Context: an optimization exercise on an open-source flow, tuned for small area, a short achievable clock period and few clock cycles per item. The choices shown serve that exercise and are no tape-out recipe.
At most, simulation tests tie the RTL to the original design; equivalence was not proved.
The series may have gaps, and a smaller design here may also do less where the tests do not look.
The RTL of runs 2 to 11 was laid out without a check of its function.
Power figures rest on the tool's default switching activity, not on a simulated workload.

==> run_1/metal_stack.png <==
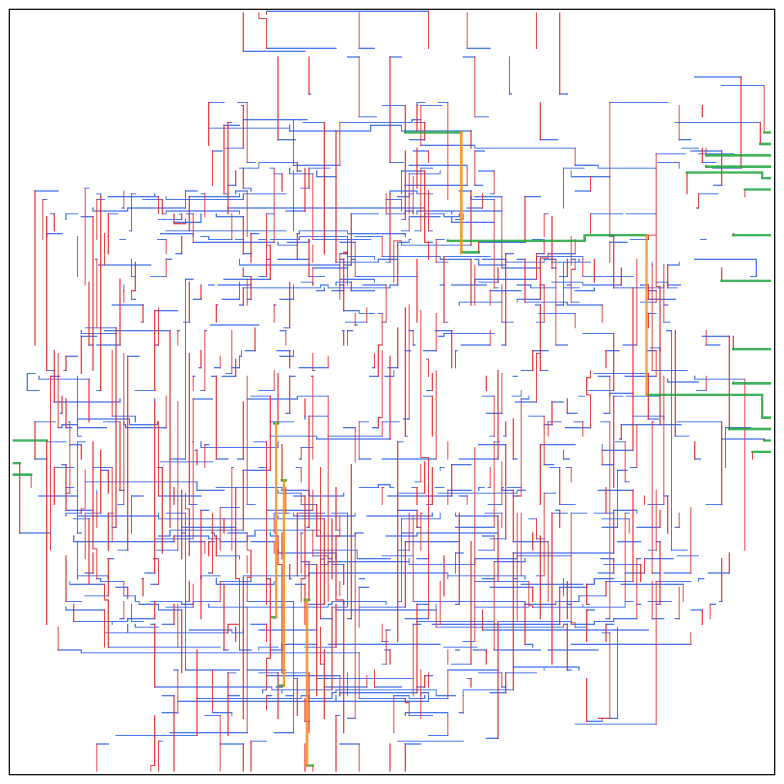
==> run_1/final_routing.png <==
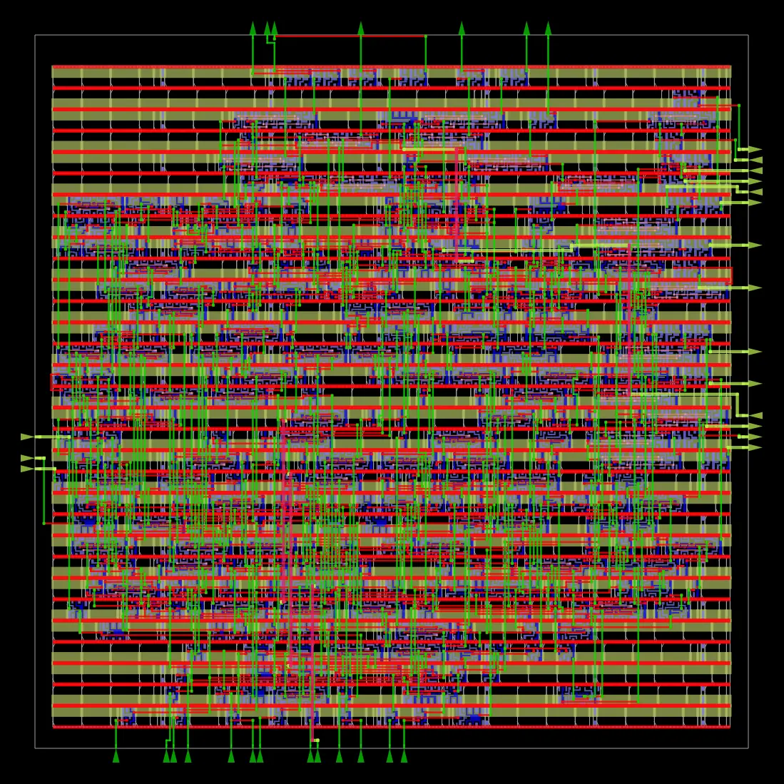
==> run_1/met1.png <==
Supply wires on this layer in gray. Cells faint in the background.
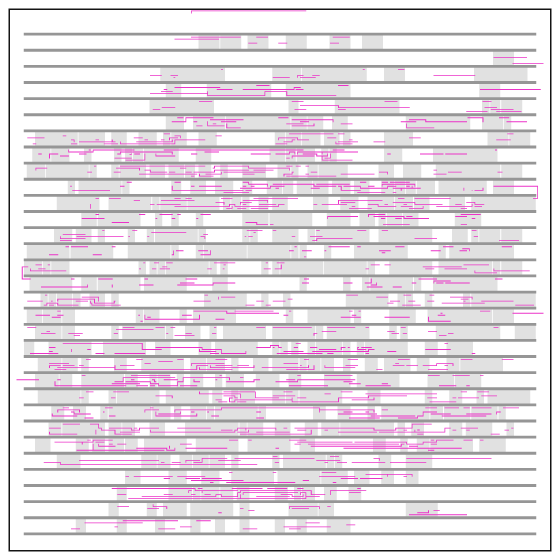
[config.mk]
export PLATFORM = sky130hd
export DESIGN_NAME = mult8
export DESIGN_NICKNAME = mult8
export VERILOG_FILES = /design/flow/design.v
export SDC_FILE = /design/flow/constraint.sdc
export NUM_CORES = 4
export LEC_CHECK = 0
export CAP_MARGIN = 20
export CORE_MARGIN = 2
export CORE_UTILIZATION = 40
export PLACE_DENSITY = 0.6
export SLEW_MARGIN = 20
[constraint.sdc]
create_clock -name core_clock -period 5.0 [get_ports {clk}]
set_input_delay 1.0000 -clock core_clock [delete_from_list [all_inputs] [get_ports {clk}]]
set_output_delay 1.0000 -clock core_clock [all_outputs]
set_load 0.01 [all_outputs]
[design.v]
module mult8(clk, nRST, c_ALL, m_busy, a_data, b_data, mult_out, m_finish);
input clk;
input nRST;
input c_ALL;
input m_busy;
input [7:0] a_data;
input [7:0] b_data;
output m_finish;
reg m_finish;
output [15:0] mult_out;
reg [15:0] mult_out;
always @(posedge clk or negedge nRST)
begin
    if(nRST == 1'b0)
        m_finish <= 1'b0;
    else if(c_ALL == 1'b1)
        m_finish <= 1'b0;
    else if(m_busy == 1'b0)
        m_finish <= 1'b1;
end
always @(posedge clk)
begin
    if(m_busy == 1'b0)
        mult_out <= {{8{a_data[7]}}, a_data} * {{8{b_data[7]}}, b_data};
end
endmodule
[run.sh]
#!/bin/bash
# synth_recipe.tcl (not shown) runs the flow's synth.tcl, then flattens the netlist and writes it again
# the make line also repeats each setting of config.mk as NAME=value (left out here)
make -C /OpenROAD-flow-scripts/flow DESIGN_CONFIG=/design/flow/config.mk WORK_HOME=/design/flow/orfs CLKGATE_MAP_FILE= SYNTH_SCRIPT=/design/flow/synth_recipe.tcl finish
==> summary.md, run 1 <==
| Metric | Value |
|---|---|
| Largest Register | mult_out |
| Synth area leader | sky130_fd_sc_hd__fa_1 |
| Setup_tns | 0 ns |
| Multi-input gates | 203 |
| Starting density of the core | 0.416 |
| Clock group | 0.000102 W |
| Post-CTS Setup Repair Bufs | 1 |
| P_int | 0.00116 W |
| Clock transition at path regs | 0.07 ns |
| Highest-delay cell along the critical path | sky130_fd_sc_hd__or4_4 |
| Synthesis warning total | 1 |
| Final weighted congestion in routability-driven placement | 0.778 |
| Final core utilization | 0.554 |
| Number of levels the H-tree was split into | 1 |
| Worst hold path class | register to register |
| Multi-input combinational area share | 0.581 |
| Combinational family with the most area after synthesis | adder cells |
| Gate Count Post-Synth | 305 |
| Status | timing/DRC/antenna clean |
| Total number of cells along the worst setup path | 16 |
| Clock network contribution to total cell area | 0.0115 |
| Sum of buffers and inverters on the critical path | 5 |
| R2r worst-path depth | 2 |
| Switching power as a share of total power | 0.402 |
| Critical path cell sequence | buf_2, and2_4, fa_1, inv_2, fa_1, inv_2, fa_1, inv_2, fa_1, inv_2, ha_4, a211oi_2, o21bai_2, or4_4, a221oi_2, xnor2_1 |
| Post-cts sizing count | 45 |
| Clk sink count | 17 |
| Highest-count cells in the layout ignoring fill and taps | 78 x sky130_fd_sc_hd__inv_1, 53 x sky130_fd_sc_hd__fa_1, 48 x sky130_fd_sc_hd__buf_4, 39 x sky130_fd_sc_hd__and2_1, 21 x sky130_fd_sc_hd__ha_1 |
| Reg2reg setup slack | 4.40 ns |
| End point of the worst hold path | m_finish$_DFFE_PN0P_ |
| Worst EP required | 5.01 ns |
| Setup crit start kind | input port |
| Category of the worst setup path capture point | register |
| Ant diodes | 0 |
| Top class by area | multi-input combinational cells |
| Maximum fanout encountered on the critical timing path | 8 |
| Final-stage net count | 502 |
| Number of enable flip-flop cells after synthesis | 16 |
| Share of synthesized flip-flops with an asynchronous set or reset | 0.0588 |
| Ratio of final minimum period to clock period | 0.972 |
| DRC violation count after routing | 0 |
| Psw | 0.000777 W |
| Hold depth | 2 |
| Commonest cells in the synthesized netlist | 85 x sky130_fd_sc_hd__inv_1, 55 x sky130_fd_sc_hd__fa_1, 45 x sky130_fd_sc_hd__and2_1, 29 x sky130_fd_sc_hd__ha_1, 16 x sky130_fd_sc_hd__edfxtp_1 |
| Horizontal die dimension | 91.1 um |
| Later-pin clock latency in the skew report | 0.25 ns |
| Fin crit period | 4.86 ns |
| Via count of the first global-routing pass | 2,437 |
| Clock Power Share | 0.053 |
| Core Region | 7290 um2 |
| Cts bufs inserted | 3 |
| Max Cap Violations | 0 |
| Power per cell area | 478 nW/um2 |
| Detail Route Antenna Nets | 0 |
| Top Registers | mult_out (16), m_finish (1) |
| Number of fill cells in the layout | 716 |
| Compound-gate portion of the synthesized area | 0.0486 |
| Fraction of synthesized cell area taken by the top area cell type | 0.363 |
| Setup skew after layout | 0 ns |
| Clock tree from TritonCTS | yes |
| Combinational power share | 0.798 |
| Buffering overhead | 0.173 |
| Final hold slack | 0.524 ns |
| Combined area of the multi-input logic cells | 2350 um2 |
| Post-Layout Inst Area | 4040 um2 |
| DRT iter0 DRCs | 62 |
| Part of the Yosys area used for sequential elements | 0.167 |
| Root Buffer Master | sky130_fd_sc_hd__clkbuf_8 |
| Origin of the critical flop-to-flop path | m_finish$_DFFE_PN0P_ |
| Synth Cell Area | 3040 um2 |
| Area added between synthesis and finish | 33.1% |
| Grt peak-use layer | met2 |
| Area of the die | 8300 um2 |
| Std-Cell Rows | 31 |
| Dpl hpwl | 5110 um |
| Total power consumption of the routed design | 0.00193 W |
| Remaining global-route overflow | 0 |
| Number of pins with negative max-slew slack in the final report | 0 |
| Global routing usage on met3 | 0.0207 |
| Register bit count reported by yosys | 17 |
| End point of the critical path | mult_out[14]$_DFFE_PN_ |
| Commonest non-fill, non-tap cell in the layout | sky130_fd_sc_hd__inv_1 |
| Largest net degree at the start of global routing | 17 |
| Inverters, non-clock | 85 |
| Worst-case clock buffer depth | 2 |
| RSZ-0062 raised after global routing | no |
| IO Pins | 37 |
| Power attributed to sequential cells | 0.000287 W |
| Post-synthesis share of cell area spent on xor and xnor gates | 0.0433 |
| Cell area after placement | 3890 um2 |
| Final setup fails | 0 |
| Y dimension of the die | 91.1 um |
| Pre-CTS WS | -0.582 ns |
| Layout sequential cell count | 17 |
| Antenna violations before repair | 0 |
| Maximum frequency from static timing analysis | 206 MHz |
| Data arrival time of the critical path | 4.87 ns |
| Share of cells above drive strength 1 | 0.275 |
| Headroom to the max-slew limit | 0.596 |
| Kind of cell adding the most delay to the critical path | adder cells |
| Proportion of synthesized area in mux cells | 0.00371 |
| Terminus of the critical flop-to-flop path | m_finish$_DFFE_PN0P_ |
| Placed insts | 490 |
| Via density | 4.55 |
Testbench counts for the RTL of run 1, summed over its fixed seeds: cycles 3,200, items 3,200.
Notes on metal_stack.png above:
Key: met4 = orange [wire length 101 um]; met3 = green [wire length 116 um]; met2 = red [wire length 3,150 um]; met1 = blue [wire length 2,430 um]
total routing usage reported by global routing: 0.156
routed wire length: 5790 um
number of vias in the routed layout: 2,257

Notes on final_routing.png above:
routed length per instance: 11.7 um
Max Used Layer: met4
met2 WL post-DR: 3150 um
Met3 Routed Length: 116 um
routed metal-1 wirelength: 2430 um

Notes on met1.png above:
458 nets have wire on it. The longest straight run is 33.1 um. The wires run mostly horizontal.
GR Layer Usage met1: 0.191

--- run 2 (changed files replaced; the others as in run 1) ---
==> design.v <==
module mult8(clk, nRST, c_ALL, m_busy, a_data, b_data, mult_out, m_finish);
input clk;
input nRST;
input c_ALL;
input m_busy;
input [7:0] a_data;
input [7:0] b_data;
output m_finish;
reg m_finish;
output [15:0] mult_out;
reg [15:0] mult_out;
wire pp_0_0;
wire pp_0_1;
wire pp_0_2;
wire pp_0_3;
wire pp_0_4;
wire pp_0_5;
wire pp_0_6;
wire pp_0_7;
wire pp_1_0;
wire pp_1_1;
wire pp_1_2;
wire pp_1_3;
wire pp_1_4;
wire pp_1_5;
wire pp_1_6;
wire pp_1_7;
wire pp_2_0;
wire pp_2_1;
wire pp_2_2;
wire pp_2_3;
wire pp_2_4;
wire pp_2_5;
wire pp_2_6;
wire pp_2_7;
wire pp_3_0;
wire pp_3_1;
wire pp_3_2;
wire pp_3_3;
wire pp_3_4;
wire pp_3_5;
wire pp_3_6;
wire pp_3_7;
wire pp_4_0;
wire pp_4_1;
wire pp_4_2;
wire pp_4_3;
wire pp_4_4;
wire pp_4_5;
wire pp_4_6;
wire pp_4_7;
wire pp_5_0;
wire pp_5_1;
wire pp_5_2;
wire pp_5_3;
wire pp_5_4;
wire pp_5_5;
wire pp_5_6;
wire pp_5_7;
wire pp_6_0;
wire pp_6_1;
wire pp_6_2;
wire pp_6_3;
wire pp_6_4;
wire pp_6_5;
wire pp_6_6;
wire pp_6_7;
wire pp_7_0;
wire pp_7_1;
wire pp_7_2;
wire pp_7_3;
wire pp_7_4;
wire pp_7_5;
wire pp_7_6;
wire pp_7_7;
wire s1;
wire c2;
wire s3;
wire c4;
wire s5;
wire c6;
wire s7;
wire c8;
wire s9;
wire c10;
wire s11;
wire c12;
wire s13;
wire c14;
wire s15;
wire c16;
wire s17;
wire c18;
wire s19;
wire c20;
wire s21;
wire c22;
wire s23;
wire c24;
wire s25;
wire c26;
wire s27;
wire c28;
wire s29;
wire c30;
wire s31;
wire c32;
wire s33;
wire c34;
wire s35;
wire c36;
wire s37;
wire c38;
wire s39;
wire c40;
wire s41;
wire c42;
wire s43;
wire c44;
wire s45;
wire c46;
wire s47;
wire c48;
wire s49;
wire c50;
wire s51;
wire c52;
wire s53;
wire c54;
wire s55;
wire c56;
wire s57;
wire c58;
wire s59;
wire c60;
wire s61;
wire c62;
wire s63;
wire c64;
wire s65;
wire c66;
wire s67;
wire c68;
wire s69;
wire c70;
wire s71;
wire c72;
wire s73;
wire c74;
wire s75;
wire c76;
wire s77;
wire c78;
wire s79;
wire c80;
wire s81;
wire c82;
wire s83;
wire c84;
wire [15:0] row_a, row_b, prod;
assign pp_0_0 = a_data[0] & b_data[0];
assign pp_0_1 = a_data[0] & b_data[1];
assign pp_0_2 = a_data[0] & b_data[2];
assign pp_0_3 = a_data[0] & b_data[3];
assign pp_0_4 = a_data[0] & b_data[4];
assign pp_0_5 = a_data[0] & b_data[5];
assign pp_0_6 = a_data[0] & b_data[6];
assign pp_0_7 = ~(a_data[0] & b_data[7]);
assign pp_1_0 = a_data[1] & b_data[0];
assign pp_1_1 = a_data[1] & b_data[1];
assign pp_1_2 = a_data[1] & b_data[2];
assign pp_1_3 = a_data[1] & b_data[3];
assign pp_1_4 = a_data[1] & b_data[4];
assign pp_1_5 = a_data[1] & b_data[5];
assign pp_1_6 = a_data[1] & b_data[6];
assign pp_1_7 = ~(a_data[1] & b_data[7]);
assign pp_2_0 = a_data[2] & b_data[0];
assign pp_2_1 = a_data[2] & b_data[1];
assign pp_2_2 = a_data[2] & b_data[2];
assign pp_2_3 = a_data[2] & b_data[3];
assign pp_2_4 = a_data[2] & b_data[4];
assign pp_2_5 = a_data[2] & b_data[5];
assign pp_2_6 = a_data[2] & b_data[6];
assign pp_2_7 = ~(a_data[2] & b_data[7]);
assign pp_3_0 = a_data[3] & b_data[0];
assign pp_3_1 = a_data[3] & b_data[1];
assign pp_3_2 = a_data[3] & b_data[2];
assign pp_3_3 = a_data[3] & b_data[3];
assign pp_3_4 = a_data[3] & b_data[4];
assign pp_3_5 = a_data[3] & b_data[5];
assign pp_3_6 = a_data[3] & b_data[6];
assign pp_3_7 = ~(a_data[3] & b_data[7]);
assign pp_4_0 = a_data[4] & b_data[0];
assign pp_4_1 = a_data[4] & b_data[1];
assign pp_4_2 = a_data[4] & b_data[2];
assign pp_4_3 = a_data[4] & b_data[3];
assign pp_4_4 = a_data[4] & b_data[4];
assign pp_4_5 = a_data[4] & b_data[5];
assign pp_4_6 = a_data[4] & b_data[6];
assign pp_4_7 = ~(a_data[4] & b_data[7]);
assign pp_5_0 = a_data[5] & b_data[0];
assign pp_5_1 = a_data[5] & b_data[1];
assign pp_5_2 = a_data[5] & b_data[2];
assign pp_5_3 = a_data[5] & b_data[3];
assign pp_5_4 = a_data[5] & b_data[4];
assign pp_5_5 = a_data[5] & b_data[5];
assign pp_5_6 = a_data[5] & b_data[6];
assign pp_5_7 = ~(a_data[5] & b_data[7]);
assign pp_6_0 = a_data[6] & b_data[0];
assign pp_6_1 = a_data[6] & b_data[1];
assign pp_6_2 = a_data[6] & b_data[2];
assign pp_6_3 = a_data[6] & b_data[3];
assign pp_6_4 = a_data[6] & b_data[4];
assign pp_6_5 = a_data[6] & b_data[5];
assign pp_6_6 = a_data[6] & b_data[6];
assign pp_6_7 = ~(a_data[6] & b_data[7]);
assign pp_7_0 = ~(a_data[7] & b_data[0]);
assign pp_7_1 = ~(a_data[7] & b_data[1]);
assign pp_7_2 = ~(a_data[7] & b_data[2]);
assign pp_7_3 = ~(a_data[7] & b_data[3]);
assign pp_7_4 = ~(a_data[7] & b_data[4]);
assign pp_7_5 = ~(a_data[7] & b_data[5]);
assign pp_7_6 = ~(a_data[7] & b_data[6]);
assign pp_7_7 = a_data[7] & b_data[7];
assign s1 = pp_0_6 ^ pp_1_5;
assign c2 = pp_0_6 & pp_1_5;
assign s3 = pp_0_7 ^ pp_1_6 ^ pp_2_5;
assign c4 = (pp_0_7 & pp_1_6) | (pp_2_5 & (pp_0_7 ^ pp_1_6));
assign s5 = pp_3_4 ^ pp_4_3;
assign c6 = pp_3_4 & pp_4_3;
assign s7 = pp_1_7 ^ pp_2_6 ^ pp_3_5;
assign c8 = (pp_1_7 & pp_2_6) | (pp_3_5 & (pp_1_7 ^ pp_2_6));
assign s9 = pp_4_4 ^ pp_5_3 ^ pp_6_2;
assign c10 = (pp_4_4 & pp_5_3) | (pp_6_2 & (pp_4_4 ^ pp_5_3));
assign s11 = pp_2_7 ^ pp_3_6 ^ pp_4_5;
assign c12 = (pp_2_7 & pp_3_6) | (pp_4_5 & (pp_2_7 ^ pp_3_6));
assign s13 = pp_0_4 ^ pp_1_3;
assign c14 = pp_0_4 & pp_1_3;
assign s15 = pp_0_5 ^ pp_1_4 ^ pp_2_3;
assign c16 = (pp_0_5 & pp_1_4) | (pp_2_3 & (pp_0_5 ^ pp_1_4));
assign s17 = pp_3_2 ^ pp_4_1;
assign c18 = pp_3_2 & pp_4_1;
assign s19 = s1 ^ pp_2_4 ^ pp_3_3;
assign c20 = (s1 & pp_2_4) | (pp_3_3 & (s1 ^ pp_2_4));
assign s21 = pp_4_2 ^ pp_5_1 ^ pp_6_0;
assign c22 = (pp_4_2 & pp_5_1) | (pp_6_0 & (pp_4_2 ^ pp_5_1));
assign s23 = s3 ^ s5 ^ pp_5_2;
assign c24 = (s3 & s5) | (pp_5_2 & (s3 ^ s5));
assign s25 = pp_6_1 ^ pp_7_0 ^ c2;
assign c26 = (pp_6_1 & pp_7_0) | (c2 & (pp_6_1 ^ pp_7_0));
assign s27 = s7 ^ s9 ^ pp_7_1;
assign c28 = (s7 & s9) | (pp_7_1 & (s7 ^ s9));
assign s29 = 1'b1 ^ c4 ^ c6;
assign c30 = (1'b1 & c4) | (c6 & (1'b1 ^ c4));
assign s31 = s11 ^ pp_5_4 ^ pp_6_3;
assign c32 = (s11 & pp_5_4) | (pp_6_3 & (s11 ^ pp_5_4));
assign s33 = pp_7_2 ^ c8 ^ c10;
assign c34 = (pp_7_2 & c8) | (c10 & (pp_7_2 ^ c8));
assign s35 = pp_3_7 ^ pp_4_6 ^ pp_5_5;
assign c36 = (pp_3_7 & pp_4_6) | (pp_5_5 & (pp_3_7 ^ pp_4_6));
assign s37 = pp_6_4 ^ pp_7_3 ^ c12;
assign c38 = (pp_6_4 & pp_7_3) | (c12 & (pp_6_4 ^ pp_7_3));
assign s39 = pp_4_7 ^ pp_5_6 ^ pp_6_5;
assign c40 = (pp_4_7 & pp_5_6) | (pp_6_5 & (pp_4_7 ^ pp_5_6));
assign s41 = pp_0_3 ^ pp_1_2;
assign c42 = pp_0_3 & pp_1_2;
assign s43 = s13 ^ pp_2_2 ^ pp_3_1;
assign c44 = (s13 & pp_2_2) | (pp_3_1 & (s13 ^ pp_2_2));
assign s45 = s15 ^ s17 ^ pp_5_0;
assign c46 = (s15 & s17) | (pp_5_0 & (s15 ^ s17));
assign s47 = s19 ^ s21 ^ c16;
assign c48 = (s19 & s21) | (c16 & (s19 ^ s21));
assign s49 = s23 ^ s25 ^ c20;
assign c50 = (s23 & s25) | (c20 & (s23 ^ s25));
assign s51 = s27 ^ s29 ^ c24;
assign c52 = (s27 & s29) | (c24 & (s27 ^ s29));
assign s53 = s31 ^ s33 ^ c28;
assign c54 = (s31 & s33) | (c28 & (s31 ^ s33));
assign s55 = s35 ^ s37 ^ c32;
assign c56 = (s35 & s37) | (c32 & (s35 ^ s37));
assign s57 = s39 ^ pp_7_4 ^ c36;
assign c58 = (s39 & pp_7_4) | (c36 & (s39 ^ pp_7_4));
assign s59 = pp_5_7 ^ pp_6_6 ^ pp_7_5;
assign c60 = (pp_5_7 & pp_6_6) | (pp_7_5 & (pp_5_7 ^ pp_6_6));
assign s61 = pp_0_2 ^ pp_1_1;
assign c62 = pp_0_2 & pp_1_1;
assign s63 = s41 ^ pp_2_1 ^ pp_3_0;
assign c64 = (s41 & pp_2_1) | (pp_3_0 & (s41 ^ pp_2_1));
assign s65 = s43 ^ pp_4_0 ^ c42;
assign c66 = (s43 & pp_4_0) | (c42 & (s43 ^ pp_4_0));
assign s67 = s45 ^ c14 ^ c44;
assign c68 = (s45 & c14) | (c44 & (s45 ^ c14));
assign s69 = s47 ^ c18 ^ c46;
assign c70 = (s47 & c18) | (c46 & (s47 ^ c18));
assign s71 = s49 ^ c22 ^ c48;
assign c72 = (s49 & c22) | (c48 & (s49 ^ c22));
assign s73 = s51 ^ c26 ^ c50;
assign c74 = (s51 & c26) | (c50 & (s51 ^ c26));
assign s75 = s53 ^ c30 ^ c52;
assign c76 = (s53 & c30) | (c52 & (s53 ^ c30));
assign s77 = s55 ^ c34 ^ c54;
assign c78 = (s55 & c34) | (c54 & (s55 ^ c34));
assign s79 = s57 ^ c38 ^ c56;
assign c80 = (s57 & c38) | (c56 & (s57 ^ c38));
assign s81 = s59 ^ c40 ^ c58;
assign c82 = (s59 & c40) | (c58 & (s59 ^ c40));
assign s83 = pp_6_7 ^ pp_7_6 ^ c60;
assign c84 = (pp_6_7 & pp_7_6) | (c60 & (pp_6_7 ^ pp_7_6));
assign row_a = {1'b1, pp_7_7, s83, s81, s79, s77, s75, s73, s71, s69, s67, s65, s63, s61, pp_0_1, pp_0_0};
assign row_b = {1'b0, c84, c82, c80, c78, c76, c74, c72, c70, c68, c66, c64, c62, pp_2_0, pp_1_0, 1'b0};
assign prod[0:0] = row_a[0:0];
assign prod[15:1] = row_a[15:1] + row_b[15:1];
always @(posedge clk or negedge nRST)
begin
    if(nRST == 1'b0)
        m_finish <= 1'b0;
    else if(c_ALL == 1'b1)
        m_finish <= 1'b0;
    else if(m_busy == 1'b0)
        m_finish <= 1'b1;
end
always @(posedge clk)
begin
    if(m_busy == 1'b0)
        mult_out <= prod;
end
endmodule
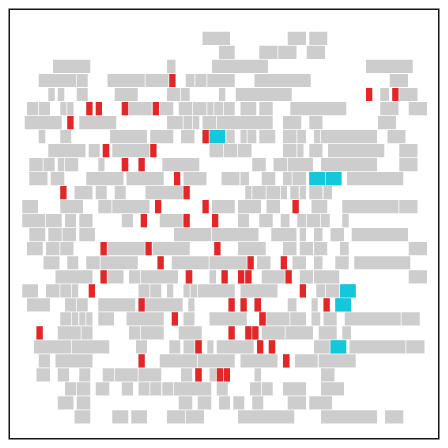
(run_2/gate_families.png)
Key: inverters = red [cells 55, most used inv_1]; XOR/XNOR gates = cyan [cells 6, where right middle]
multi-input combinational area share: 0.545
commonest non-fill, non-tap cell in the layout: sky130_fd_sc_hd__inv_1
final cell count without fillers: 417

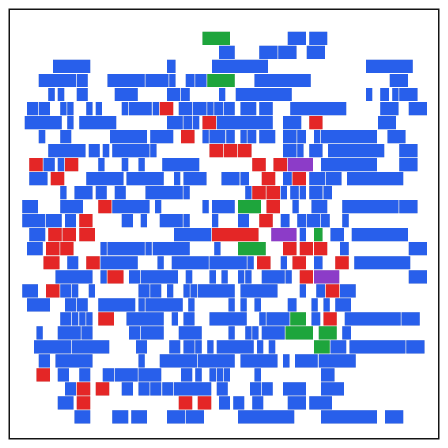
(run_2/drive_strength.png)
Key: drive 6 and up = purple [cells 3, share 0.88%, most used clkbuf_8]; drive 2 = green [cells 9, share 2.6%, most used a21oi_2]; drive 3 to 4 = red [cells 46, share 13%, most used buf_4]; drive 1 or less = blue [cells 284, share 83%, most used inv_1]
non-clock buffer instance count of the final layout: 77
worst setup slack after layout: 0.170 ns
area added between synthesis and finish: 33.5%
Post-Layout Inst Area: 3340 um2

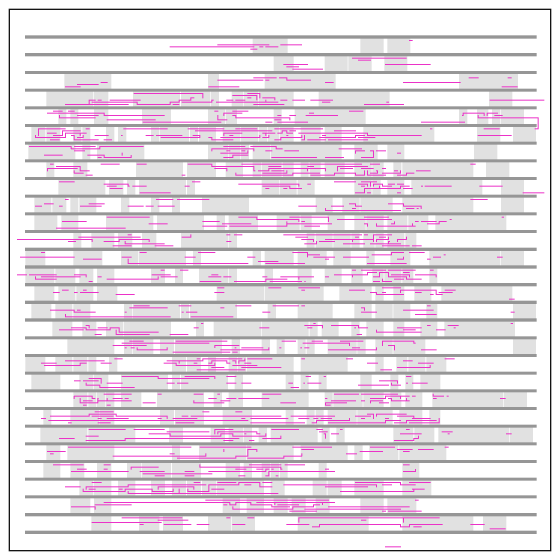
(run_2/met1.png)
Supply wires on this layer in gray. Cells faint in the background.
The longest straight run is 30.6 um. 376 nets have wire on it. The layer holds 46% of the routed length. The layer carries 2,420 um of wire.
routed wire length: 5210 um
GR Layer Usage met1: 0.226
number of vias in the routed layout: 2,046

==> summary.md, run 2 <==
| Metric | Value |
|---|---|
| Status | timing/DRC/antenna clean |
| Fin crit period | 4.83 ns (-0.0301 ns) |
| Commonest cells in the synthesized netlist | 55 x sky130_fd_sc_hd__inv_1, 45 x sky130_fd_sc_hd__and2_1, 36 x sky130_fd_sc_hd__fa_1, 26 x sky130_fd_sc_hd__nand2_1, 21 x sky130_fd_sc_hd__ha_1 |
| Detail Route Antenna Nets | 0 (unchanged) |
| Ant diodes | 0 (unchanged) |
| Sum of buffers and inverters on the critical path | 4 (-1) |
| Share of cells above drive strength 1 | 0.170 (-0.105) |
| Via density | 4.91 (+7.8%) |
| Worst-case clock buffer depth | 2 (unchanged) |
| Headroom to the max-slew limit | 0.599 (+0.00311) |
| Max Used Layer | met4 |
| Routed length per instance | 12.5 um (+7.0%) |
| Kind of cell adding the most delay to the critical path | adder cells |
| Final setup fails | 0 (unchanged) |
| Register bit count reported by yosys | 17 (unchanged) |
| Via count of the first global-routing pass | 2,126 (-13%) |
| Cts bufs inserted | 3 (unchanged) |
| Setup skew after layout | 0 ns (unchanged) |
| Remaining global-route overflow | 0 (unchanged) |
| Largest net degree at the start of global routing | 17 (unchanged) |
| Core Region | 5990 um2 (-18%) |
| Combinational family with the most area after synthesis | adder cells |
| Number of fill cells in the layout | 589 (-18%) |
| Post-synthesis share of cell area spent on xor and xnor gates | 0.0210 (-0.0222) |
| Met3 Routed Length | 151 um (+30%) |
| Clock group | 0.000103 W (about the same) |
| Y dimension of the die | 83.0 um (-8.9%) |
| Critical path cell sequence | clkdlybuf4s50_1, and2_4, fa_1, fa_1, inv_1, fa_1, fa_1, inv_1, ha_4, a211oi_2, nor2_1, a311o_1, buf_4, a221oi_2 |
| Post-cts sizing count | 12 (-73%) |
| Multi-input gates | 189 (-6.9%) |
| Fraction of synthesized cell area taken by the top area cell type | 0.288 (-0.0743) |
| Number of levels the H-tree was split into | 1 (unchanged) |
| Setup_tns | 0 ns (unchanged) |
| Part of the Yosys area used for sequential elements | 0.202 (+0.0358) |
| Number of pins with negative max-slew slack in the final report | 0 (unchanged) |
| Clock Power Share | 0.069 (+0.016) |
| Area of the die | 6890 um2 (-17%) |
| IO Pins | 37 (unchanged) |
| Starting density of the core | 0.417 (+0.000818) |
| Final weighted congestion in routability-driven placement | 0.831 (+6.7%) |
| Origin of the critical flop-to-flop path | m_finish$_DFFE_PN0P_ |
| R2r worst-path depth | 2 (unchanged) |
| Proportion of synthesized area in mux cells | 0 (-0.00371) |
| Highest-count cells in the layout ignoring fill and taps | 55 x sky130_fd_sc_hd__inv_1, 41 x sky130_fd_sc_hd__and2_1, 41 x sky130_fd_sc_hd__buf_4, 36 x sky130_fd_sc_hd__fa_1, 26 x sky130_fd_sc_hd__nand2_1 |
| Final hold slack | 0.516 ns (-0.00808 ns) |
| Maximum frequency from static timing analysis | 207 MHz (+0.62%) |
| Switching power as a share of total power | 0.408 (+0.00612) |
| Combined area of the multi-input logic cells | 1820 um2 (-23%) |
| Clock network contribution to total cell area | 0.0139 (+0.00242) |
| Terminus of the critical flop-to-flop path | m_finish$_DFFE_PN0P_ |
| Clock transition at path regs | 0.07 ns (about the same) |
| Total power consumption of the routed design | 0.00149 W (-23%) |
| Worst hold path class | register to register |
| Top Registers | mult_out (16), m_finish (1) |
| Antenna violations before repair | 0 (unchanged) |
| Compound-gate portion of the synthesized area | 0.111 (+0.0625) |
| Met2 WL post-DR | 2610 um (-17%) |
| Data arrival time of the critical path | 4.91 ns (+0.04 ns) |
==> run 2 -> run 3 <==
--- a/config.mk
+++ b/config.mk
@@ -8,5 +8,6 @@
 export CAP_MARGIN = 20
 export CORE_MARGIN = 2
 export CORE_UTILIZATION = 40
+export GPL_TIMING_DRIVEN = 0
 export PLACE_DENSITY = 0.6
 export SLEW_MARGIN = 20
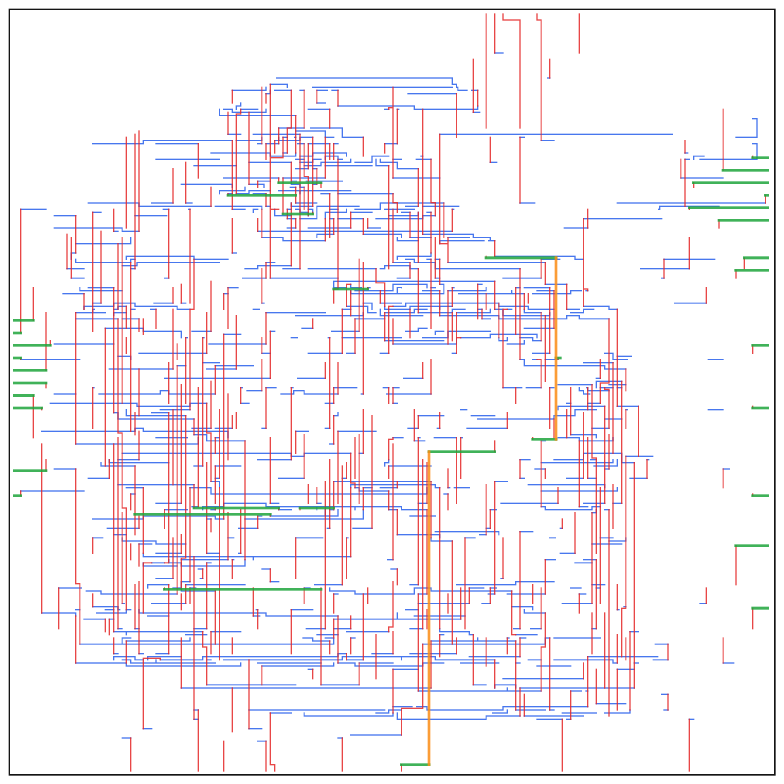
(run_3/metal_stack.png)
Key: met2 = red [wire length 2,280 um]; met3 = green [wire length 152 um]; met4 = orange [wire length 53.7 um]; met1 = blue [wire length 2,280 um]
routed length per instance: 12.6 um
total routing usage reported by global routing: 0.147
number of vias in the routed layout: 1,909

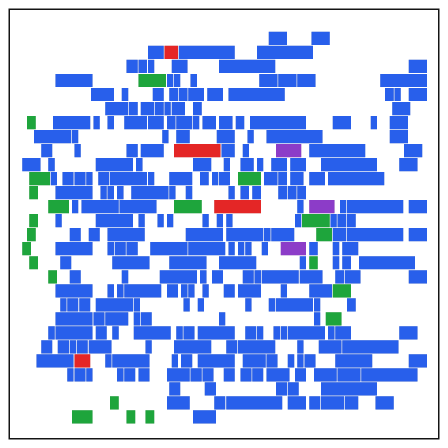
(run_3/drive_strength.png)
Key: drive 2 = green [cells 21, share 6.9%, most used clkbuf_2]; drive 3 to 4 = red [cells 4, share 1.3%, most used ha_4]; drive 1 or less = blue [cells 275, share 91%, most used inv_1]; drive 6 and up = purple [cells 3, share 0.99%, most used clkbuf_8]
Post-Layout Inst Area: 3000 um2
non-clock buffer instance count of the final layout: 38
area added between synthesis and finish: 20.1%
worst setup slack after layout: 0.165 ns

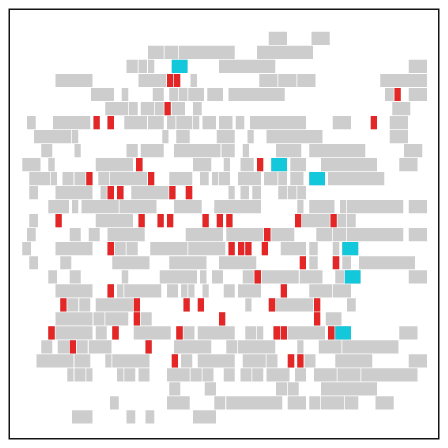
(run_3/gate_families.png)
Key: XOR/XNOR gates = cyan [cells 6]; inverters = red [cells 55, most used inv_1]
final cell count without fillers: 378
multi-input combinational area share: 0.606

==> summary.md, run 3 <==
| Metric | Value |
|---|---|
| Status | timing/DRC/antenna clean |
| Headroom to the max-slew limit | 0.581 (-0.0184) |
| Post-synthesis share of cell area spent on xor and xnor gates | 0.0210 (unchanged) |
| Final hold slack | 0.509 ns (-0.00756 ns) |
| Terminus of the critical flop-to-flop path | m_finish$_DFFE_PN0P_ |
| P_int | 0.000747 W |
| Remaining global-route overflow | 0 (unchanged) |
| Clock network contribution to total cell area | 0.0154 (+0.00155) |
| Clock group | 0.000104 W (about the same) |
| Starting density of the core | 0.417 (unchanged) |
| IO Pins | 37 (unchanged) |
| Commonest non-fill, non-tap cell in the layout | sky130_fd_sc_hd__inv_1 |
| Largest power group | combinational cells |
| Max Used Layer | met4 |
| Detail Route Antenna Nets | 0 (unchanged) |
| Total power consumption of the routed design | 0.00131 W (-12%) |
| Met2 WL post-DR | 2280 um (-13%) |
| Clock Power Share | 0.080 (+0.011) |
| Fin crit period | 4.83 ns (+0.00502 ns) |
| Origin of the critical flop-to-flop path | m_finish$_DFFE_PN0P_ |
| Final core utilization | 0.501 |
| Grt peak-use layer | met2 |
| Sum of buffers and inverters on the critical path | 4 (unchanged) |
| Core Region | 5990 um2 (unchanged) |
| Final weighted congestion in routability-driven placement | 0.780 (-6.1%) |
| R2r worst-path depth | 2 (unchanged) |
| Register bit count reported by yosys | 17 (unchanged) |
| Via density | 5.05 (+2.9%) |
| Number of input and output port buffers inserted | 36 |
| Comb power | 0.000949 W |
| GR Layer Usage met1 | 0.205 (-0.0218) |
| Top Registers | mult_out (16), m_finish (1) |
| Ant diodes | 0 (unchanged) |
| Clock transition at path regs | 0.07 ns (about the same) |
| Routed wire length | 4770 um (-8.5%) |
| Critical path cell sequence | clkdlybuf4s15_2, and2_1, fa_1, fa_1, inv_1, fa_1, fa_1, inv_1, ha_2, o21ai_1, nor2_1, a311o_1, buf_4, nand4_1, nand4b_1 |
| Highest-count cells in the layout ignoring fill and taps | 55 x sky130_fd_sc_hd__inv_1, 44 x sky130_fd_sc_hd__and2_1, 36 x sky130_fd_sc_hd__fa_1, 26 x sky130_fd_sc_hd__nand2_1, 21 x sky130_fd_sc_hd__clkdlybuf4s50_1 |
| Area of the die | 6890 um2 (unchanged) |
| Fraction of synthesized cell area taken by the top area cell type | 0.288 (unchanged) |
| Hold depth | 2 |
| Root Buffer Master | sky130_fd_sc_hd__clkbuf_8 |
| Number of fill cells in the layout | 571 (-3.1%) |
| Compound-gate portion of the synthesized area | 0.111 (unchanged) |
| Reg2reg setup slack | 4.42 ns |
| Maximum frequency from static timing analysis | 207 MHz (-0.10%) |
| Commonest cells in the synthesized netlist | 55 x sky130_fd_sc_hd__inv_1, 45 x sky130_fd_sc_hd__and2_1, 36 x sky130_fd_sc_hd__fa_1, 26 x sky130_fd_sc_hd__nand2_1, 21 x sky130_fd_sc_hd__ha_1 |
| Setup_tns | 0 ns (unchanged) |
| Post-cts sizing count | 29 (+17) |
| Placed insts | 373 |
| Max Cap Violations | 0 |
| Number of flip-flops under the largest register name | 16 |
| Number of pins with negative max-slew slack in the final report | 0 (unchanged) |
| Final setup fails | 0 (unchanged) |
| Part of the Yosys area used for sequential elements | 0.202 (unchanged) |
| Proportion of synthesized area in mux cells | 0 (unchanged) |
| Cts bufs inserted | 3 (unchanged) |
| Worst EP required | 4.99 ns |
| Setup skew after layout | 0 ns (unchanged) |
| Psw | 0.000566 W |
| Combinational family with the most area after synthesis | adder cells |
| Leading cell type by number of instances after synthesis | sky130_fd_sc_hd__inv_1 |
| Via count of the first global-routing pass | 1,894 (-11%) |
| Switching power as a share of total power | 0.431 (+0.0229) |
| Syn Area/Cell | 9.54 um2 |
| Number of levels the H-tree was split into | 1 (unchanged) |
| Largest net degree at the start of global routing | 17 (unchanged) |
| Met3 Routed Length | 151 um (unchanged) |
| Antenna violations before repair | 0 (unchanged) |
| Later-pin clock latency in the skew report | 0.25 ns |
| Gate Count Post-Synth | 262 |
| Share of cells above drive strength 1 | 0.0924 (-0.0772) |
| Combinational power share | 0.722 |
| Worst-case clock buffer depth | 2 (unchanged) |
| Library cell appearing most often on the critical path | sky130_fd_sc_hd__fa_1 |
| Kind of cell adding the most delay to the critical path | adder cells |
| Worst hold path class | register to register |
| Data arrival time of the critical path | 4.82 ns (-0.09 ns) |
| Combined area of the multi-input logic cells | 1820 um2 (about the same) |
| Total number of cells along the worst setup path | 15 |
| Clock buffers | 3 |
| Y dimension of the die | 83.0 um (unchanged) |
| Multi-input gates | 189 (unchanged) |
==> run 3 -> run 4 <==
--- a/config.mk
+++ b/config.mk
@@ -10,4 +10,5 @@
 export CORE_UTILIZATION = 40
 export GPL_TIMING_DRIVEN = 0
 export PLACE_DENSITY = 0.6
+export SETUP_SLACK_MARGIN = 1.5
 export SLEW_MARGIN = 20
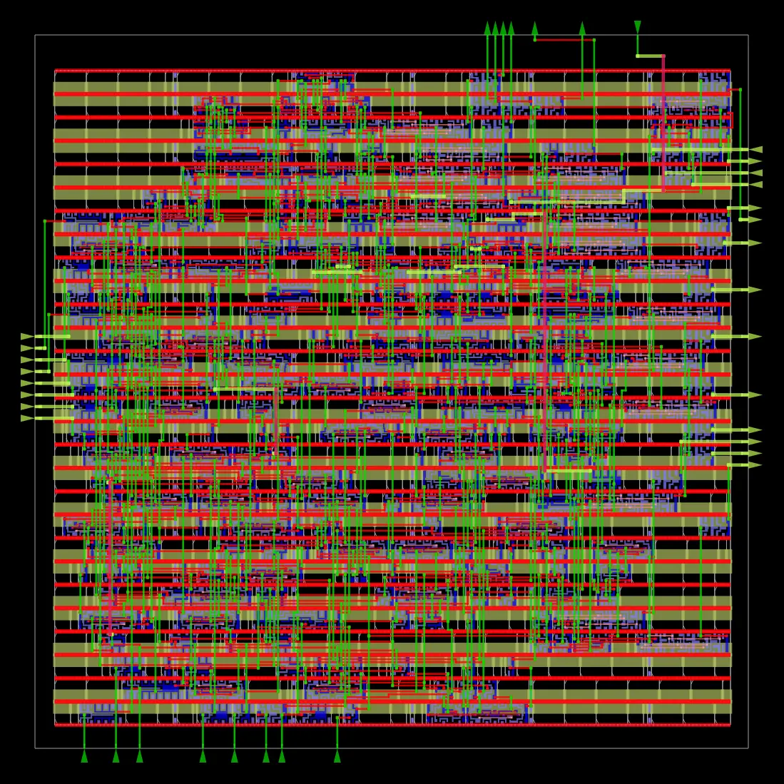
(run_4/final_routing.png)
Met3 Routed Length: 145 um
routed metal-1 wirelength: 2290 um
routed wire length: 5390 um
total routing usage reported by global routing: 0.173

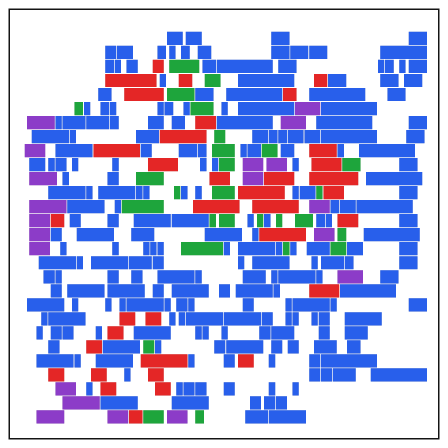
(run_4/drive_strength.png)
Key: drive 2 = green [cells 27, share 8.7%, most used inv_2]; drive 6 and up = purple [cells 20, share 6.4%, most used buf_6]; drive 3 to 4 = red [cells 35, share 11%, most used and2_4]; drive 1 or less = blue [cells 229, share 74%, most used inv_1]
worst setup slack after layout: 0.531 ns
non-clock buffer instance count of the final layout: 46
area added between synthesis and finish: 36.6%
Post-Layout Inst Area: 3410 um2

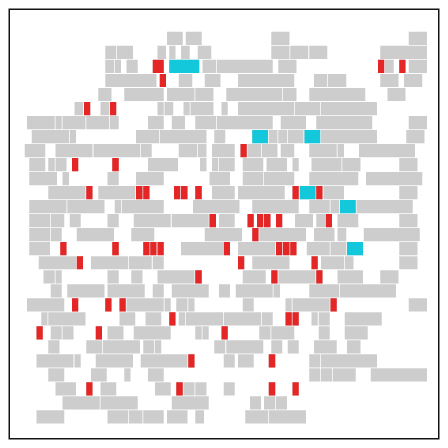
(run_4/gate_families.png)
Key: inverters = red [cells 55, most used inv_1]; XOR/XNOR gates = cyan [cells 6, most used xor2_1]
multi-input combinational area share: 0.607
final cell count without fillers: 386

==> summary.md, run 4 <==
| Metric | Value |
|---|---|
| Hold violation count in the final report | 0 |
| Starting density of the core | 0.417 (unchanged) |
| P_int | 0.000963 W (+29%) |
| Part of the Yosys area used for sequential elements | 0.202 (unchanged) |
| Largest power group | combinational cells |
| Status | timing/DRC/antenna clean |
| Grt peak-use layer | met2 |
| Final core utilization | 0.570 (+0.0687) |
| Syn Area/Cell | 9.54 um2 (unchanged) |
| Max Used Layer | met4 |
| Terminus of the critical flop-to-flop path | m_finish$_DFFE_PN0P_ |
| Maximum frequency from static timing analysis | 224 MHz (+8.2%) |
| Cts bufs inserted | 3 (unchanged) |
| GR Layer Usage met1 | 0.208 (+0.00372) |
| Library cell appearing most often on the critical path | sky130_fd_sc_hd__fa_1 |
| Share of cells above drive strength 1 | 0.264 (+0.171) |
| Largest net degree at the start of global routing | 17 (unchanged) |
| Reg2reg setup slack | 4.42 ns (about the same) |
| Layout sequential cell count | 17 |
| R2r worst-path depth | 2 (unchanged) |
| Final hold slack | 0.509 ns (+0.000568 ns) |
| Psw | 0.000726 W (+28%) |
| Via density | 5.11 (+1.2%) |
| Top Registers | mult_out (16), m_finish (1) |
| Detail Route Antenna Nets | 0 (unchanged) |
| Setup skew after layout | 0 ns (unchanged) |
| Worst-case clock buffer depth | 2 (unchanged) |
| Headroom to the max-slew limit | 0.596 (+0.0153) |
| Combinational power share | 0.783 (+0.061) |
| Startpoint of the most critical setup path | a_data[4] |
| Area of the die | 6890 um2 (unchanged) |
| Gate Count Post-Synth | 262 (unchanged) |
| Inverters, non-clock | 55 |
| Kind of cell adding the most delay to the critical path | adder cells |
| Number of fill cells in the layout | 537 (-6.0%) |
| Fraction of synthesized cell area taken by the top area cell type | 0.288 (unchanged) |
| Ant diodes | 0 (unchanged) |
| Number of input and output port buffers inserted | 36 (unchanged) |
| Core Region | 5990 um2 (unchanged) |
| Max Cap Violations | 0 (unchanged) |
| Commonest cells in the synthesized netlist | 55 x sky130_fd_sc_hd__inv_1, 45 x sky130_fd_sc_hd__and2_1, 36 x sky130_fd_sc_hd__fa_1, 26 x sky130_fd_sc_hd__nand2_1, 21 x sky130_fd_sc_hd__ha_1 |
| Proportion of synthesized area in mux cells | 0 (unchanged) |
| IO Pins | 37 (unchanged) |
| Clock group | 0.000104 W (about the same) |
| Total power consumption of the routed design | 0.00169 W (+29%) |
| Multi-input gates | 189 (unchanged) |
| Highest-count cells in the layout ignoring fill and taps | 48 x sky130_fd_sc_hd__inv_1, 35 x sky130_fd_sc_hd__and2_1, 34 x sky130_fd_sc_hd__fa_1, 22 x sky130_fd_sc_hd__nand2_1, 20 x sky130_fd_sc_hd__clkdlybuf4s50_1 |
| Fin crit period | 4.47 ns (-0.365 ns) |
| Worst hold path class | register to register |
| Placed insts | 373 (unchanged) |
| Switching power as a share of total power | 0.430 (-0.00159) |
| Register bit count reported by yosys | 17 (unchanged) |
| Clock buffers | 3 (unchanged) |
| Via count of the first global-routing pass | 2,138 (+13%) |
| Root Buffer Master | sky130_fd_sc_hd__clkbuf_8 |
| Number of pins with negative max-slew slack in the final report | 0 (unchanged) |
| Post-synthesis share of cell area spent on xor and xnor gates | 0.0210 (unchanged) |
| Number of vias in the routed layout | 1,973 (+3.4%) |
| Comb power | 0.00132 W (+39%) |
| Sum of buffers and inverters on the critical path | 3 (-1) |
| Remaining global-route overflow | 0 (unchanged) |
| Final setup fails | 0 (unchanged) |
| Total number of cells along the worst setup path | 14 (-1) |
| Y dimension of the die | 83.0 um (unchanged) |
| Setup_tns | 0 ns (unchanged) |
| Number of flip-flops under the largest register name | 16 (unchanged) |
| Combined area of the multi-input logic cells | 2070 um2 (+14%) |
| Hold depth | 2 (unchanged) |
| Category of the worst setup path capture point | register |
| Combinational family with the most area after synthesis | adder cells |
| Routed length per instance | 14.0 um (+11%) |
| Worst EP required | 5.11 ns (+0.12 ns) |
| Clock network contribution to total cell area | 0.0136 (-0.00186) |
| Commonest non-fill, non-tap cell in the layout | sky130_fd_sc_hd__inv_1 |
| Antenna violations before repair | 0 (unchanged) |
| Leading cell type by number of instances after synthesis | sky130_fd_sc_hd__inv_1 |
| Number of levels the H-tree was split into | 1 (unchanged) |
==> run 4 -> run 5 <==
--- a/config.mk
+++ b/config.mk
@@ -10,5 +10,5 @@
 export CORE_UTILIZATION = 40
 export GPL_TIMING_DRIVEN = 0
 export PLACE_DENSITY = 0.6
-export SETUP_SLACK_MARGIN = 1.5
+export SETUP_SLACK_MARGIN = 2.5
 export SLEW_MARGIN = 20
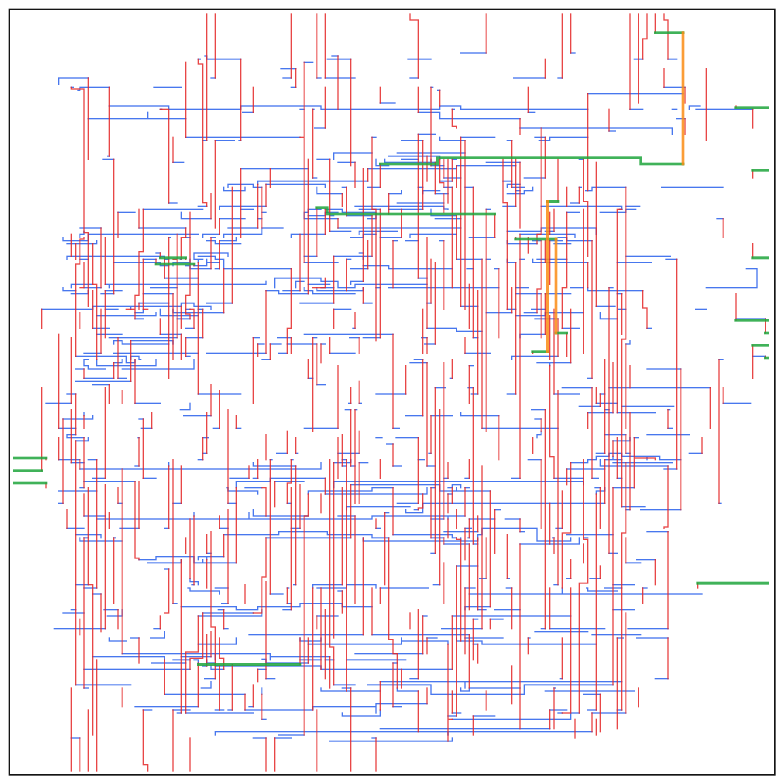
(run_5/metal_stack.png)
Key: met3 = green [wire length 113 um]; met4 = orange [wire length 40.8 um]; met1 = blue [wire length 2,160 um]; met2 = red [wire length 2,950 um]
routed length per instance: 13.4 um
number of vias in the routed layout: 1,980
total routing usage reported by global routing: 0.170
routed wire length: 5270 um

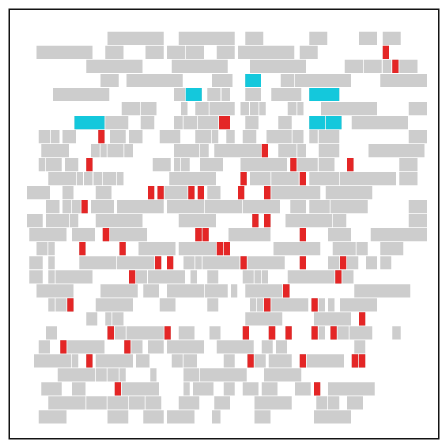
(run_5/gate_families.png)
Key: inverters = red [cells 55, most used inv_1]; XOR/XNOR gates = cyan [cells 6, most used xor2_1]
multi-input combinational area share: 0.600
final cell count without fillers: 392

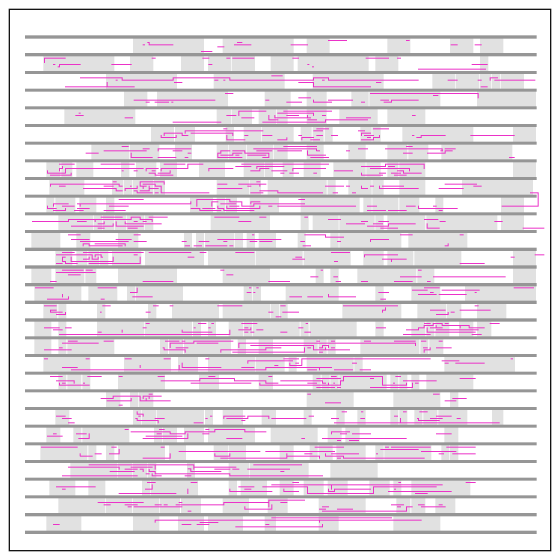
(run_5/met1.png)
Supply wires on this layer in gray. Cells faint in the background.
The longest straight run is 40.9 um. 347 nets have wire on it. The wires run mostly horizontal. The layer carries 2,160 um of wire.
GR Layer Usage met1: 0.211

==> summary.md, run 5 <==
| Metric | Value |
|---|---|
| RSZ-0062 raised after global routing | yes |
| Category of the worst setup path capture point | register |
| Multi-input gates | 189 (unchanged) |
| Highest-count cells in the layout ignoring fill and taps | 46 x sky130_fd_sc_hd__inv_1, 35 x sky130_fd_sc_hd__fa_1, 32 x sky130_fd_sc_hd__and2_1, 23 x sky130_fd_sc_hd__nand2_1, 20 x sky130_fd_sc_hd__clkdlybuf4s50_1 |
| Combinational power share | 0.781 (-0.002) |
| Y dimension of the die | 83.0 um (unchanged) |
| Number of levels the H-tree was split into | 1 (unchanged) |
| Comb power | 0.00130 W (about the same) |
| Part of the Yosys area used for sequential elements | 0.202 (unchanged) |
| Setup_tns | 0 ns (unchanged) |
| Cts bufs inserted | 3 (unchanged) |
| Leading cell type by number of instances after synthesis | sky130_fd_sc_hd__inv_1 |
| Top class by area | multi-input combinational cells |
| Met2 WL post-DR | 2950 um |
| Number of fill cells in the layout | 539 (+0.37%) |
| Largest net degree at the start of global routing | 17 (unchanged) |
| Syn Area/Cell | 9.54 um2 (unchanged) |
| Worst hold path class | register to register |
| Worst EP required | 5.11 ns (about the same) |
| Sum of buffers and inverters on the critical path | 3 (unchanged) |
| Switching power as a share of total power | 0.413 (-0.0171) |
| Proportion of synthesized area in mux cells | 0 (unchanged) |
| Total power consumption of the routed design | 0.00166 W (-1.6%) |
| Maximum frequency from static timing analysis | 224 MHz (about the same) |
| Clock network contribution to total cell area | 0.0135 (-0.000104) |
| Via count of the first global-routing pass | 2,149 (+0.51%) |
| Routed metal-1 wirelength | 2160 um (-5.3%) |
| Inverters, non-clock | 55 (unchanged) |
| Non-clock buffer instance count of the final layout | 52 (+13%) |
| Commonest non-fill, non-tap cell in the layout | sky130_fd_sc_hd__inv_1 |
| Share of cells above drive strength 1 | 0.284 (+0.0202) |
| Placed insts | 373 (unchanged) |
| Worst setup slack after layout | 0.532 ns (+0.00129 ns) |
| Post-synthesis share of cell area spent on xor and xnor gates | 0.0210 (unchanged) |
| Terminus of the critical flop-to-flop path | m_finish$_DFFE_PN0P_ |
| Via density | 5.05 (-1.2%) |
| Status | timing/DRC/antenna clean |
| Root Buffer Master | sky130_fd_sc_hd__clkbuf_8 |
| Worst-case clock buffer depth | 2 (unchanged) |
| IO Pins | 37 (unchanged) |
| Reg2reg setup slack | 4.42 ns (about the same) |
| Kind of cell adding the most delay to the critical path | adder cells |
| Setup skew after layout | 0 ns (unchanged) |
| Detail Route Antenna Nets | 0 (unchanged) |
| Ant diodes | 0 (unchanged) |
| Layout sequential cell count | 17 (unchanged) |
| Final setup fails | 0 (unchanged) |
| P_int | 0.000977 W (+1.4%) |
| Grt peak-use layer | met2 |
| Max Used Layer | met4 |
| Core Region | 5990 um2 (unchanged) |
| Max Cap Violations | 0 (unchanged) |
| Register bit count reported by yosys | 17 (unchanged) |
| Psw | 0.000686 W (-5.5%) |
| Combinational family with the most area after synthesis | adder cells |
| Startpoint of the most critical setup path | a_data[4] |
| Area of the die | 6890 um2 (unchanged) |
| R2r worst-path depth | 2 (unchanged) |
| Sequential Power Share | 0.156 |
| Final core utilization | 0.574 (+0.00439) |
| Fin crit period | 4.47 ns (-0.00129 ns) |
| Clock buffers | 3 (unchanged) |
| Commonest cells in the synthesized netlist | 55 x sky130_fd_sc_hd__inv_1, 45 x sky130_fd_sc_hd__and2_1, 36 x sky130_fd_sc_hd__fa_1, 26 x sky130_fd_sc_hd__nand2_1, 21 x sky130_fd_sc_hd__ha_1 |
| Met3 Routed Length | 113 um (-22%) |
| N_taps | 75 |
| Hold depth | 2 (unchanged) |
| Total number of cells along the worst setup path | 14 (unchanged) |
| Number of input and output port buffers inserted | 36 (unchanged) |
| Top Registers | mult_out (16), m_finish (1) |
| Starting density of the core | 0.417 (unchanged) |
| Fraction of synthesized cell area taken by the top area cell type | 0.288 (unchanged) |
| Final hold slack | 0.510 ns (+0.00111 ns) |
| Library cell appearing most often on the critical path | sky130_fd_sc_hd__fa_1 |
| Post-Layout Inst Area | 3440 um2 (+0.77%) |
| Gate Count Post-Synth | 262 (unchanged) |
| Largest power group | combinational cells |
==> run 5 -> run 6 <==
==> flow/run.sh (new file) <==
#!/bin/bash
# Own layout flow: the standard flow (standard.sh), with its synthesis
# script swapped for flow/synth.tcl, which sources the standard script
# synth_recipe.tcl but skips full-adder extraction and maps with flow/map.abc.
set -euo pipefail
work=$(pwd)
export MY_WORK_DIR=$work
export MY_FLOW_DIR=$work/flow
sed -e "s#SYNTH_SCRIPT=[^ ]*#SYNTH_SCRIPT=$work/flow/synth.tcl ADDER_MAP_FILE=#" standard.sh > own_standard.sh
bash own_standard.sh > own_flow.log 2>&1
==> flow/map.abc (new file) <==
strash
dch
map -D 2000
topo
stime -c
buffer -c
upsize -c -D 2000
dnsize -c -D 2000
stime -c
==> flow/synth.tcl (new file) <==
# Standard synthesis (synth_recipe.tcl, sourced unchanged) with two changes made
# from outside it: no full-adder extraction (ADDER_MAP_FILE is left empty on
# make's command line) and ABC mapped with a delay-driven script.
set my_abc_script $::env(MY_FLOW_DIR)/map.abc

proc abc {args} {
  set out {}
  set skip 0
  foreach a $args {
    if {$skip} { set skip 0; continue }
    if {$a eq "-script" || $a eq "-D"} { set skip 1; continue }
    lappend out $a
  }
  puts "abc override: -script $::my_abc_script"
  yosys abc -script $::my_abc_script {*}$out
}
source $::env(MY_WORK_DIR)/synth_recipe.tcl
==> standard.sh (new file) <==
#!/bin/bash
# synth_recipe.tcl (not shown) runs the flow's synth.tcl, then flattens the netlist and writes it again
# the make line also repeats each setting of config.mk as NAME=value (left out here)
make -C /OpenROAD-flow-scripts/flow DESIGN_CONFIG=/design/flow/config.mk WORK_HOME=/design/flow/orfs CLKGATE_MAP_FILE= SYNTH_SCRIPT=/design/flow/synth_recipe.tcl "${@:-finish}"
--- a/config.mk
+++ b/config.mk
@@ -10,5 +10,4 @@
 export CORE_UTILIZATION = 40
 export GPL_TIMING_DRIVEN = 0
 export PLACE_DENSITY = 0.6
-export SETUP_SLACK_MARGIN = 2.5
 export SLEW_MARGIN = 20
removed: run.sh
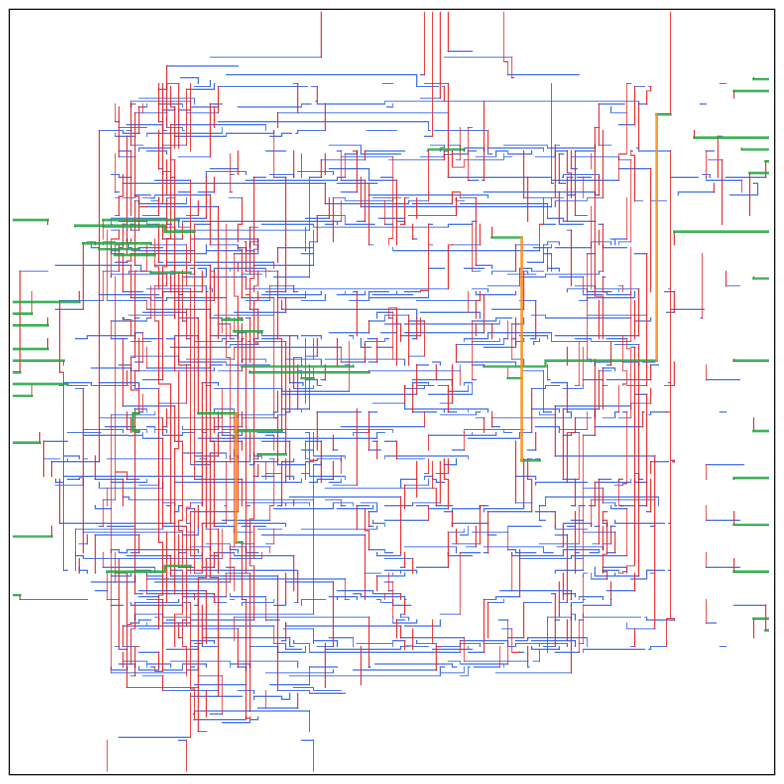
(run_6/metal_stack.png)
Key: met3 = green [wire length 235 um]; met2 = red [wire length 2,960 um]; met4 = orange [wire length 69.4 um]; met1 = blue [wire length 3,550 um]
routed length per instance: 11.9 um
total routing usage reported by global routing: 0.188
number of vias in the routed layout: 2,925

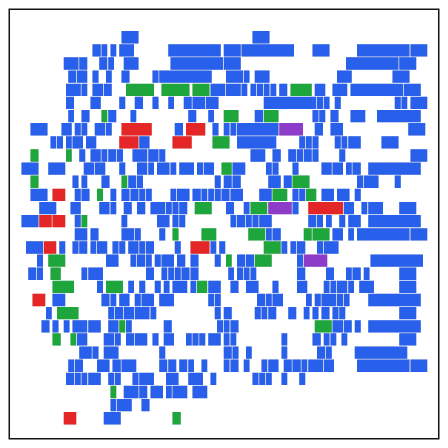
(run_6/drive_strength.png)
Key: drive 3 to 4 = red [cells 12, share 2.5%, most used buf_4]; drive 2 = green [cells 40, share 8.4%, most used nand3_2]; drive 1 or less = blue [cells 422, share 88%, most used nand2_1]; drive 6 and up = purple [cells 3, share 0.63%, most used clkbuf_8]
non-clock buffer instance count of the final layout: 39
Post-Layout Inst Area: 3320 um2

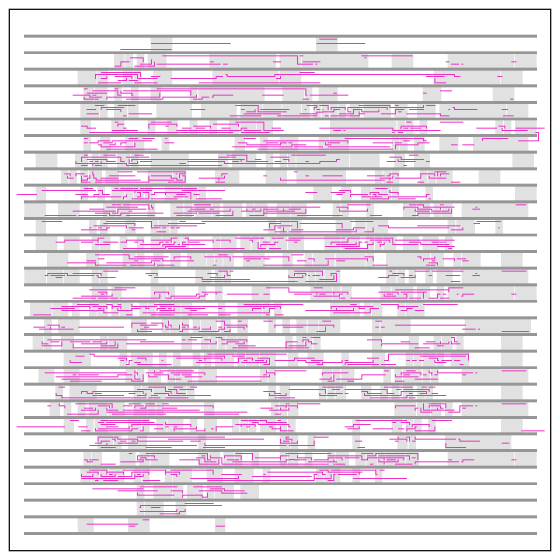
(run_6/met1.png)
Supply wires on this layer in gray. Cells faint in the background.
The longest straight run is 29.4 um. The layer holds 52% of the routed length. The wires run mostly horizontal. 461 nets have wire on it. The layer carries 3,550 um of wire.
GR Layer Usage met1: 0.271
routed wire length: 6820 um

==> summary.md, run 6 <==
| Metric | Value |
|---|---|
| Met2 layer usage reported by global route | 0.308 |
| Reg2reg setup slack | 4.37 ns (-0.05 ns) |
| Final core utilization | 0.483 (-0.0907) |
| Root Buffer Master | sky130_fd_sc_hd__clkbuf_8 |
| Power per cell area | 307 nW/um2 |
| Maximum frequency from static timing analysis | 240 MHz (+7.2%) |
| Worst hold path class | register to register |
| Total number of cells along the worst setup path | 17 (+3) |
| Psw | 0.000451 W (-34%) |
| Comb power | 0.000683 W (-47%) |
| IR Drop Worst-Case VDD | 0.0891 mV |
| Met2 WL post-DR | 2960 um (+0.37%) |
| Setup_tns | 0 ns (unchanged) |
| Syn Area/Cell | 6.45 um2 (-32%) |
| Share of cells above drive strength 1 | 0.115 (-0.169) |
| Grt peak-use layer | met2 |
| Hold depth | 2 (unchanged) |
| Final hold slack | 0.508 ns (-0.00225 ns) |
| Layout sequential cell count | 17 (unchanged) |
| Clock buffers | 3 (unchanged) |
| Max Used Layer | met4 |
| Final cell count without fillers | 573 (+46%) |
| Number of input and output port buffers inserted | 29 (-19%) |
| Core Region | 6870 um2 (+15%) |
| N_taps | 96 (+28%) |
| Clock network contribution to total cell area | 0.0139 (+0.000482) |
| Category of the worst setup path capture point | register |
| Horizontal die dimension | 88.6 um |
| Sum of buffers and inverters on the critical path | 2 (-1) |
| Part of the Yosys area used for sequential elements | 0.177 (-0.0257) |
| Worst EP required | 5.00 ns (-0.11 ns) |
| R2r worst-path depth | 2 (unchanged) |
| Worst setup slack after layout | 0.832 ns (+0.300 ns) |
| Startpoint of the most critical setup path | b_data[2] |
| Largest net degree at the start of global routing | 18 (+1) |
| Starting density of the core | 0.417 (about the same) |
| Routed metal-1 wirelength | 3550 um (+64%) |
| Via count of the first global-routing pass | 2,668 (+24%) |
| Largest power group | combinational cells |
| Worst-case clock buffer depth | 2 (unchanged) |
| Highest-count cells in the layout ignoring fill and taps | 123 x sky130_fd_sc_hd__nand2_1, 37 x sky130_fd_sc_hd__inv_1, 37 x sky130_fd_sc_hd__nand3_1, 33 x sky130_fd_sc_hd__nor2_1, 29 x sky130_fd_sc_hd__clkdlybuf4s50_1 |
| Combinational family with the most area after synthesis | simple AND/OR/NAND/NOR gates |
| Fin crit period | 4.17 ns (-0.300 ns) |
| Commonest cells in the synthesized netlist | 123 x sky130_fd_sc_hd__nand2_1, 37 x sky130_fd_sc_hd__inv_1, 37 x sky130_fd_sc_hd__nand3_1, 33 x sky130_fd_sc_hd__nor2_1 |
| Final setup fails | 0 (unchanged) |
| Ant diodes | 0 (unchanged) |
| Sequential Power Share | 0.228 (+0.072) |
| Met3 Routed Length | 235 um (+110%) |
| Clock Power Share | 0.101 |
| Highest cell delay on the worst timing path | 0.71 ns |
| Cts bufs inserted | 3 (unchanged) |
| Fraction of synthesized cell area taken by the top area cell type | 0.168 (-0.121) |
| Total power consumption of the routed design | 0.00102 W (-39%) |
| RSZ-0062 raised after global routing | no |
| Area of the die | 7850 um2 (+14%) |
| Register bit count reported by yosys | 17 (unchanged) |
| Y dimension of the die | 88.6 um (+6.7%) |
| Leading cell type by number of instances after synthesis | sky130_fd_sc_hd__nand2_1 |
| Post-synthesis share of cell area spent on xor and xnor gates | 0.113 (+0.0922) |
| Synthesis warning total | 1 |
| Commonest non-fill, non-tap cell in the layout | sky130_fd_sc_hd__nand2_1 |
| Via density | 5.10 (+1.1%) |
| Combinational power share | 0.671 (-0.110) |
| Proportion of synthesized area in mux cells | 0 (unchanged) |
| Number of levels the H-tree was split into | 1 (unchanged) |
| Setup skew after layout | 0 ns (unchanged) |
| Switching power as a share of total power | 0.443 (+0.0300) |
| Gate Count Post-Synth | 444 (+69%) |
| P_int | 0.000568 W (-42%) |
| Multi-input combinational area share | 0.637 (+0.0370) |
| Multi-input gates | 370 (+96%) |
| Top class by area | multi-input combinational cells |
| Number of fill cells in the layout | 726 (+35%) |
| Maximum fanout encountered on the critical timing path | 7 |
| IO Pins | 37 (unchanged) |
| Cell area after placement | 3270 um2 |
| Antenna violations before repair | 0 |
| First-pass DRT Iterations | 4 |
| Detail Route Antenna Nets | 0 (unchanged) |
| Terminus of the critical flop-to-flop path | m_finish$_DFFE_PN0P_ |
| Top Registers | mult_out (16), m_finish (1) |
| Max Cap Violations | 0 (unchanged) |
| Inverters, non-clock | 47 (-15%) |
| Status | timing/DRC/antenna clean |
| Kind of cell adding the most delay to the critical path | simple AND/OR/NAND/NOR gates |
| Placed insts | 569 (+53%) |
| Std-Cell Rows | 30 |
| Library cell appearing most often on the critical path | sky130_fd_sc_hd__nand2_1 |
==> run 6 -> run 7 <==
--- a/config.mk
+++ b/config.mk
@@ -10,4 +10,5 @@
 export CORE_UTILIZATION = 40
 export GPL_TIMING_DRIVEN = 0
 export PLACE_DENSITY = 0.6
+export SETUP_SLACK_MARGIN = 1.5
 export SLEW_MARGIN = 20
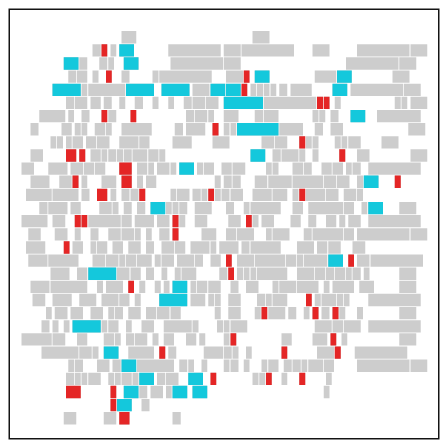
(run_7/gate_families.png)
Key: inverters = red [cells 47, most used inv_1]; XOR/XNOR gates = cyan [cells 32, most used xor2_1]
multi-input combinational area share: 0.631
commonest non-fill, non-tap cell in the layout: sky130_fd_sc_hd__nand2_1

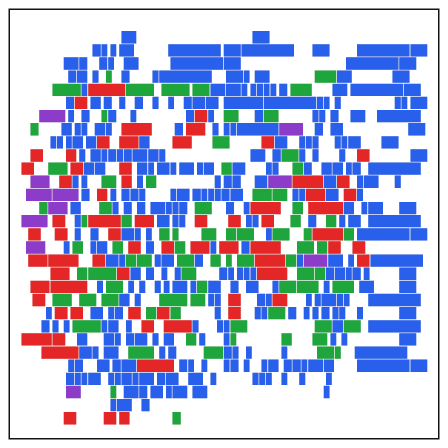
(run_7/drive_strength.png)
Key: drive 6 and up = purple [cells 11, share 2.2%, most used buf_8]; drive 1 or less = blue [cells 347, share 69%, most used nand2_1]; drive 3 to 4 = red [cells 68, share 13%, most used buf_4]; drive 2 = green [cells 80, share 16%, most used nand2_2]
worst setup slack after layout: 1.40 ns
non-clock buffer instance count of the final layout: 68
Post-Layout Inst Area: 3970 um2
area added between synthesis and finish: 38.7%

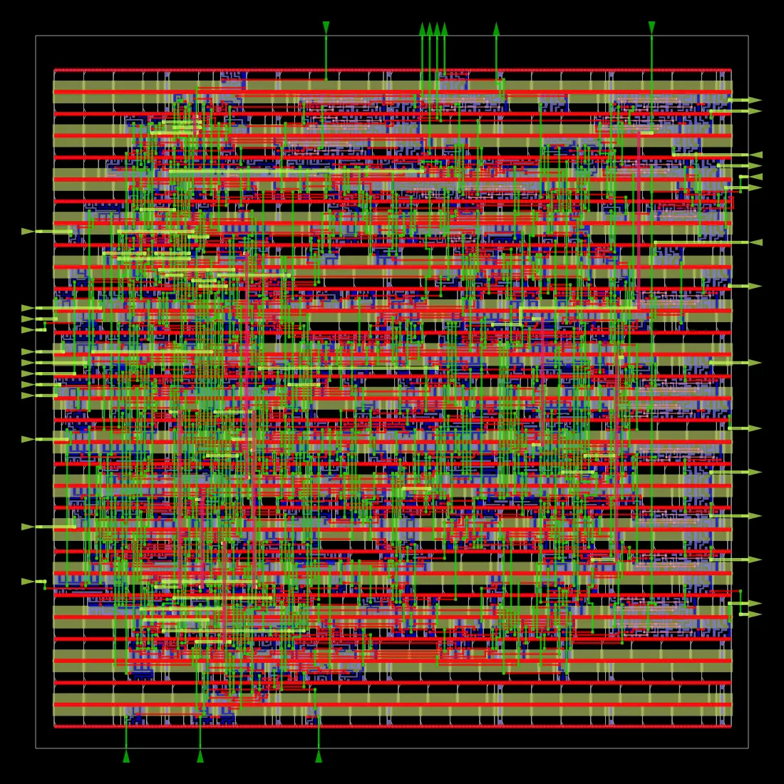
(run_7/final_routing.png)
routed wire length: 7800 um
Met3 Routed Length: 356 um
routed metal-1 wirelength: 3550 um

==> summary.md, run 7 <==
| Metric | Value |
|---|---|
| Status | timing/DRC/antenna clean |
| Highest cell delay on the worst timing path | 0.42 ns (-0.29 ns) |
| Proportion of synthesized area in mux cells | 0 (unchanged) |
| Final core utilization | 0.578 (+0.0947) |
| P_int | 0.000651 W (+15%) |
| Sum of buffers and inverters on the critical path | 2 (unchanged) |
| Area of the die | 7850 um2 (unchanged) |
| Final-stage net count | 527 |
| Antenna violations before repair | 0 (unchanged) |
| IO Pins | 37 (unchanged) |
| GR Layer Usage met1 | 0.272 (+0.000308) |
| Inverters, non-clock | 47 (unchanged) |
| Cts bufs inserted | 3 (unchanged) |
| Later-pin clock latency in the skew report | 0.26 ns |
| Fin crit period | 3.60 ns (-0.565 ns) |
| Worst hold path class | register to register |
| Category of the worst setup path capture point | register |
| Placed insts | 569 (unchanged) |
| Maximum fanout encountered on the critical timing path | 7 (unchanged) |
| Setup skew after layout | 0 ns (unchanged) |
| Max Cap Violations | 0 (unchanged) |
| N_taps | 96 (unchanged) |
| Met2 WL post-DR | 3740 um (+26%) |
| Final cell count without fillers | 602 (+5.1%) |
| DRT iter0 DRCs | 134 |
| Number of vias in the routed layout | 3,184 (+8.9%) |
| Highest-count cells in the layout ignoring fill and taps | 103 x sky130_fd_sc_hd__nand2_1, 33 x sky130_fd_sc_hd__buf_4, 33 x sky130_fd_sc_hd__inv_1, 27 x sky130_fd_sc_hd__nor2_1, 23 x sky130_fd_sc_hd__nand3_1 |
| Buffering overhead | 0.151 |
| Register fraction of the total cell area | 0.127 |
| Total number of cells along the worst setup path | 19 (+2) |
| Switching power as a share of total power | 0.450 (+0.00765) |
| Met2 layer usage reported by global route | 0.319 (+0.0116) |
| Largest net degree at the start of global routing | 18 (unchanged) |
| Routed length per instance | 13.0 um (+8.9%) |
| Max Used Layer | met4 |
| Reg2reg setup slack | 4.37 ns (about the same) |
| Comb power | 0.000848 W (+24%) |
| Grt peak-use layer | met2 |
| Sequential Power Share | 0.196 (-0.032) |
| Starting density of the core | 0.417 (unchanged) |
| Top Registers | mult_out (16), m_finish (1) |
| Leading cell type by number of instances after synthesis | sky130_fd_sc_hd__nand2_1 |
| Number of levels the H-tree was split into | 1 (unchanged) |
| Register bit count reported by yosys | 17 (unchanged) |
| Multi-input gates | 370 (unchanged) |
| Data arrival time of the critical path | 3.60 ns |
| Layout sequential cell count | 17 (unchanged) |
| Y dimension of the die | 88.6 um (unchanged) |
| Fraction of synthesized cell area taken by the top area cell type | 0.168 (unchanged) |
| Sequential Area | 505 um2 |
| Synthesis warning total | 1 (unchanged) |
| Final hold slack | 0.508 ns (-0.0000940 ns) |
| Final setup fails | 0 (unchanged) |
| Syn Area/Cell | 6.45 um2 (unchanged) |
| Cell area after placement | 3270 um2 (unchanged) |
| Final weighted congestion in routability-driven placement | 0.895 |
| Terminus of the critical flop-to-flop path | m_finish$_DFFE_PN0P_ |
| First-pass DRT Iterations | 6 (+2) |
| Core Region | 6870 um2 (unchanged) |
| Top class by area | multi-input combinational cells |
| Part of the Yosys area used for sequential elements | 0.177 (unchanged) |
| Combinational power share | 0.717 (+0.046) |
| Std-Cell Rows | 30 (unchanged) |
| Maximum frequency from static timing analysis | 278 MHz (+16%) |
| Largest power group | combinational cells |
| Highest-delay cell along the critical path | sky130_fd_sc_hd__or3b_4 |
| Total routing usage reported by global routing | 0.196 (+0.00780) |
| R2r worst-path depth | 2 (unchanged) |
| Combinational family with the most area after synthesis | simple AND/OR/NAND/NOR gates |
| Clock buffers | 3 (unchanged) |
| Clock Power Share | 0.087 (-0.014) |
| Number of fill cells in the layout | 655 (-9.8%) |
| Power per cell area | 298 nW/um2 (-2.8%) |
| Post-synthesis share of cell area spent on xor and xnor gates | 0.113 (unchanged) |
| Number of input and output port buffers inserted | 29 (unchanged) |
| Worst EP required | 4.99 ns (about the same) |
| Startpoint of the most critical setup path | b_data[6] |
| Root Buffer Master | sky130_fd_sc_hd__clkbuf_8 |
| Clock network contribution to total cell area | 0.0117 (-0.00229) |
| Via count of the first global-routing pass | 2,836 (+6.3%) |
| Fraction of the mapped netlist area in adder cells | 0 |
| Worst-case clock buffer depth | 2 (unchanged) |
| Ant diodes | 0 (unchanged) |
| Hold depth | 2 (unchanged) |
| Share of cells above drive strength 1 | 0.314 (+0.199) |
| Combined area of the multi-input logic cells | 2500 um2 |
| RSZ-0062 raised after global routing | yes |
| Via density | 5.29 (+3.6%) |
| Gate Count Post-Synth | 444 (unchanged) |
| Commonest cells in the synthesized netlist | 123 x sky130_fd_sc_hd__nand2_1, 37 x sky130_fd_sc_hd__inv_1, 37 x sky130_fd_sc_hd__nand3_1, 33 x sky130_fd_sc_hd__nor2_1 |
| Detail Route Antenna Nets | 0 (unchanged) |
| Psw | 0.000533 W (+18%) |
| Kind of cell adding the most delay to the critical path | simple AND/OR/NAND/NOR gates |
| Total power consumption of the routed design | 0.00118 W (+16%) |
| Setup_tns | 0 ns (unchanged) |
==> run 7 -> run 8 <==
--- a/config.mk
+++ b/config.mk
@@ -10,5 +10,5 @@
 export CORE_UTILIZATION = 40
 export GPL_TIMING_DRIVEN = 0
 export PLACE_DENSITY = 0.6
-export SETUP_SLACK_MARGIN = 1.5
+export SETUP_SLACK_MARGIN = 2.0
 export SLEW_MARGIN = 20
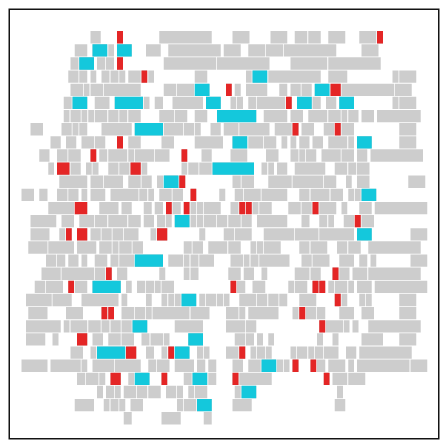
(run_8/gate_families.png)
Key: inverters = red [cells 47, most used inv_1]; XOR/XNOR gates = cyan [cells 32, most used xor2_1]
final cell count without fillers: 620
multi-input combinational area share: 0.616

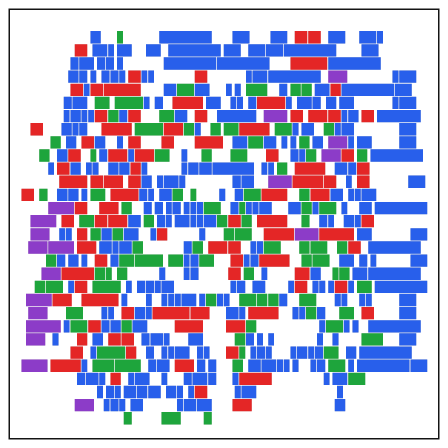
(run_8/drive_strength.png)
Key: drive 2 = green [cells 94, share 18%, most used nand2_2]; drive 3 to 4 = red [cells 94, share 18%, most used buf_4]; drive 1 or less = blue [cells 318, share 61%, most used nand2_1]; drive 6 and up = purple [cells 18, share 3.4%, most used buf_6]
non-clock buffer instance count of the final layout: 86
worst setup slack after layout: 1.37 ns
Post-Layout Inst Area: 4290 um2

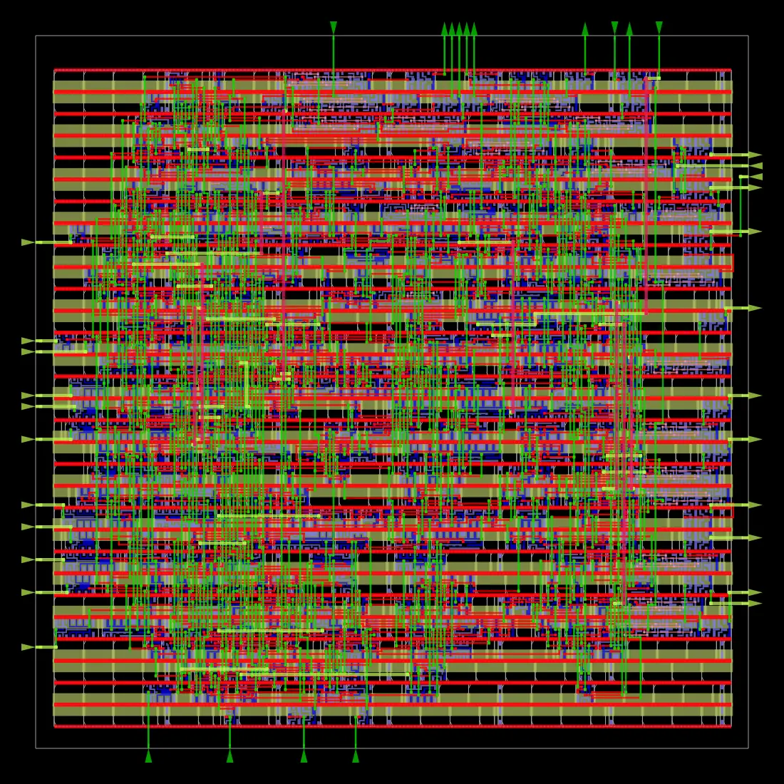
(run_8/final_routing.png)
met2 WL post-DR: 4130 um
Met3 Routed Length: 253 um
routed metal-1 wirelength: 3730 um
routed length per instance: 13.4 um
number of vias in the routed layout: 3,308

==> summary.md, run 8 <==
| Metric | Value |
|---|---|
| Placed insts | 569 (unchanged) |
| Post-synthesis share of cell area spent on xor and xnor gates | 0.113 (unchanged) |
| Gate Count Post-Synth | 444 (unchanged) |
| Worst EP required | 5.00 ns (about the same) |
| Starting density of the core | 0.417 (unchanged) |
| Total routing usage reported by global routing | 0.200 (+0.00379) |
| Y dimension of the die | 88.6 um (unchanged) |
| Worst hold path class | register to register |
| Leading cell type by number of instances after synthesis | sky130_fd_sc_hd__nand2_1 |
| Via count of the first global-routing pass | 2,823 (-0.46%) |
| Hold depth | 2 (unchanged) |
| DRT iter0 DRCs | 116 (-13%) |
| Highest-count cells in the layout ignoring fill and taps | 87 x sky130_fd_sc_hd__nand2_1, 46 x sky130_fd_sc_hd__buf_4, 34 x sky130_fd_sc_hd__nand2_2, 31 x sky130_fd_sc_hd__inv_1, 22 x sky130_fd_sc_hd__nor2_1 |
| Sequential Power Share | 0.180 (-0.016) |
| Synthesis warning total | 1 (unchanged) |
| Via density | 5.34 (+0.88%) |
| Fraction of the mapped netlist area in adder cells | 0 (unchanged) |
| Clock network contribution to total cell area | 0.0108 (-0.000880) |
| Top class by area | multi-input combinational cells |
| Clock Power Share | 0.080 (-0.007) |
| RSZ-0062 raised after global routing | yes |
| Buffering overhead | 0.181 (+0.0300) |
| Met2 layer usage reported by global route | 0.325 (+0.00615) |
| Highest-delay cell along the critical path | sky130_fd_sc_hd__o31ai_4 |
| N_taps | 96 (unchanged) |
| Total number of cells along the worst setup path | 21 (+2) |
| Maximum frequency from static timing analysis | 275 MHz (-0.75%) |
| Grt peak-use layer | met2 |
| Root Buffer Master | sky130_fd_sc_hd__clkbuf_8 |
| Final hold slack | 0.507 ns (-0.000775 ns) |
| Maximum fanout encountered on the critical timing path | 7 (unchanged) |
| Later-pin clock latency in the skew report | 0.26 ns (about the same) |
| Final core utilization | 0.625 (+0.0472) |
| Combined area of the multi-input logic cells | 2640 um2 (+5.6%) |
| Worst-case clock buffer depth | 2 (unchanged) |
| Fin crit period | 3.63 ns (+0.0273 ns) |
| Clock buffers | 3 (unchanged) |
| Final weighted congestion in routability-driven placement | 0.872 (-2.6%) |
| Share of cells above drive strength 1 | 0.393 (+0.0789) |
| R2r worst-path depth | 2 (unchanged) |
| Largest net degree at the start of global routing | 18 (unchanged) |
| Layout sequential cell count | 17 (unchanged) |
| Commonest cells in the synthesized netlist | 123 x sky130_fd_sc_hd__nand2_1, 37 x sky130_fd_sc_hd__inv_1, 37 x sky130_fd_sc_hd__nand3_1, 33 x sky130_fd_sc_hd__nor2_1 |
| Core Region | 6870 um2 (unchanged) |
| Sequential Area | 505 um2 (unchanged) |
| Setup skew after layout | 0 ns (unchanged) |
| Final-stage net count | 545 (+3.4%) |
| Std-Cell Rows | 30 (unchanged) |
| P_int | 0.000712 W (+9.4%) |
| Category of the worst setup path capture point | register |
| Power per cell area | 302 nW/um2 (+1.2%) |
| Register bit count reported by yosys | 17 (unchanged) |
| Number of input and output port buffers inserted | 29 (unchanged) |
| Max Cap Violations | 0 (unchanged) |
| Status | timing/DRC/antenna clean |
| Total power consumption of the routed design | 0.00130 W (+9.5%) |
| Sum of buffers and inverters on the critical path | 3 (+1) |
| Combinational power share | 0.740 (+0.023) |
| Setup_tns | 0 ns (unchanged) |
| Comb power | 0.000959 W (+13%) |
| Highest cell delay on the worst timing path | 0.27 ns (-0.15 ns) |
==> run 8 -> run 9 <==
--- a/flow/run.sh
+++ b/flow/run.sh
@@ -6,5 +6,5 @@
 work=$(pwd)
 export MY_WORK_DIR=$work
 export MY_FLOW_DIR=$work/flow
-sed -e "s#SYNTH_SCRIPT=[^ ]*#SYNTH_SCRIPT=$work/flow/synth.tcl ADDER_MAP_FILE=#" standard.sh > own_standard.sh
+sed -e "s#SYNTH_SCRIPT=[^ ]*#SYNTH_SCRIPT=$work/flow/synth.tcl ADDER_MAP_FILE= BUFFER_PORTS_ARGS=\"-buffer_cell sky130_fd_sc_hd__buf_2\"#" standard.sh > own_standard.sh
 bash own_standard.sh > own_flow.log 2>&1
--- a/config.mk
+++ b/config.mk
@@ -10,5 +10,4 @@
 export CORE_UTILIZATION = 40
 export GPL_TIMING_DRIVEN = 0
 export PLACE_DENSITY = 0.6
-export SETUP_SLACK_MARGIN = 2.0
 export SLEW_MARGIN = 20
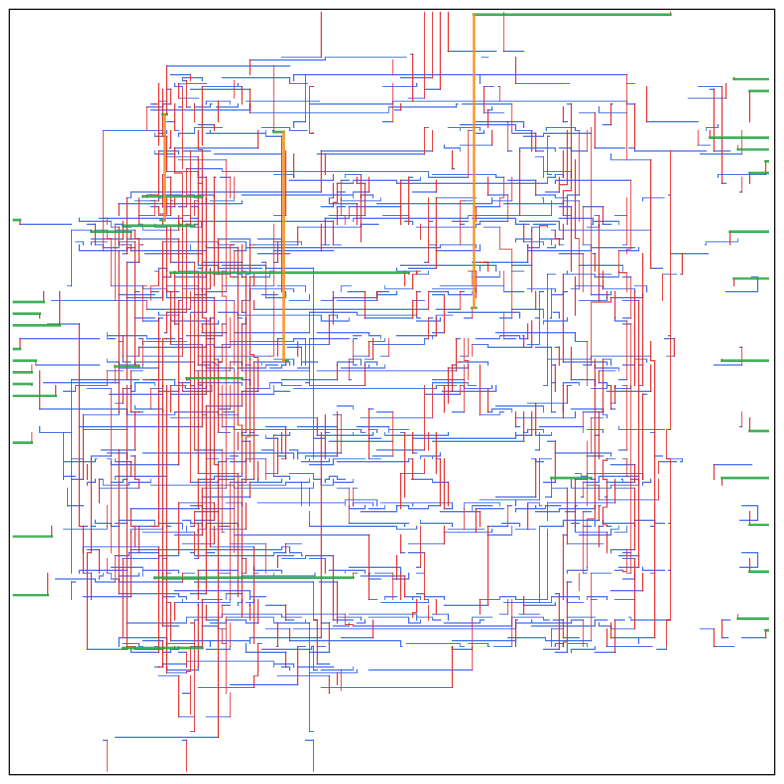
(run_9/metal_stack.png)
Key: met2 = red [wire length 2,810 um]; met3 = green [wire length 200 um]; met4 = orange [wire length 72.8 um]; met1 = blue [wire length 3,510 um]
routed wire length: 6600 um
total routing usage reported by global routing: 0.176

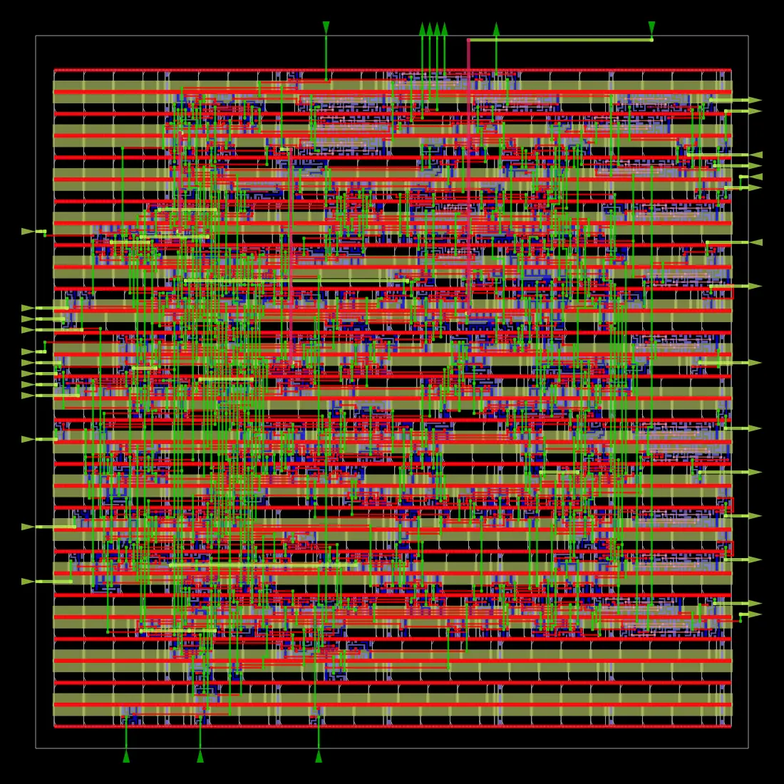
(run_9/final_routing.png)
Met3 Routed Length: 200 um
met2 WL post-DR: 2810 um

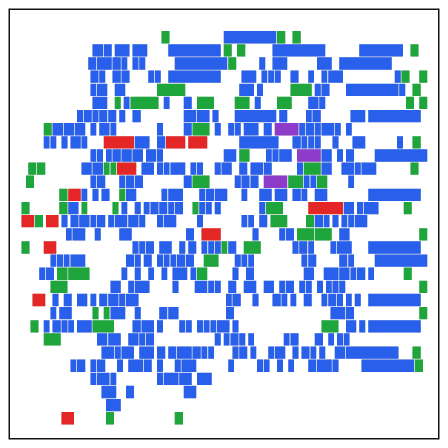
(run_9/drive_strength.png)
Key: drive 3 to 4 = red [cells 12, share 2.5%, most used buf_4]; drive 1 or less = blue [cells 393, share 82%, most used nand2_1]; drive 2 = green [cells 69, share 14%, most used buf_2]; drive 6 and up = purple [cells 3, share 0.63%, most used clkbuf_8]
Post-Layout Inst Area: 3170 um2
non-clock buffer instance count of the final layout: 39

==> summary.md, run 9 <==
| Metric | Value |
|---|---|
| Later-pin clock latency in the skew report | 0.25 ns (about the same) |
| Final cell count without fillers | 573 (-7.6%) |
| Hold-fix buffers at CTS | 0 |
| Maximum frequency from static timing analysis | 271 MHz (-1.8%) |
| Total power consumption of the routed design | 0.000966 W (-25%) |
| Clock network contribution to total cell area | 0.0146 (+0.00380) |
| Clock buffers | 3 (unchanged) |
| Placed insts | 569 (unchanged) |
| Final-stage net count | 498 (-8.6%) |
| Routed length per instance | 11.5 um (-14%) |
| Std-Cell Rows | 30 (unchanged) |
| Sequential Power Share | 0.239 (+0.059) |
| Setup skew after layout | 0 ns (unchanged) |
| End point of the critical path | mult_out[15]$_DFFE_PN_ |
| Highest-count cells in the layout ignoring fill and taps | 123 x sky130_fd_sc_hd__nand2_1, 37 x sky130_fd_sc_hd__inv_1, 37 x sky130_fd_sc_hd__nand3_1, 33 x sky130_fd_sc_hd__nor2_1, 33 x sky130_fd_sc_hd__buf_2 |
| Core Region | 6870 um2 (unchanged) |
| Category of the worst setup path capture point | register |
| Post-synthesis share of cell area spent on xor and xnor gates | 0.113 (unchanged) |
| Worst EP required | 4.99 ns (about the same) |
| Grt peak-use layer | met2 |
| Number of vias in the routed layout | 2,882 (-13%) |
| Maximum fanout encountered on the critical timing path | 10 (+3) |
| Via count of the first global-routing pass | 2,511 (-11%) |
| Register bit count reported by yosys | 17 (unchanged) |
| Largest power group | combinational cells |
| Max Cap Violations | 0 (unchanged) |
| Final hold slack | 0.509 ns (+0.00154 ns) |
| Sequential Area | 505 um2 (unchanged) |
| Number of input and output port buffers inserted | 29 (unchanged) |
| Worst hold path class | input port to async pin |
| Worst setup slack after layout | 1.30 ns (-0.0665 ns) |
| Sum of buffers and inverters on the critical path | 3 (unchanged) |
| Fraction of the mapped netlist area in adder cells | 0 (unchanged) |
| Share of cells above drive strength 1 | 0.176 (-0.217) |
| Top class by area | multi-input combinational cells |
| Highest-delay cell along the critical path | sky130_fd_sc_hd__o31ai_1 |
| Gate Count Post-Synth | 444 (unchanged) |
| Worst-case clock buffer depth | 2 (unchanged) |
| Root Buffer Master | sky130_fd_sc_hd__clkbuf_8 |
| N_taps | 96 (unchanged) |
| Commonest cells in the synthesized netlist | 123 x sky130_fd_sc_hd__nand2_1, 37 x sky130_fd_sc_hd__inv_1, 37 x sky130_fd_sc_hd__nand3_1, 33 x sky130_fd_sc_hd__nor2_1 |
| Final core utilization | 0.462 (-0.163) |
| Leading cell type by number of instances after synthesis | sky130_fd_sc_hd__nand2_1 |
| Highest cell delay on the worst timing path | 0.31 ns (+0.04 ns) |
| Fin crit period | 3.70 ns (+0.0665 ns) |
| Status | timing/DRC/antenna clean |
| Via density | 5.03 (-5.7%) |
| Buffering overhead | 0.0662 (-0.115) |
| Comb power | 0.000633 W (-34%) |
| Power per cell area | 304 nW/um2 (+0.89%) |
| Layout sequential cell count | 17 (unchanged) |
| Met2 layer usage reported by global route | 0.289 (-0.0362) |
| Final weighted congestion in routability-driven placement | 0.902 (+3.5%) |
| RSZ-0062 raised after global routing | no |
| Synthesis warning total | 1 (unchanged) |
| P_int | 0.000521 W (-27%) |
| Combinational power share | 0.655 (-0.085) |
| Combined area of the multi-input logic cells | 2120 um2 (-20%) |
| Starting density of the core | 0.417 (unchanged) |
| Multi-input combinational area share | 0.667 (+0.0509) |
| R2r worst-path depth | 2 (unchanged) |
| Y dimension of the die | 88.6 um (unchanged) |
| Clock Power Share | 0.106 (+0.026) |
| Largest net degree at the start of global routing | 18 (unchanged) |
| Setup_tns | 0 ns (unchanged) |
| Total number of cells along the worst setup path | 20 (-4.8%) |
==> run 9 -> run 10 <==
--- a/design.v
+++ b/design.v
@@ -8,7 +8,6 @@
 output m_finish;
 reg m_finish;
 output [15:0] mult_out;
-reg [15:0] mult_out;
 wire pp_0_0;
 wire pp_0_1;
 wire pp_0_2;
@@ -157,7 +156,7 @@
 wire c82;
 wire s83;
 wire c84;
-wire [15:0] row_a, row_b, prod;
+wire [15:0] row_a, row_b;
 assign pp_0_0 = a_data[0] & b_data[0];
 assign pp_0_1 = a_data[0] & b_data[1];
 assign pp_0_2 = a_data[0] & b_data[2];
@@ -308,8 +307,13 @@
 assign c84 = (pp_6_7 & pp_7_6) | (c60 & (pp_6_7 ^ pp_7_6));
 assign row_a = {1'b1, pp_7_7, s83, s81, s79, s77, s75, s73, s71, s69, s67, s65, s63, s61, pp_0_1, pp_0_0};
 assign row_b = {1'b0, c84, c82, c80, c78, c76, c74, c72, c70, c68, c66, c64, c62, pp_2_0, pp_1_0, 1'b0};
-assign prod[0:0] = row_a[0:0];
-assign prod[15:1] = row_a[15:1] + row_b[15:1];
+wire [10:0] lo_sum;
+assign lo_sum[0:0] = row_a[0:0];
+assign lo_sum[10:1] = row_a[9:1] + row_b[9:1];
+reg [9:0] lo_q;
+reg lo_c;
+reg [4:0] hi_a;
+reg [4:0] hi_b;
 always @(posedge clk or negedge nRST)
 begin
     if(nRST == 1'b0)
@@ -322,6 +326,13 @@
 always @(posedge clk)
 begin
     if(m_busy == 1'b0)
-        mult_out <= prod;
+    begin
+        lo_q <= lo_sum[9:0];
+        lo_c <= lo_sum[10];
+        hi_a <= {row_a[14], row_a[13], row_a[12], row_a[11], row_a[10]};
+        hi_b <= {row_b[14], row_b[13], row_b[12], row_b[11], row_b[10]};
+    end
 end
+assign mult_out[9:0] = lo_q;
+assign mult_out[15:10] = {1'b1, hi_a[4], hi_a[3], hi_a[2], hi_a[1], hi_a[0]} + {1'b0, hi_b[4], hi_b[3], hi_b[2], hi_b[1], hi_b[0]} + lo_c;
 endmodule
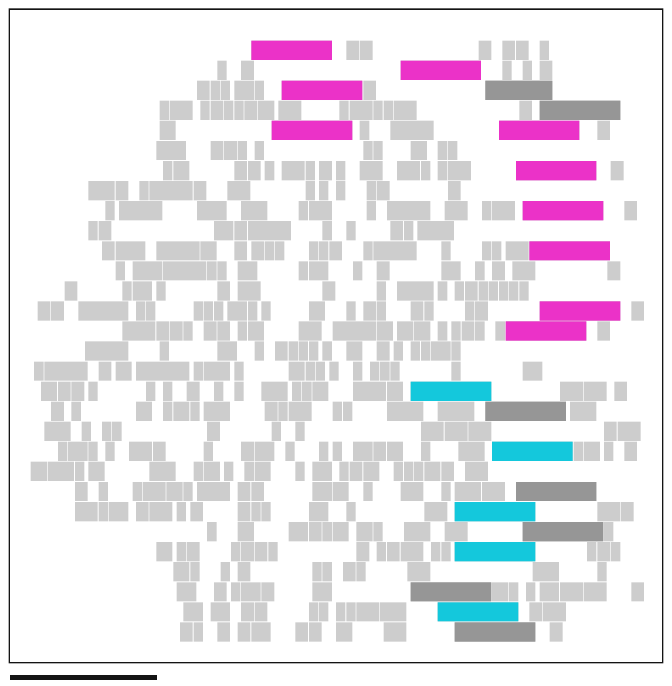
(run_10/registers.png)
The bar under the picture is 20 um long. Other sequential cells in the stronger gray, the rest of the logic in the fainter gray.
Key: lo_q = magenta [placed flops 10]; hi_b = cyan [placed flops 5, where bottom right]
Another 7 sequential cells are not colored.
final core utilization: 0.463
Sequential Area: 656 um2

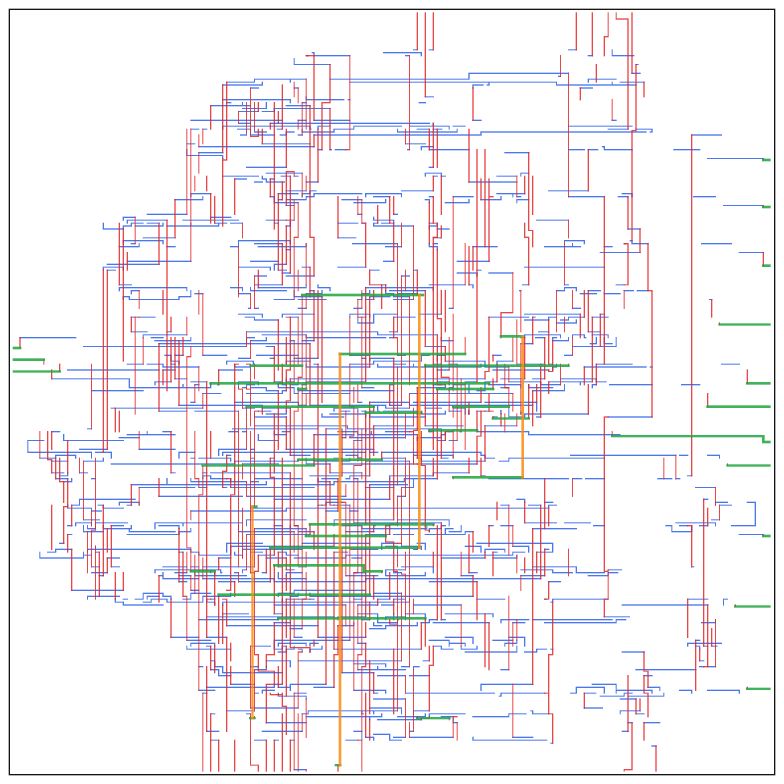
(run_10/metal_stack.png)
Key: met2 = red [wire length 2,860 um]; met1 = blue [wire length 3,050 um]; met4 = orange [wire length 118 um]; met3 = green [wire length 314 um]
total routing usage reported by global routing: 0.171
number of vias in the routed layout: 2,660
routed length per instance: 12.1 um

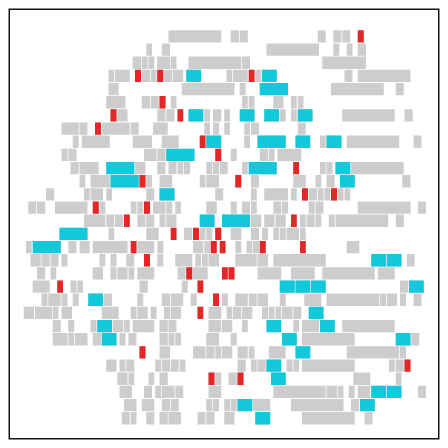
(run_10/gate_families.png)
Key: inverters = red [cells 39, most used inv_1]; XOR/XNOR gates = cyan [cells 44, most used xor2_1, where spread over the die]
final cell count without fillers: 526
multi-input combinational area share: 0.628

==> summary.md, run 10 <==
| Metric | Value |
|---|---|
| Std-Cell Rows | 30 (unchanged) |
| Core Region | 6830 um2 (-0.55%) |
| Grt peak-use layer | met2 |
| Fraction of the mapped netlist area in adder cells | 0.0246 (+0.0246) |
| Total power consumption of the routed design | 0.000983 W (+1.7%) |
| Non-clock buffer instance count of the final layout | 37 (-5.1%) |
| Number of input and output port buffers inserted | 27 (-6.9%) |
| Gate Count Post-Synth | 399 (-10%) |
| Fin crit period | 3.45 ns (-0.252 ns) |
| Hold-fix buffers at CTS | 0 (unchanged) |
| Largest power group | combinational cells |
| Final-stage net count | 451 (-9.4%) |
| Largest net degree at the start of global routing | 23 (+5) |
| Maximum frequency from static timing analysis | 290 MHz (+7.3%) |
| Met2 layer usage reported by global route | 0.290 (+0.000684) |
| Sum of buffers and inverters on the critical path | 3 (unchanged) |
| Comb power | 0.000575 W (-9.2%) |
| Setup skew after layout | 0 ns (unchanged) |
| Final hold slack | 0.492 ns (-0.0164 ns) |
| Worst-case clock buffer depth | 2 (unchanged) |
| Leading cell type by number of instances after synthesis | sky130_fd_sc_hd__nand2_1 |
| Worst hold path class | input port to async pin |
| Clock network contribution to total cell area | 0.0174 (+0.00283) |
| Via density | 5.06 (+0.54%) |
| R2r worst-path depth | 2 (unchanged) |
| N_taps | 96 (unchanged) |
| Total number of cells along the worst setup path | 18 (-10%) |
| Synthesis warning total | 1 (unchanged) |
| Sequential Power Share | 0.288 (+0.049) |
| Worst setup slack after layout | 1.55 ns (+0.252 ns) |
| Top class by area | multi-input combinational cells |
| Final weighted congestion in routability-driven placement | 0.942 (+4.4%) |
| Share of cells above drive strength 1 | 0.207 (+0.0309) |
| End point of the critical path | lo_c$_DFFE_PN_ |
| Maximum fanout encountered on the critical timing path | 10 (unchanged) |
| P_int | 0.000570 W (+9.5%) |
| RSZ-0062 raised after global routing | no |
| Starting density of the core | 0.417 (+0.000458) |
| Worst EP required | 4.97 ns (-0.02 ns) |
| Category of the worst setup path capture point | register |
| Routed wire length | 6340 um (-3.8%) |
| Post-synthesis share of cell area spent on xor and xnor gates | 0.159 (+0.0457) |
| Combinational power share | 0.585 (-0.070) |
| Layout sequential cell count | 22 (+5) |
| Status | timing/DRC/antenna clean |
| Power per cell area | 311 nW/um2 (+2.2%) |
| Buffering overhead | 0.0629 (-0.00327) |
| Placed insts | 522 (-8.3%) |
| Met2 WL post-DR | 2860 um (+1.7%) |
| Later-pin clock latency in the skew report | 0.26 ns (about the same) |
| Combined area of the multi-input logic cells | 1980 um2 (-6.2%) |
| Highest-count cells in the layout ignoring fill and taps | 105 x sky130_fd_sc_hd__nand2_1, 30 x sky130_fd_sc_hd__nor2_1, 30 x sky130_fd_sc_hd__buf_2, 29 x sky130_fd_sc_hd__inv_1, 29 x sky130_fd_sc_hd__nand3_1 |
==> run 10 -> run 11 <==
--- a/design.v
+++ b/design.v
@@ -307,13 +307,13 @@
 assign c84 = (pp_6_7 & pp_7_6) | (c60 & (pp_6_7 ^ pp_7_6));
 assign row_a = {1'b1, pp_7_7, s83, s81, s79, s77, s75, s73, s71, s69, s67, s65, s63, s61, pp_0_1, pp_0_0};
 assign row_b = {1'b0, c84, c82, c80, c78, c76, c74, c72, c70, c68, c66, c64, c62, pp_2_0, pp_1_0, 1'b0};
-wire [10:0] lo_sum;
+wire [12:0] lo_sum;
 assign lo_sum[0:0] = row_a[0:0];
-assign lo_sum[10:1] = row_a[9:1] + row_b[9:1];
-reg [9:0] lo_q;
+assign lo_sum[12:1] = row_a[11:1] + row_b[11:1];
+reg [11:0] lo_q;
 reg lo_c;
-reg [4:0] hi_a;
-reg [4:0] hi_b;
+reg [2:0] hi_a;
+reg [2:0] hi_b;
 always @(posedge clk or negedge nRST)
 begin
     if(nRST == 1'b0)
@@ -327,12 +327,12 @@
 begin
     if(m_busy == 1'b0)
     begin
-        lo_q <= lo_sum[9:0];
-        lo_c <= lo_sum[10];
-        hi_a <= {row_a[14], row_a[13], row_a[12], row_a[11], row_a[10]};
-        hi_b <= {row_b[14], row_b[13], row_b[12], row_b[11], row_b[10]};
+        lo_q <= lo_sum[11:0];
+        lo_c <= lo_sum[12];
+        hi_a <= {row_a[14], row_a[13], row_a[12]};
+        hi_b <= {row_b[14], row_b[13], row_b[12]};
     end
 end
-assign mult_out[9:0] = lo_q;
-assign mult_out[15:10] = {1'b1, hi_a[4], hi_a[3], hi_a[2], hi_a[1], hi_a[0]} + {1'b0, hi_b[4], hi_b[3], hi_b[2], hi_b[1], hi_b[0]} + lo_c;
+assign mult_out[11:0] = lo_q;
+assign mult_out[15:12] = {1'b1, hi_a[2], hi_a[1], hi_a[0]} + {1'b0, hi_b[2], hi_b[1], hi_b[0]} + lo_c;
 endmodule
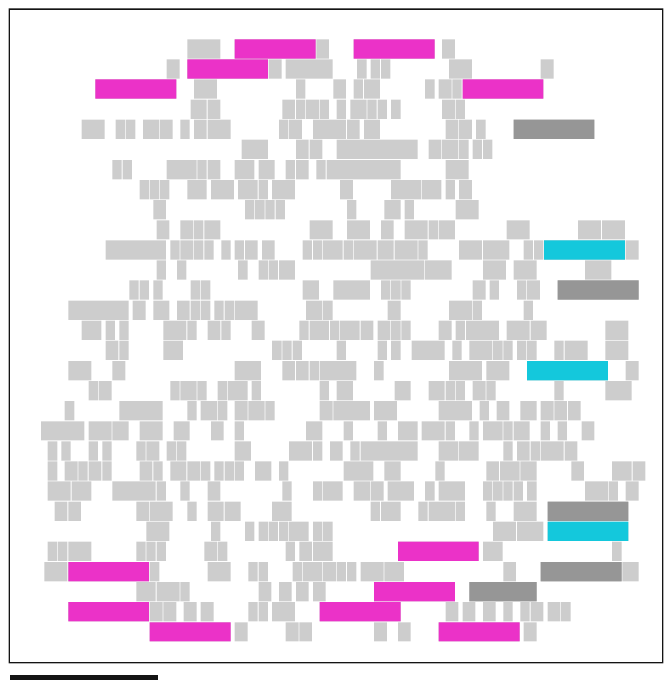
(run_11/registers.png)
The bar under the picture is 20 um long. Other sequential cells in the stronger gray, the rest of the logic in the fainter gray.
Key: lo_q = magenta [placed flops 12]; hi_b = cyan [placed flops 3]
register fraction of the total cell area: 0.187
power attributed to sequential cells: 0.000264 W
Sequential Area: 596 um2

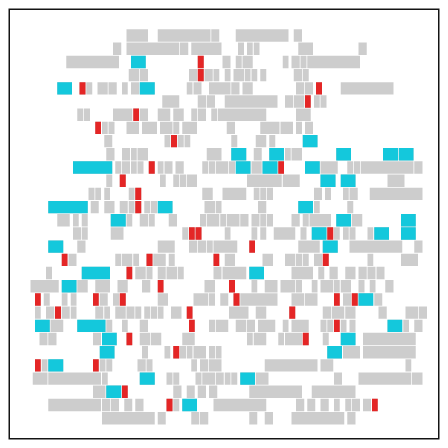
(run_11/gate_families.png)
Key: inverters = red [cells 43, most used inv_1]; XOR/XNOR gates = cyan [cells 42, most used xor2_1]
multi-input combinational area share: 0.635
final cell count without fillers: 538

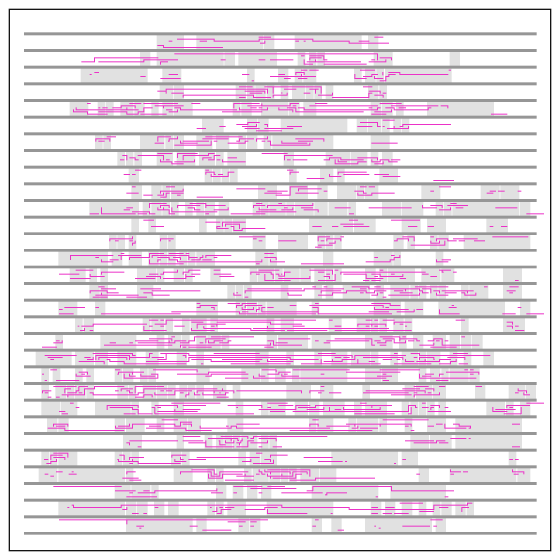
(run_11/met1.png)
Supply wires on this layer in gray. Cells faint in the background.
The layer holds 46% of the routed length. 439 nets have wire on it. The wires run mostly horizontal. The layer carries 3,020 um of wire.
number of vias in the routed layout: 2,674
GR Layer Usage met1: 0.236
routed wire length: 6530 um

==> summary.md, run 11 <==
| Metric | Value |
|---|---|
| Worst-case clock buffer depth | 2 (unchanged) |
| Non-clock buffer instance count of the final layout | 40 (+8.1%) |
| Total power consumption of the routed design | 0.00105 W (+6.7%) |
| Sum of buffers and inverters on the critical path | 2 (-1) |
| Data arrival time of the critical path | 3.61 ns |
| Dpl hpwl | 5360 um |
| Hold-fix buffers at CTS | 0 (unchanged) |
| Maximum frequency from static timing analysis | 278 MHz (-4.2%) |
| Final hold slack | 0.487 ns (-0.00550 ns) |
| Combinational power share | 0.587 (+0.002) |
| Total number of cells along the worst setup path | 18 (unchanged) |
| Startpoint of the most critical setup path | a_data[1] |
| Largest net degree at the start of global routing | 21 (-8.7%) |
| Grt peak-use layer | met2 |
| Synth Cell Area | 2840 um2 |
| Synth area leader | sky130_fd_sc_hd__edfxtp_1 |
| End point of the critical path | lo_c$_DFFE_PN_ |
| Largest power group | combinational cells |
| Setup skew after layout | 0 ns (unchanged) |
| Std-Cell Rows | 30 (unchanged) |
| Post-synthesis share of cell area spent on xor and xnor gates | 0.145 (-0.0143) |
| Final core utilization | 0.466 (+0.00348) |
| Compound-gate portion of the synthesized area | 0.185 |
| Hold violation count in the final report | 0 |
| Fin crit period | 3.59 ns (+0.150 ns) |
| Clock network contribution to total cell area | 0.0224 (+0.00498) |
| Placed insts | 534 (+2.3%) |
| Highest-count cells in the layout ignoring fill and taps | 107 x sky130_fd_sc_hd__nand2_1, 34 x sky130_fd_sc_hd__buf_2, 34 x sky130_fd_sc_hd__nor2_1, 31 x sky130_fd_sc_hd__inv_1, 28 x sky130_fd_sc_hd__nand3_1 |
| Clock tree from TritonCTS | yes |
| Routed length per instance | 12.1 um (+0.64%) |
| Combined area of the multi-input logic cells | 2020 um2 (+1.8%) |
| Status | timing/DRC/antenna clean |
| Gate Count Post-Synth | 407 (+2.0%) |
| Met2 layer usage reported by global route | 0.311 (+0.0212) |
| Power per cell area | 329 nW/um2 (+5.9%) |
| Prevailing post-synth register cell | sky130_fd_sc_hd__edfxtp_1 |
| Later-pin clock latency in the skew report | 0.27 ns (about the same) |
| Syn Area/Cell | 6.97 um2 |
| Met2 WL post-DR | 3170 um (+11%) |
| Starting density of the core | 0.415 (-0.00183) |
| Via density | 4.97 (-1.7%) |
| Worst EP required | 5.02 ns (+0.05 ns) |
| Worst hold path class | input port to async pin |
| Origin of the critical flop-to-flop path | m_finish$_DFFE_PN0P_ |
| Post-cts sizing count | 0 |
| RSZ-0062 raised after global routing | no |
| Terminus of the critical flop-to-flop path | m_finish$_DFFE_PN0P_ |
| Register bit count reported by yosys | 20 |
| Area added between synthesis and finish | 12.2% |
| N_taps | 96 (unchanged) |
| Final-stage net count | 463 (+2.7%) |
| Top class by area | multi-input combinational cells |
| Fraction of the mapped netlist area in adder cells | 0.0176 (-0.00695) |
| Largest Register | lo_q |
| Core Region | 6830 um2 (unchanged) |
| Leading cell type by number of instances after synthesis | sky130_fd_sc_hd__nand2_1 |
| Layout sequential cell count | 20 (-9.1%) |
| Number of input and output port buffers inserted | 31 (+15%) |
| P_int | 0.000609 W (+6.8%) |
| Max Cap Violations | 0 |
| Clk sink count | 20 |
| Synthesis warning total | 1 (unchanged) |
| R2r worst-path depth | 2 (unchanged) |
| Sequential Power Share | 0.251 (-0.037) |
| Worst setup slack after layout | 1.41 ns (-0.150 ns) |
| Maximum fanout encountered on the critical timing path | 10 (unchanged) |
| Total routing usage reported by global routing | 0.178 (+0.00690) |
| Share of cells above drive strength 1 | 0.213 (+0.00569) |
| Comb power | 0.000615 W (+7.0%) |
| Category of the worst setup path capture point | register |
| Final weighted congestion in routability-driven placement | 0.944 (+0.30%) |
| Buffering overhead | 0.0676 (+0.00464) |
==> run 11 -> run 12 <==
--- a/design.v
+++ b/design.v
@@ -307,13 +307,13 @@
 assign c84 = (pp_6_7 & pp_7_6) | (c60 & (pp_6_7 ^ pp_7_6));
 assign row_a = {1'b1, pp_7_7, s83, s81, s79, s77, s75, s73, s71, s69, s67, s65, s63, s61, pp_0_1, pp_0_0};
 assign row_b = {1'b0, c84, c82, c80, c78, c76, c74, c72, c70, c68, c66, c64, c62, pp_2_0, pp_1_0, 1'b0};
-wire [12:0] lo_sum;
+wire [6:0] lo_sum;
 assign lo_sum[0:0] = row_a[0:0];
-assign lo_sum[12:1] = row_a[11:1] + row_b[11:1];
-reg [11:0] lo_q;
+assign lo_sum[6:1] = row_a[5:1] + row_b[5:1];
+reg [5:0] lo_q;
 reg lo_c;
-reg [2:0] hi_a;
-reg [2:0] hi_b;
+reg [8:0] hi_a;
+reg [8:0] hi_b;
 always @(posedge clk or negedge nRST)
 begin
     if(nRST == 1'b0)
@@ -327,12 +327,12 @@
 begin
     if(m_busy == 1'b0)
     begin
-        lo_q <= lo_sum[11:0];
-        lo_c <= lo_sum[12];
-        hi_a <= {row_a[14], row_a[13], row_a[12]};
-        hi_b <= {row_b[14], row_b[13], row_b[12]};
+        lo_q <= lo_sum[5:0];
+        lo_c <= lo_sum[6];
+        hi_a <= {row_a[14], row_a[13], row_a[12], row_a[11], row_a[10], row_a[9], row_a[8], row_a[7], row_a[6]};
+        hi_b <= {row_b[14], row_b[13], row_b[12], row_b[11], row_b[10], row_b[9], row_b[8], row_b[7], row_b[6]};
     end
 end
-assign mult_out[11:0] = lo_q;
-assign mult_out[15:12] = {1'b1, hi_a[2], hi_a[1], hi_a[0]} + {1'b0, hi_b[2], hi_b[1], hi_b[0]} + lo_c;
+assign mult_out[5:0] = lo_q;
+assign mult_out[15:6] = {1'b1, hi_a[8], hi_a[7], hi_a[6], hi_a[5], hi_a[4], hi_a[3], hi_a[2], hi_a[1], hi_a[0]} + {1'b0, hi_b[8], hi_b[7], hi_b[6], hi_b[5], hi_b[4], hi_b[3], hi_b[2], hi_b[1], hi_b[0]} + lo_c;
 endmodule
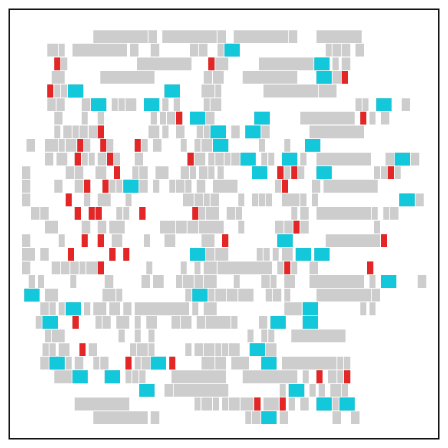
(run_12/gate_families.png)
Key: inverters = red [cells 45, most used inv_1]; XOR/XNOR gates = cyan [cells 44, most used xor2_1, where spread over the die]
final cell count without fillers: 499
multi-input combinational area share: 0.564

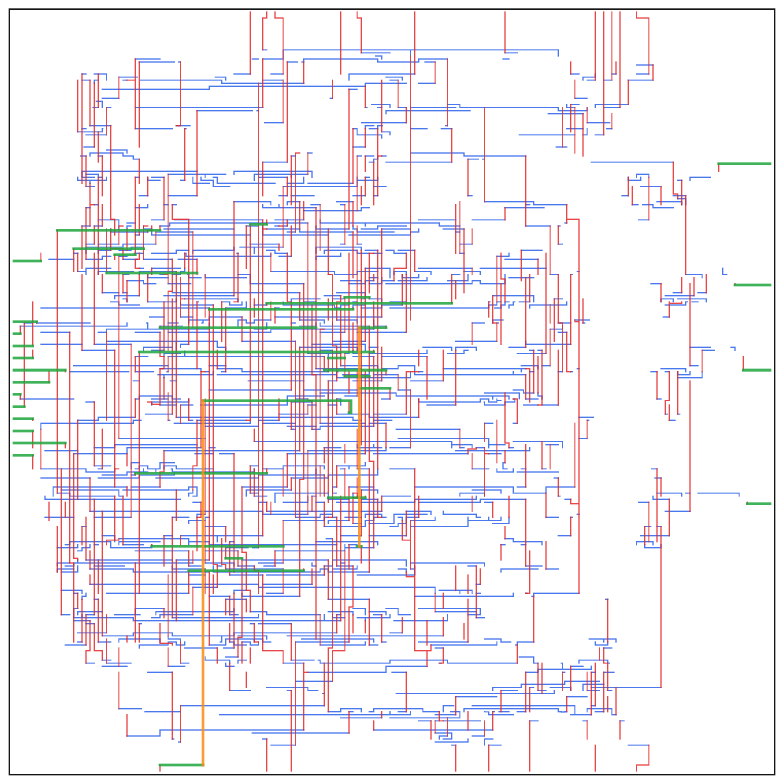
(run_12/metal_stack.png)
Key: met4 = orange [wire length 65.3 um]; met3 = green [wire length 255 um]; met1 = blue [wire length 3,190 um]; met2 = red [wire length 2,730 um]
total routing usage reported by global routing: 0.177
routed wire length: 6240 um
number of vias in the routed layout: 2,550

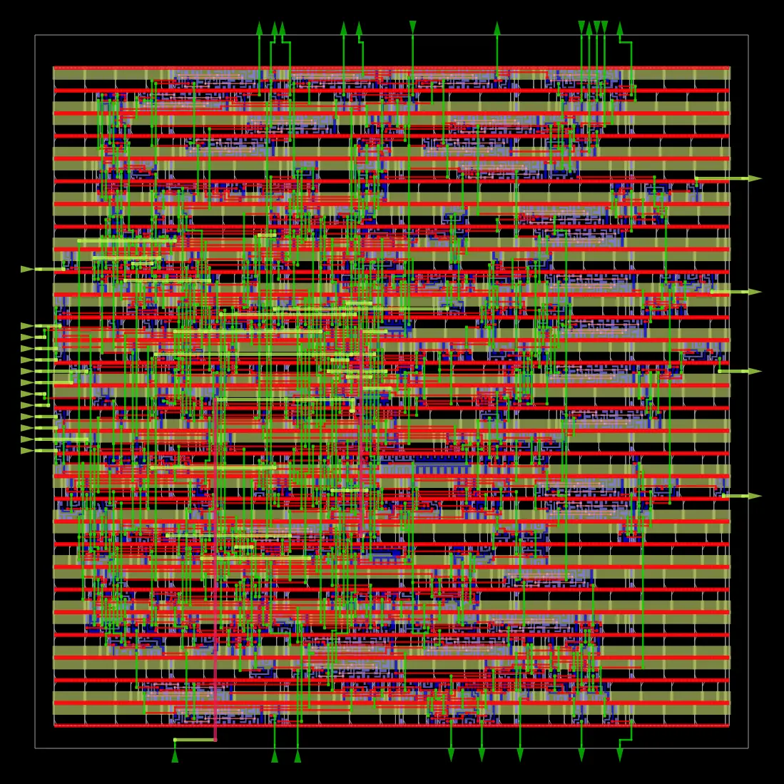
(run_12/final_routing.png)
met2 WL post-DR: 2730 um
Met3 Routed Length: 255 um
routed metal-1 wirelength: 3190 um
routed length per instance: 12.5 um

==> summary.md, run 12 <==
| Metric | Value |
|---|---|
| Status | timing/DRC/antenna clean |
| Slew @ Worst Pin | 1.00 ns |
| IO Pins | 37 |
| Horizontal die dimension | 85.6 um |
| P_int | 0.000610 W (about the same) |
| Synth Cell Area | 2660 um2 (-6.3%) |
| Reg2reg setup slack | 4.36 ns |
| Worst setup slack after layout | 1.36 ns (-0.0465 ns) |
| Worst EP required | 4.00 ns (-1.02 ns) |
| Core Region | 6390 um2 (-6.5%) |
| Antenna violations before repair | 0 |
| Post-cts sizing count | 0 (unchanged) |
| Sequential Area | 776 um2 (+30%) |
| Psw | 0.000381 W |
| Final hold slack | 0.470 ns (-0.0165 ns) |
| Max Cap Violations | 0 (unchanged) |
| Pre-CTS WS | 1.62 ns |
| Worst-case clock buffer depth | 2 (unchanged) |
| R2r worst-path depth | 2 (unchanged) |
| Largest power group | combinational cells |
| Sum of buffers and inverters on the critical path | 1 (-1) |
| Sequential Power Share | 0.323 (+0.072) |
| Non-clock buffer instance count of the final layout | 36 (-10%) |
| Register bit count reported by yosys | 26 (+30%) |
| End point of the critical path | mult_out[14] |
| Syn Area/Cell | 6.84 um2 (-1.9%) |
| Clk sink count | 26 (+30%) |
| Number of levels the H-tree was split into | 1 |
| Highest-delay cell along the critical path | sky130_fd_sc_hd__edfxtp_1 |
| Detail Route Antenna Nets | 0 |
| Std-Cell Rows | 29 (-3.3%) |
| Setup_tns | 0 ns |
| Origin of the critical flop-to-flop path | m_finish$_DFFE_PN0P_ |
| Multi-input gates | 311 |
| Inverters, non-clock | 45 |
| Dpl hpwl | 4900 um (-8.5%) |
| Data arrival time of the critical path | 2.64 ns (-0.97 ns) |
| Combinational family with the most area after synthesis | simple AND/OR/NAND/NOR gates |
| Share of synthesized flip-flops with an asynchronous set or reset | 0.0385 |
| Clock network contribution to total cell area | 0.0240 (+0.00159) |
| Terminus of the critical flop-to-flop path | m_finish$_DFFE_PN0P_ |
| Combinational power share | 0.493 (-0.094) |
| Buffering overhead | 0.0623 (-0.00529) |
| N_taps | 77 (-20%) |
| Largest net degree at the start of global routing | 27 (+29%) |
| Synth area leader | sky130_fd_sc_hd__edfxtp_1 |
| Prevailing post-synth register cell | sky130_fd_sc_hd__edfxtp_1 |
| Power attributed to sequential cells | 0.000320 W (+21%) |
| Post-synthesis share of cell area spent on xor and xnor gates | 0.145 (+0.000252) |
| Commonest non-fill, non-tap cell in the layout | sky130_fd_sc_hd__nand2_1 |
| Comb power | 0.000489 W (-20%) |
| Total number of cells along the worst setup path | 10 (-8) |
| Basic-gate share of the synthesized area counting and, or, nand and nor cells | 0.325 |
| Grt peak-use layer | met2 |
| Category of the worst setup path capture point | output port |
| Later-pin clock latency in the skew report | 0.28 ns (about the same) |
| Layout sequential cell count | 26 (+30%) |
| Register fraction of the total cell area | 0.261 (+0.0739) |
| Hold violation count in the final report | 0 (unchanged) |
| Met2 layer usage reported by global route | 0.276 (-0.0347) |
| Highest-count cells in the layout ignoring fill and taps | 93 x sky130_fd_sc_hd__nand2_1, 48 x sky130_fd_sc_hd__nor2_1, 44 x sky130_fd_sc_hd__inv_1, 34 x sky130_fd_sc_hd__buf_2, 32 x sky130_fd_sc_hd__xor2_1 |
| Highest cell delay on the worst timing path | 0.42 ns |
| Via density | 5.11 (+2.8%) |
| Area added between synthesis and finish | 11.8% |
| Top area cells in the synthesized netlist | sky130_fd_sc_hd__edfxtp_1 28%, sky130_fd_sc_hd__nand2_1 13%, sky130_fd_sc_hd__xor2_1 11%, sky130_fd_sc_hd__nor2_1 6.8%, sky130_fd_sc_hd__inv_1 6.2% |
| Synthesis warning total | 1 (unchanged) |
| Maximum frequency from static timing analysis | 275 MHz (-1.3%) |
| Final weighted congestion in routability-driven placement | 0.907 (-4.0%) |
| Max Used Layer | met4 |
| Hold-fix buffers at CTS | 0 (unchanged) |
| Leading cell type by number of instances after synthesis | sky130_fd_sc_hd__nand2_1 |
| Final-stage net count | 443 (-4.3%) |
| Compound-gate portion of the synthesized area | 0.141 (-0.0445) |
| RSZ-0062 raised after global routing | no |
| Post-Layout Inst Area | 2970 um2 |
| Fin crit period | 3.64 ns (+0.0465 ns) |
| Final core utilization | 0.466 (-0.000600) |
| Power per cell area | 333 nW/um2 (+1.2%) |
| Ant diodes | 0 |
| Ratio of final minimum period to clock period | 0.728 |
| Cell area after placement | 2900 um2 |
| Maximum fanout encountered on the critical timing path | 3 (-7) |
| IR Drop Worst-Case VDD | 0.163 mV |
| Clock transition at path regs | 0.10 ns |
| GR Layer Usage met1 | 0.257 (+0.0217) |
| Static Leakage | 1.45 nW |
| Starting density of the core | 0.417 (+0.00115) |
| Fraction of the mapped netlist area in adder cells | 0.0188 (+0.00118) |
| Startpoint of the most critical setup path | lo_c$_DFFE_PN_ |
| Total power consumption of the routed design | 0.000990 W (-5.6%) |
| Combined area of the multi-input logic cells | 1680 um2 (-17%) |
| Clock tree from TritonCTS | yes |
| Number of input and output port buffers inserted | 29 (-6.5%) |
| Cts bufs inserted | 3 |
| Number of unique standard cell types used by synthesis | 34 |
| Placed insts | 495 (-7.3%) |
| Share of cells above drive strength 1 | 0.109 (-0.104) |
| Gate Count Post-Synth | 389 (-4.4%) |
| Top class by area | multi-input combinational cells |
| Worst hold path class | input port to async pin |
| Setup skew after layout | 0 ns (unchanged) |
| Proportion of synthesized area in mux cells | 0 |
Testbench counts for the RTL of run 12, summed over its fixed seeds: cycles 3,200, items 3,200.

==> screenshots <==
Routed metal, one color a layer.
panel A
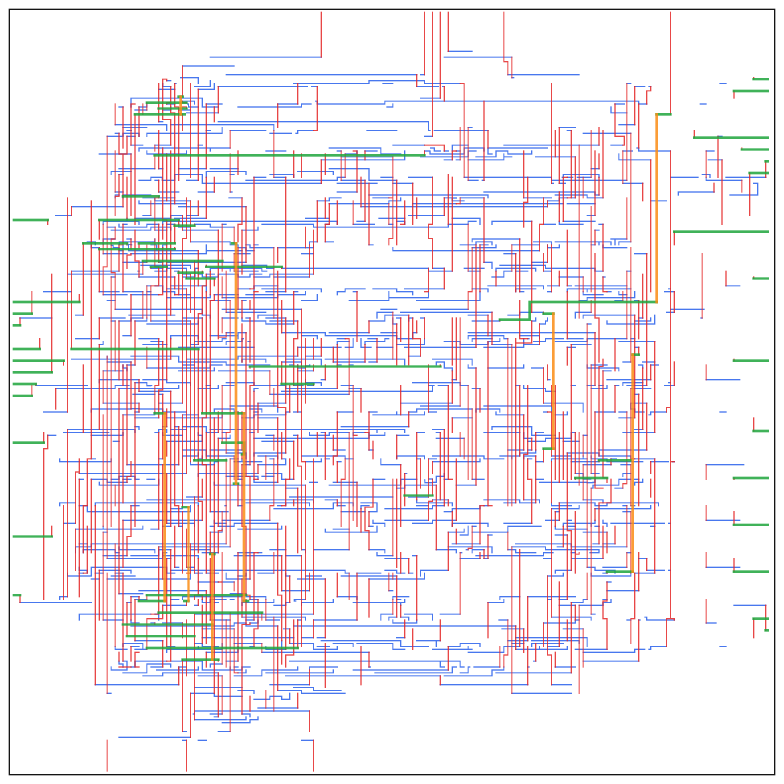
panel B
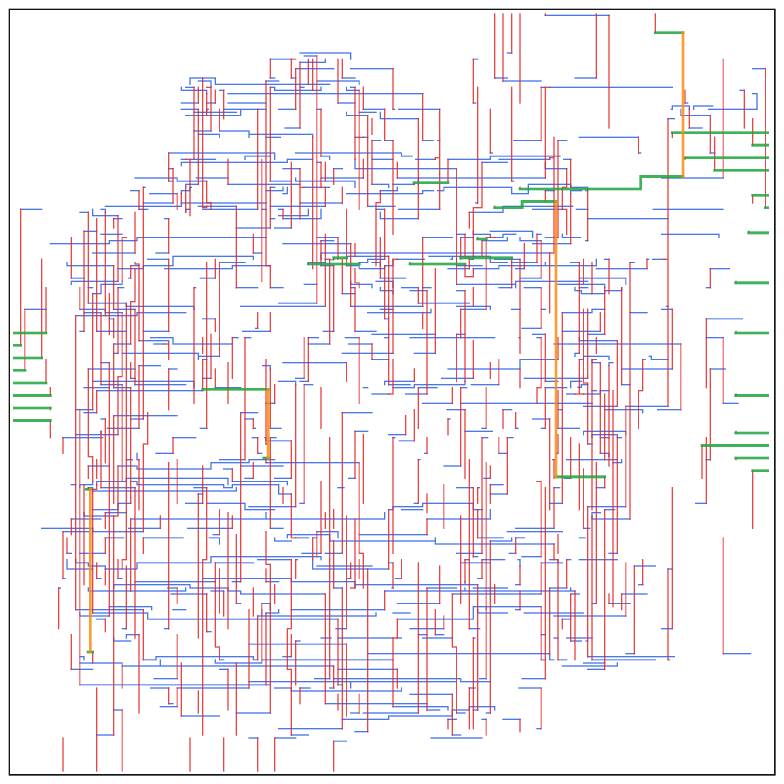
panel C
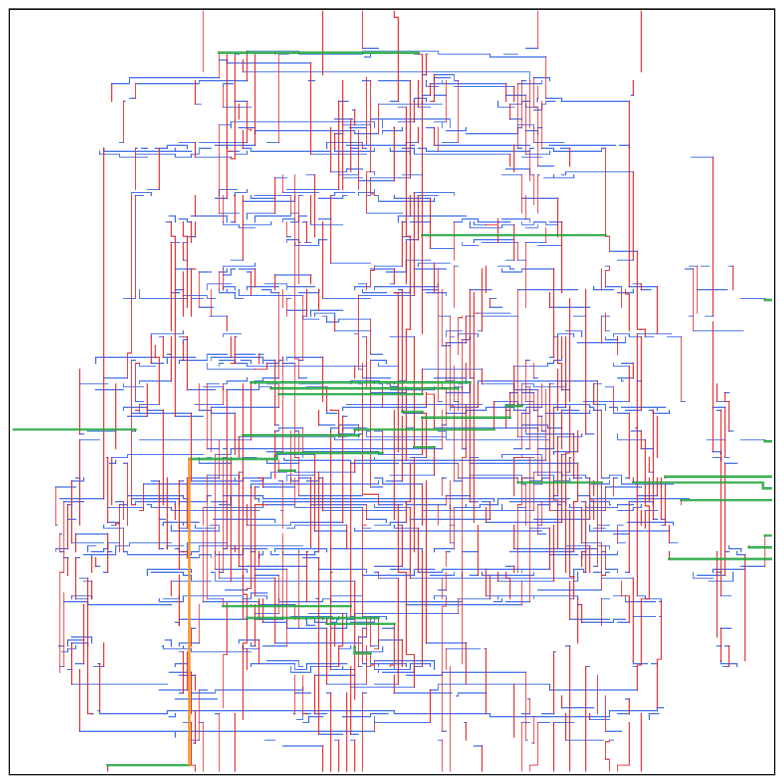
panel D
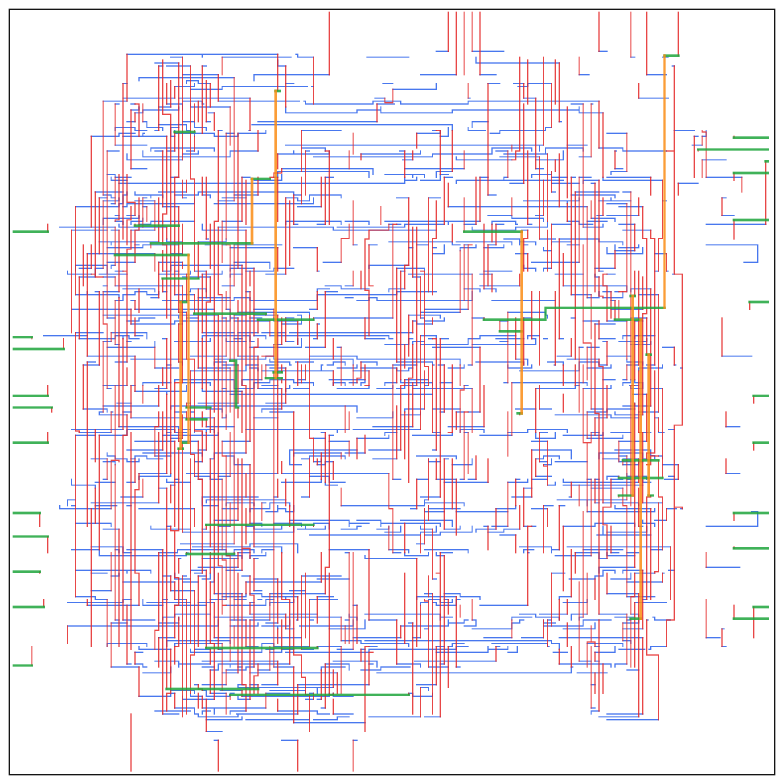
panel E
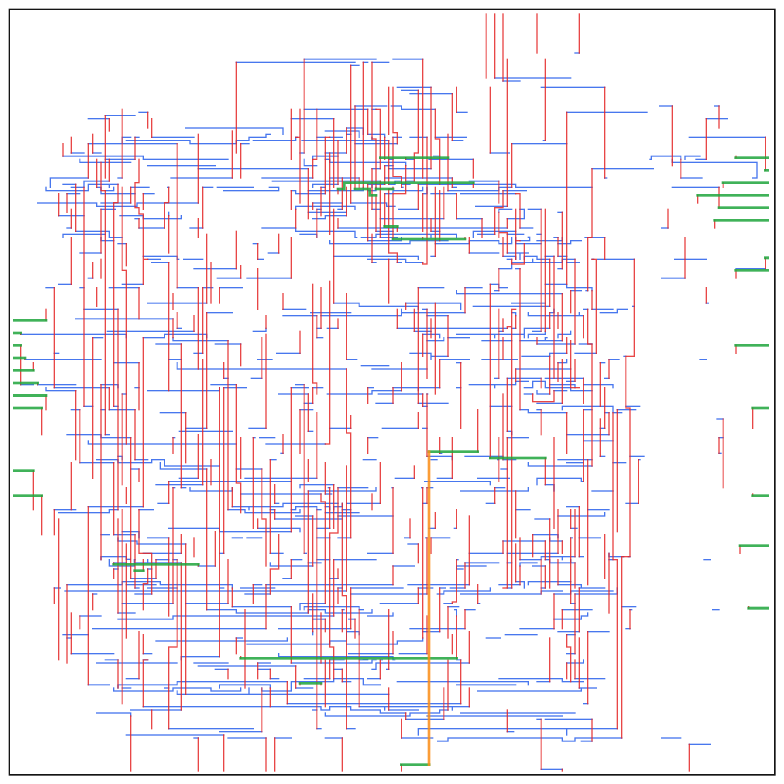
run 8 -> panel D
run 11 -> panel C
run 7 -> panel A
run 2 -> panel E
run 4 -> panel B

Key to panel B:
Key: met4 = orange [wire length 70.7 um]; met2 = red [wire length 2,890 um]; met1 = blue [wire length 2,290 um]; met3 = green [wire length 146 um]


==> layout pictures side by side <==
Logic cells by family.
Plate I
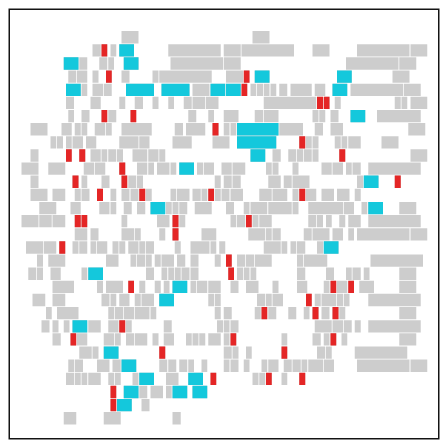
Plate II
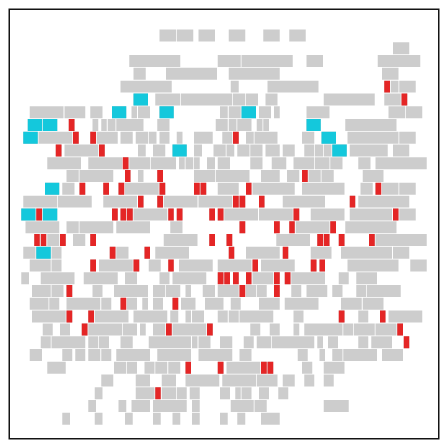
The one with the most cells is Plate I.
Run 1 is Plate II.
Run 6 is Plate I.

[afterwards: timing with drivers on the ports]
The results above use ideal ports. As a check the final layouts listed here were re-extracted and re-timed, cells and wires unchanged.
Step 1, drivers: a clkbuf_16 drives clk and a buf_2 each remaining input, both assumed.
Step 2 times the ports against the registers' clock, not the clock port: input delays grow and output delays shrink by t, the midpoint of the rising clock arrivals with the driver on.
a / b / c = ideal / step 1 / step 2; a / b = the first two.
| run | t (ns) | slack for setup (ns) | worst setup path at the end | clock arrival spread, ns | pins driven straight from the clock port |
|---|---|---|---|---|---|
| run 1 | 0.279 | 0.140 / 0.135 / -0.143 | input to register | 0.001 / 0.001 | 1 |
| run 2 | 0.275 | 0.170 / 0.169 / -0.106 | input to register | 0.002 / 0.003 | 1 |
| run 3 | 0.277 | 0.165 / 0.167 / -0.110 | input to register | 0.002 / 0.002 | 1 |
| run 4 | 0.278 | 0.531 / 0.507 / 0.229 | input to register | 0.002 / 0.002 | 1 |
| run 5 | 0.280 | 0.532 / 0.509 / 0.229 | input to register | 0.008 / 0.008 | 1 |
| run 6 | 0.279 | 0.832 / 0.838 / 0.559 | input to register | 0.008 / 0.008 | 1 |
| run 7 | 0.278 | 1.397 / 1.386 / 1.107 | input to register | 0.007 / 0.007 | 1 |
| run 8 | 0.280 | 1.370 / 1.358 / 1.078 | input to register | 0.004 / 0.005 | 1 |
| run 9 | 0.272 | 1.303 / 1.309 / 1.037 | input to register | 0.008 / 0.008 | 1 |
| run 10 | 0.287 | 1.555 / 1.561 / 1.273 | input to register | 0.007 / 0.007 | 1 |
| run 11 | 0.293 | 1.405 / 1.415 / 1.121 | input to register | 0.005 / 0.005 | 1 |
| run 12 | 0.307 | 1.358 / 1.330 / 1.637 | register to output | 0.001 / 0.002 | 1 |
Met with ideal ports but missed after step 2: setup timing in run 1, run 2 and run 3. The setup slack of run 5, which loses most, moves by -0.023 ns with the drivers and by -0.303 ns with both steps.
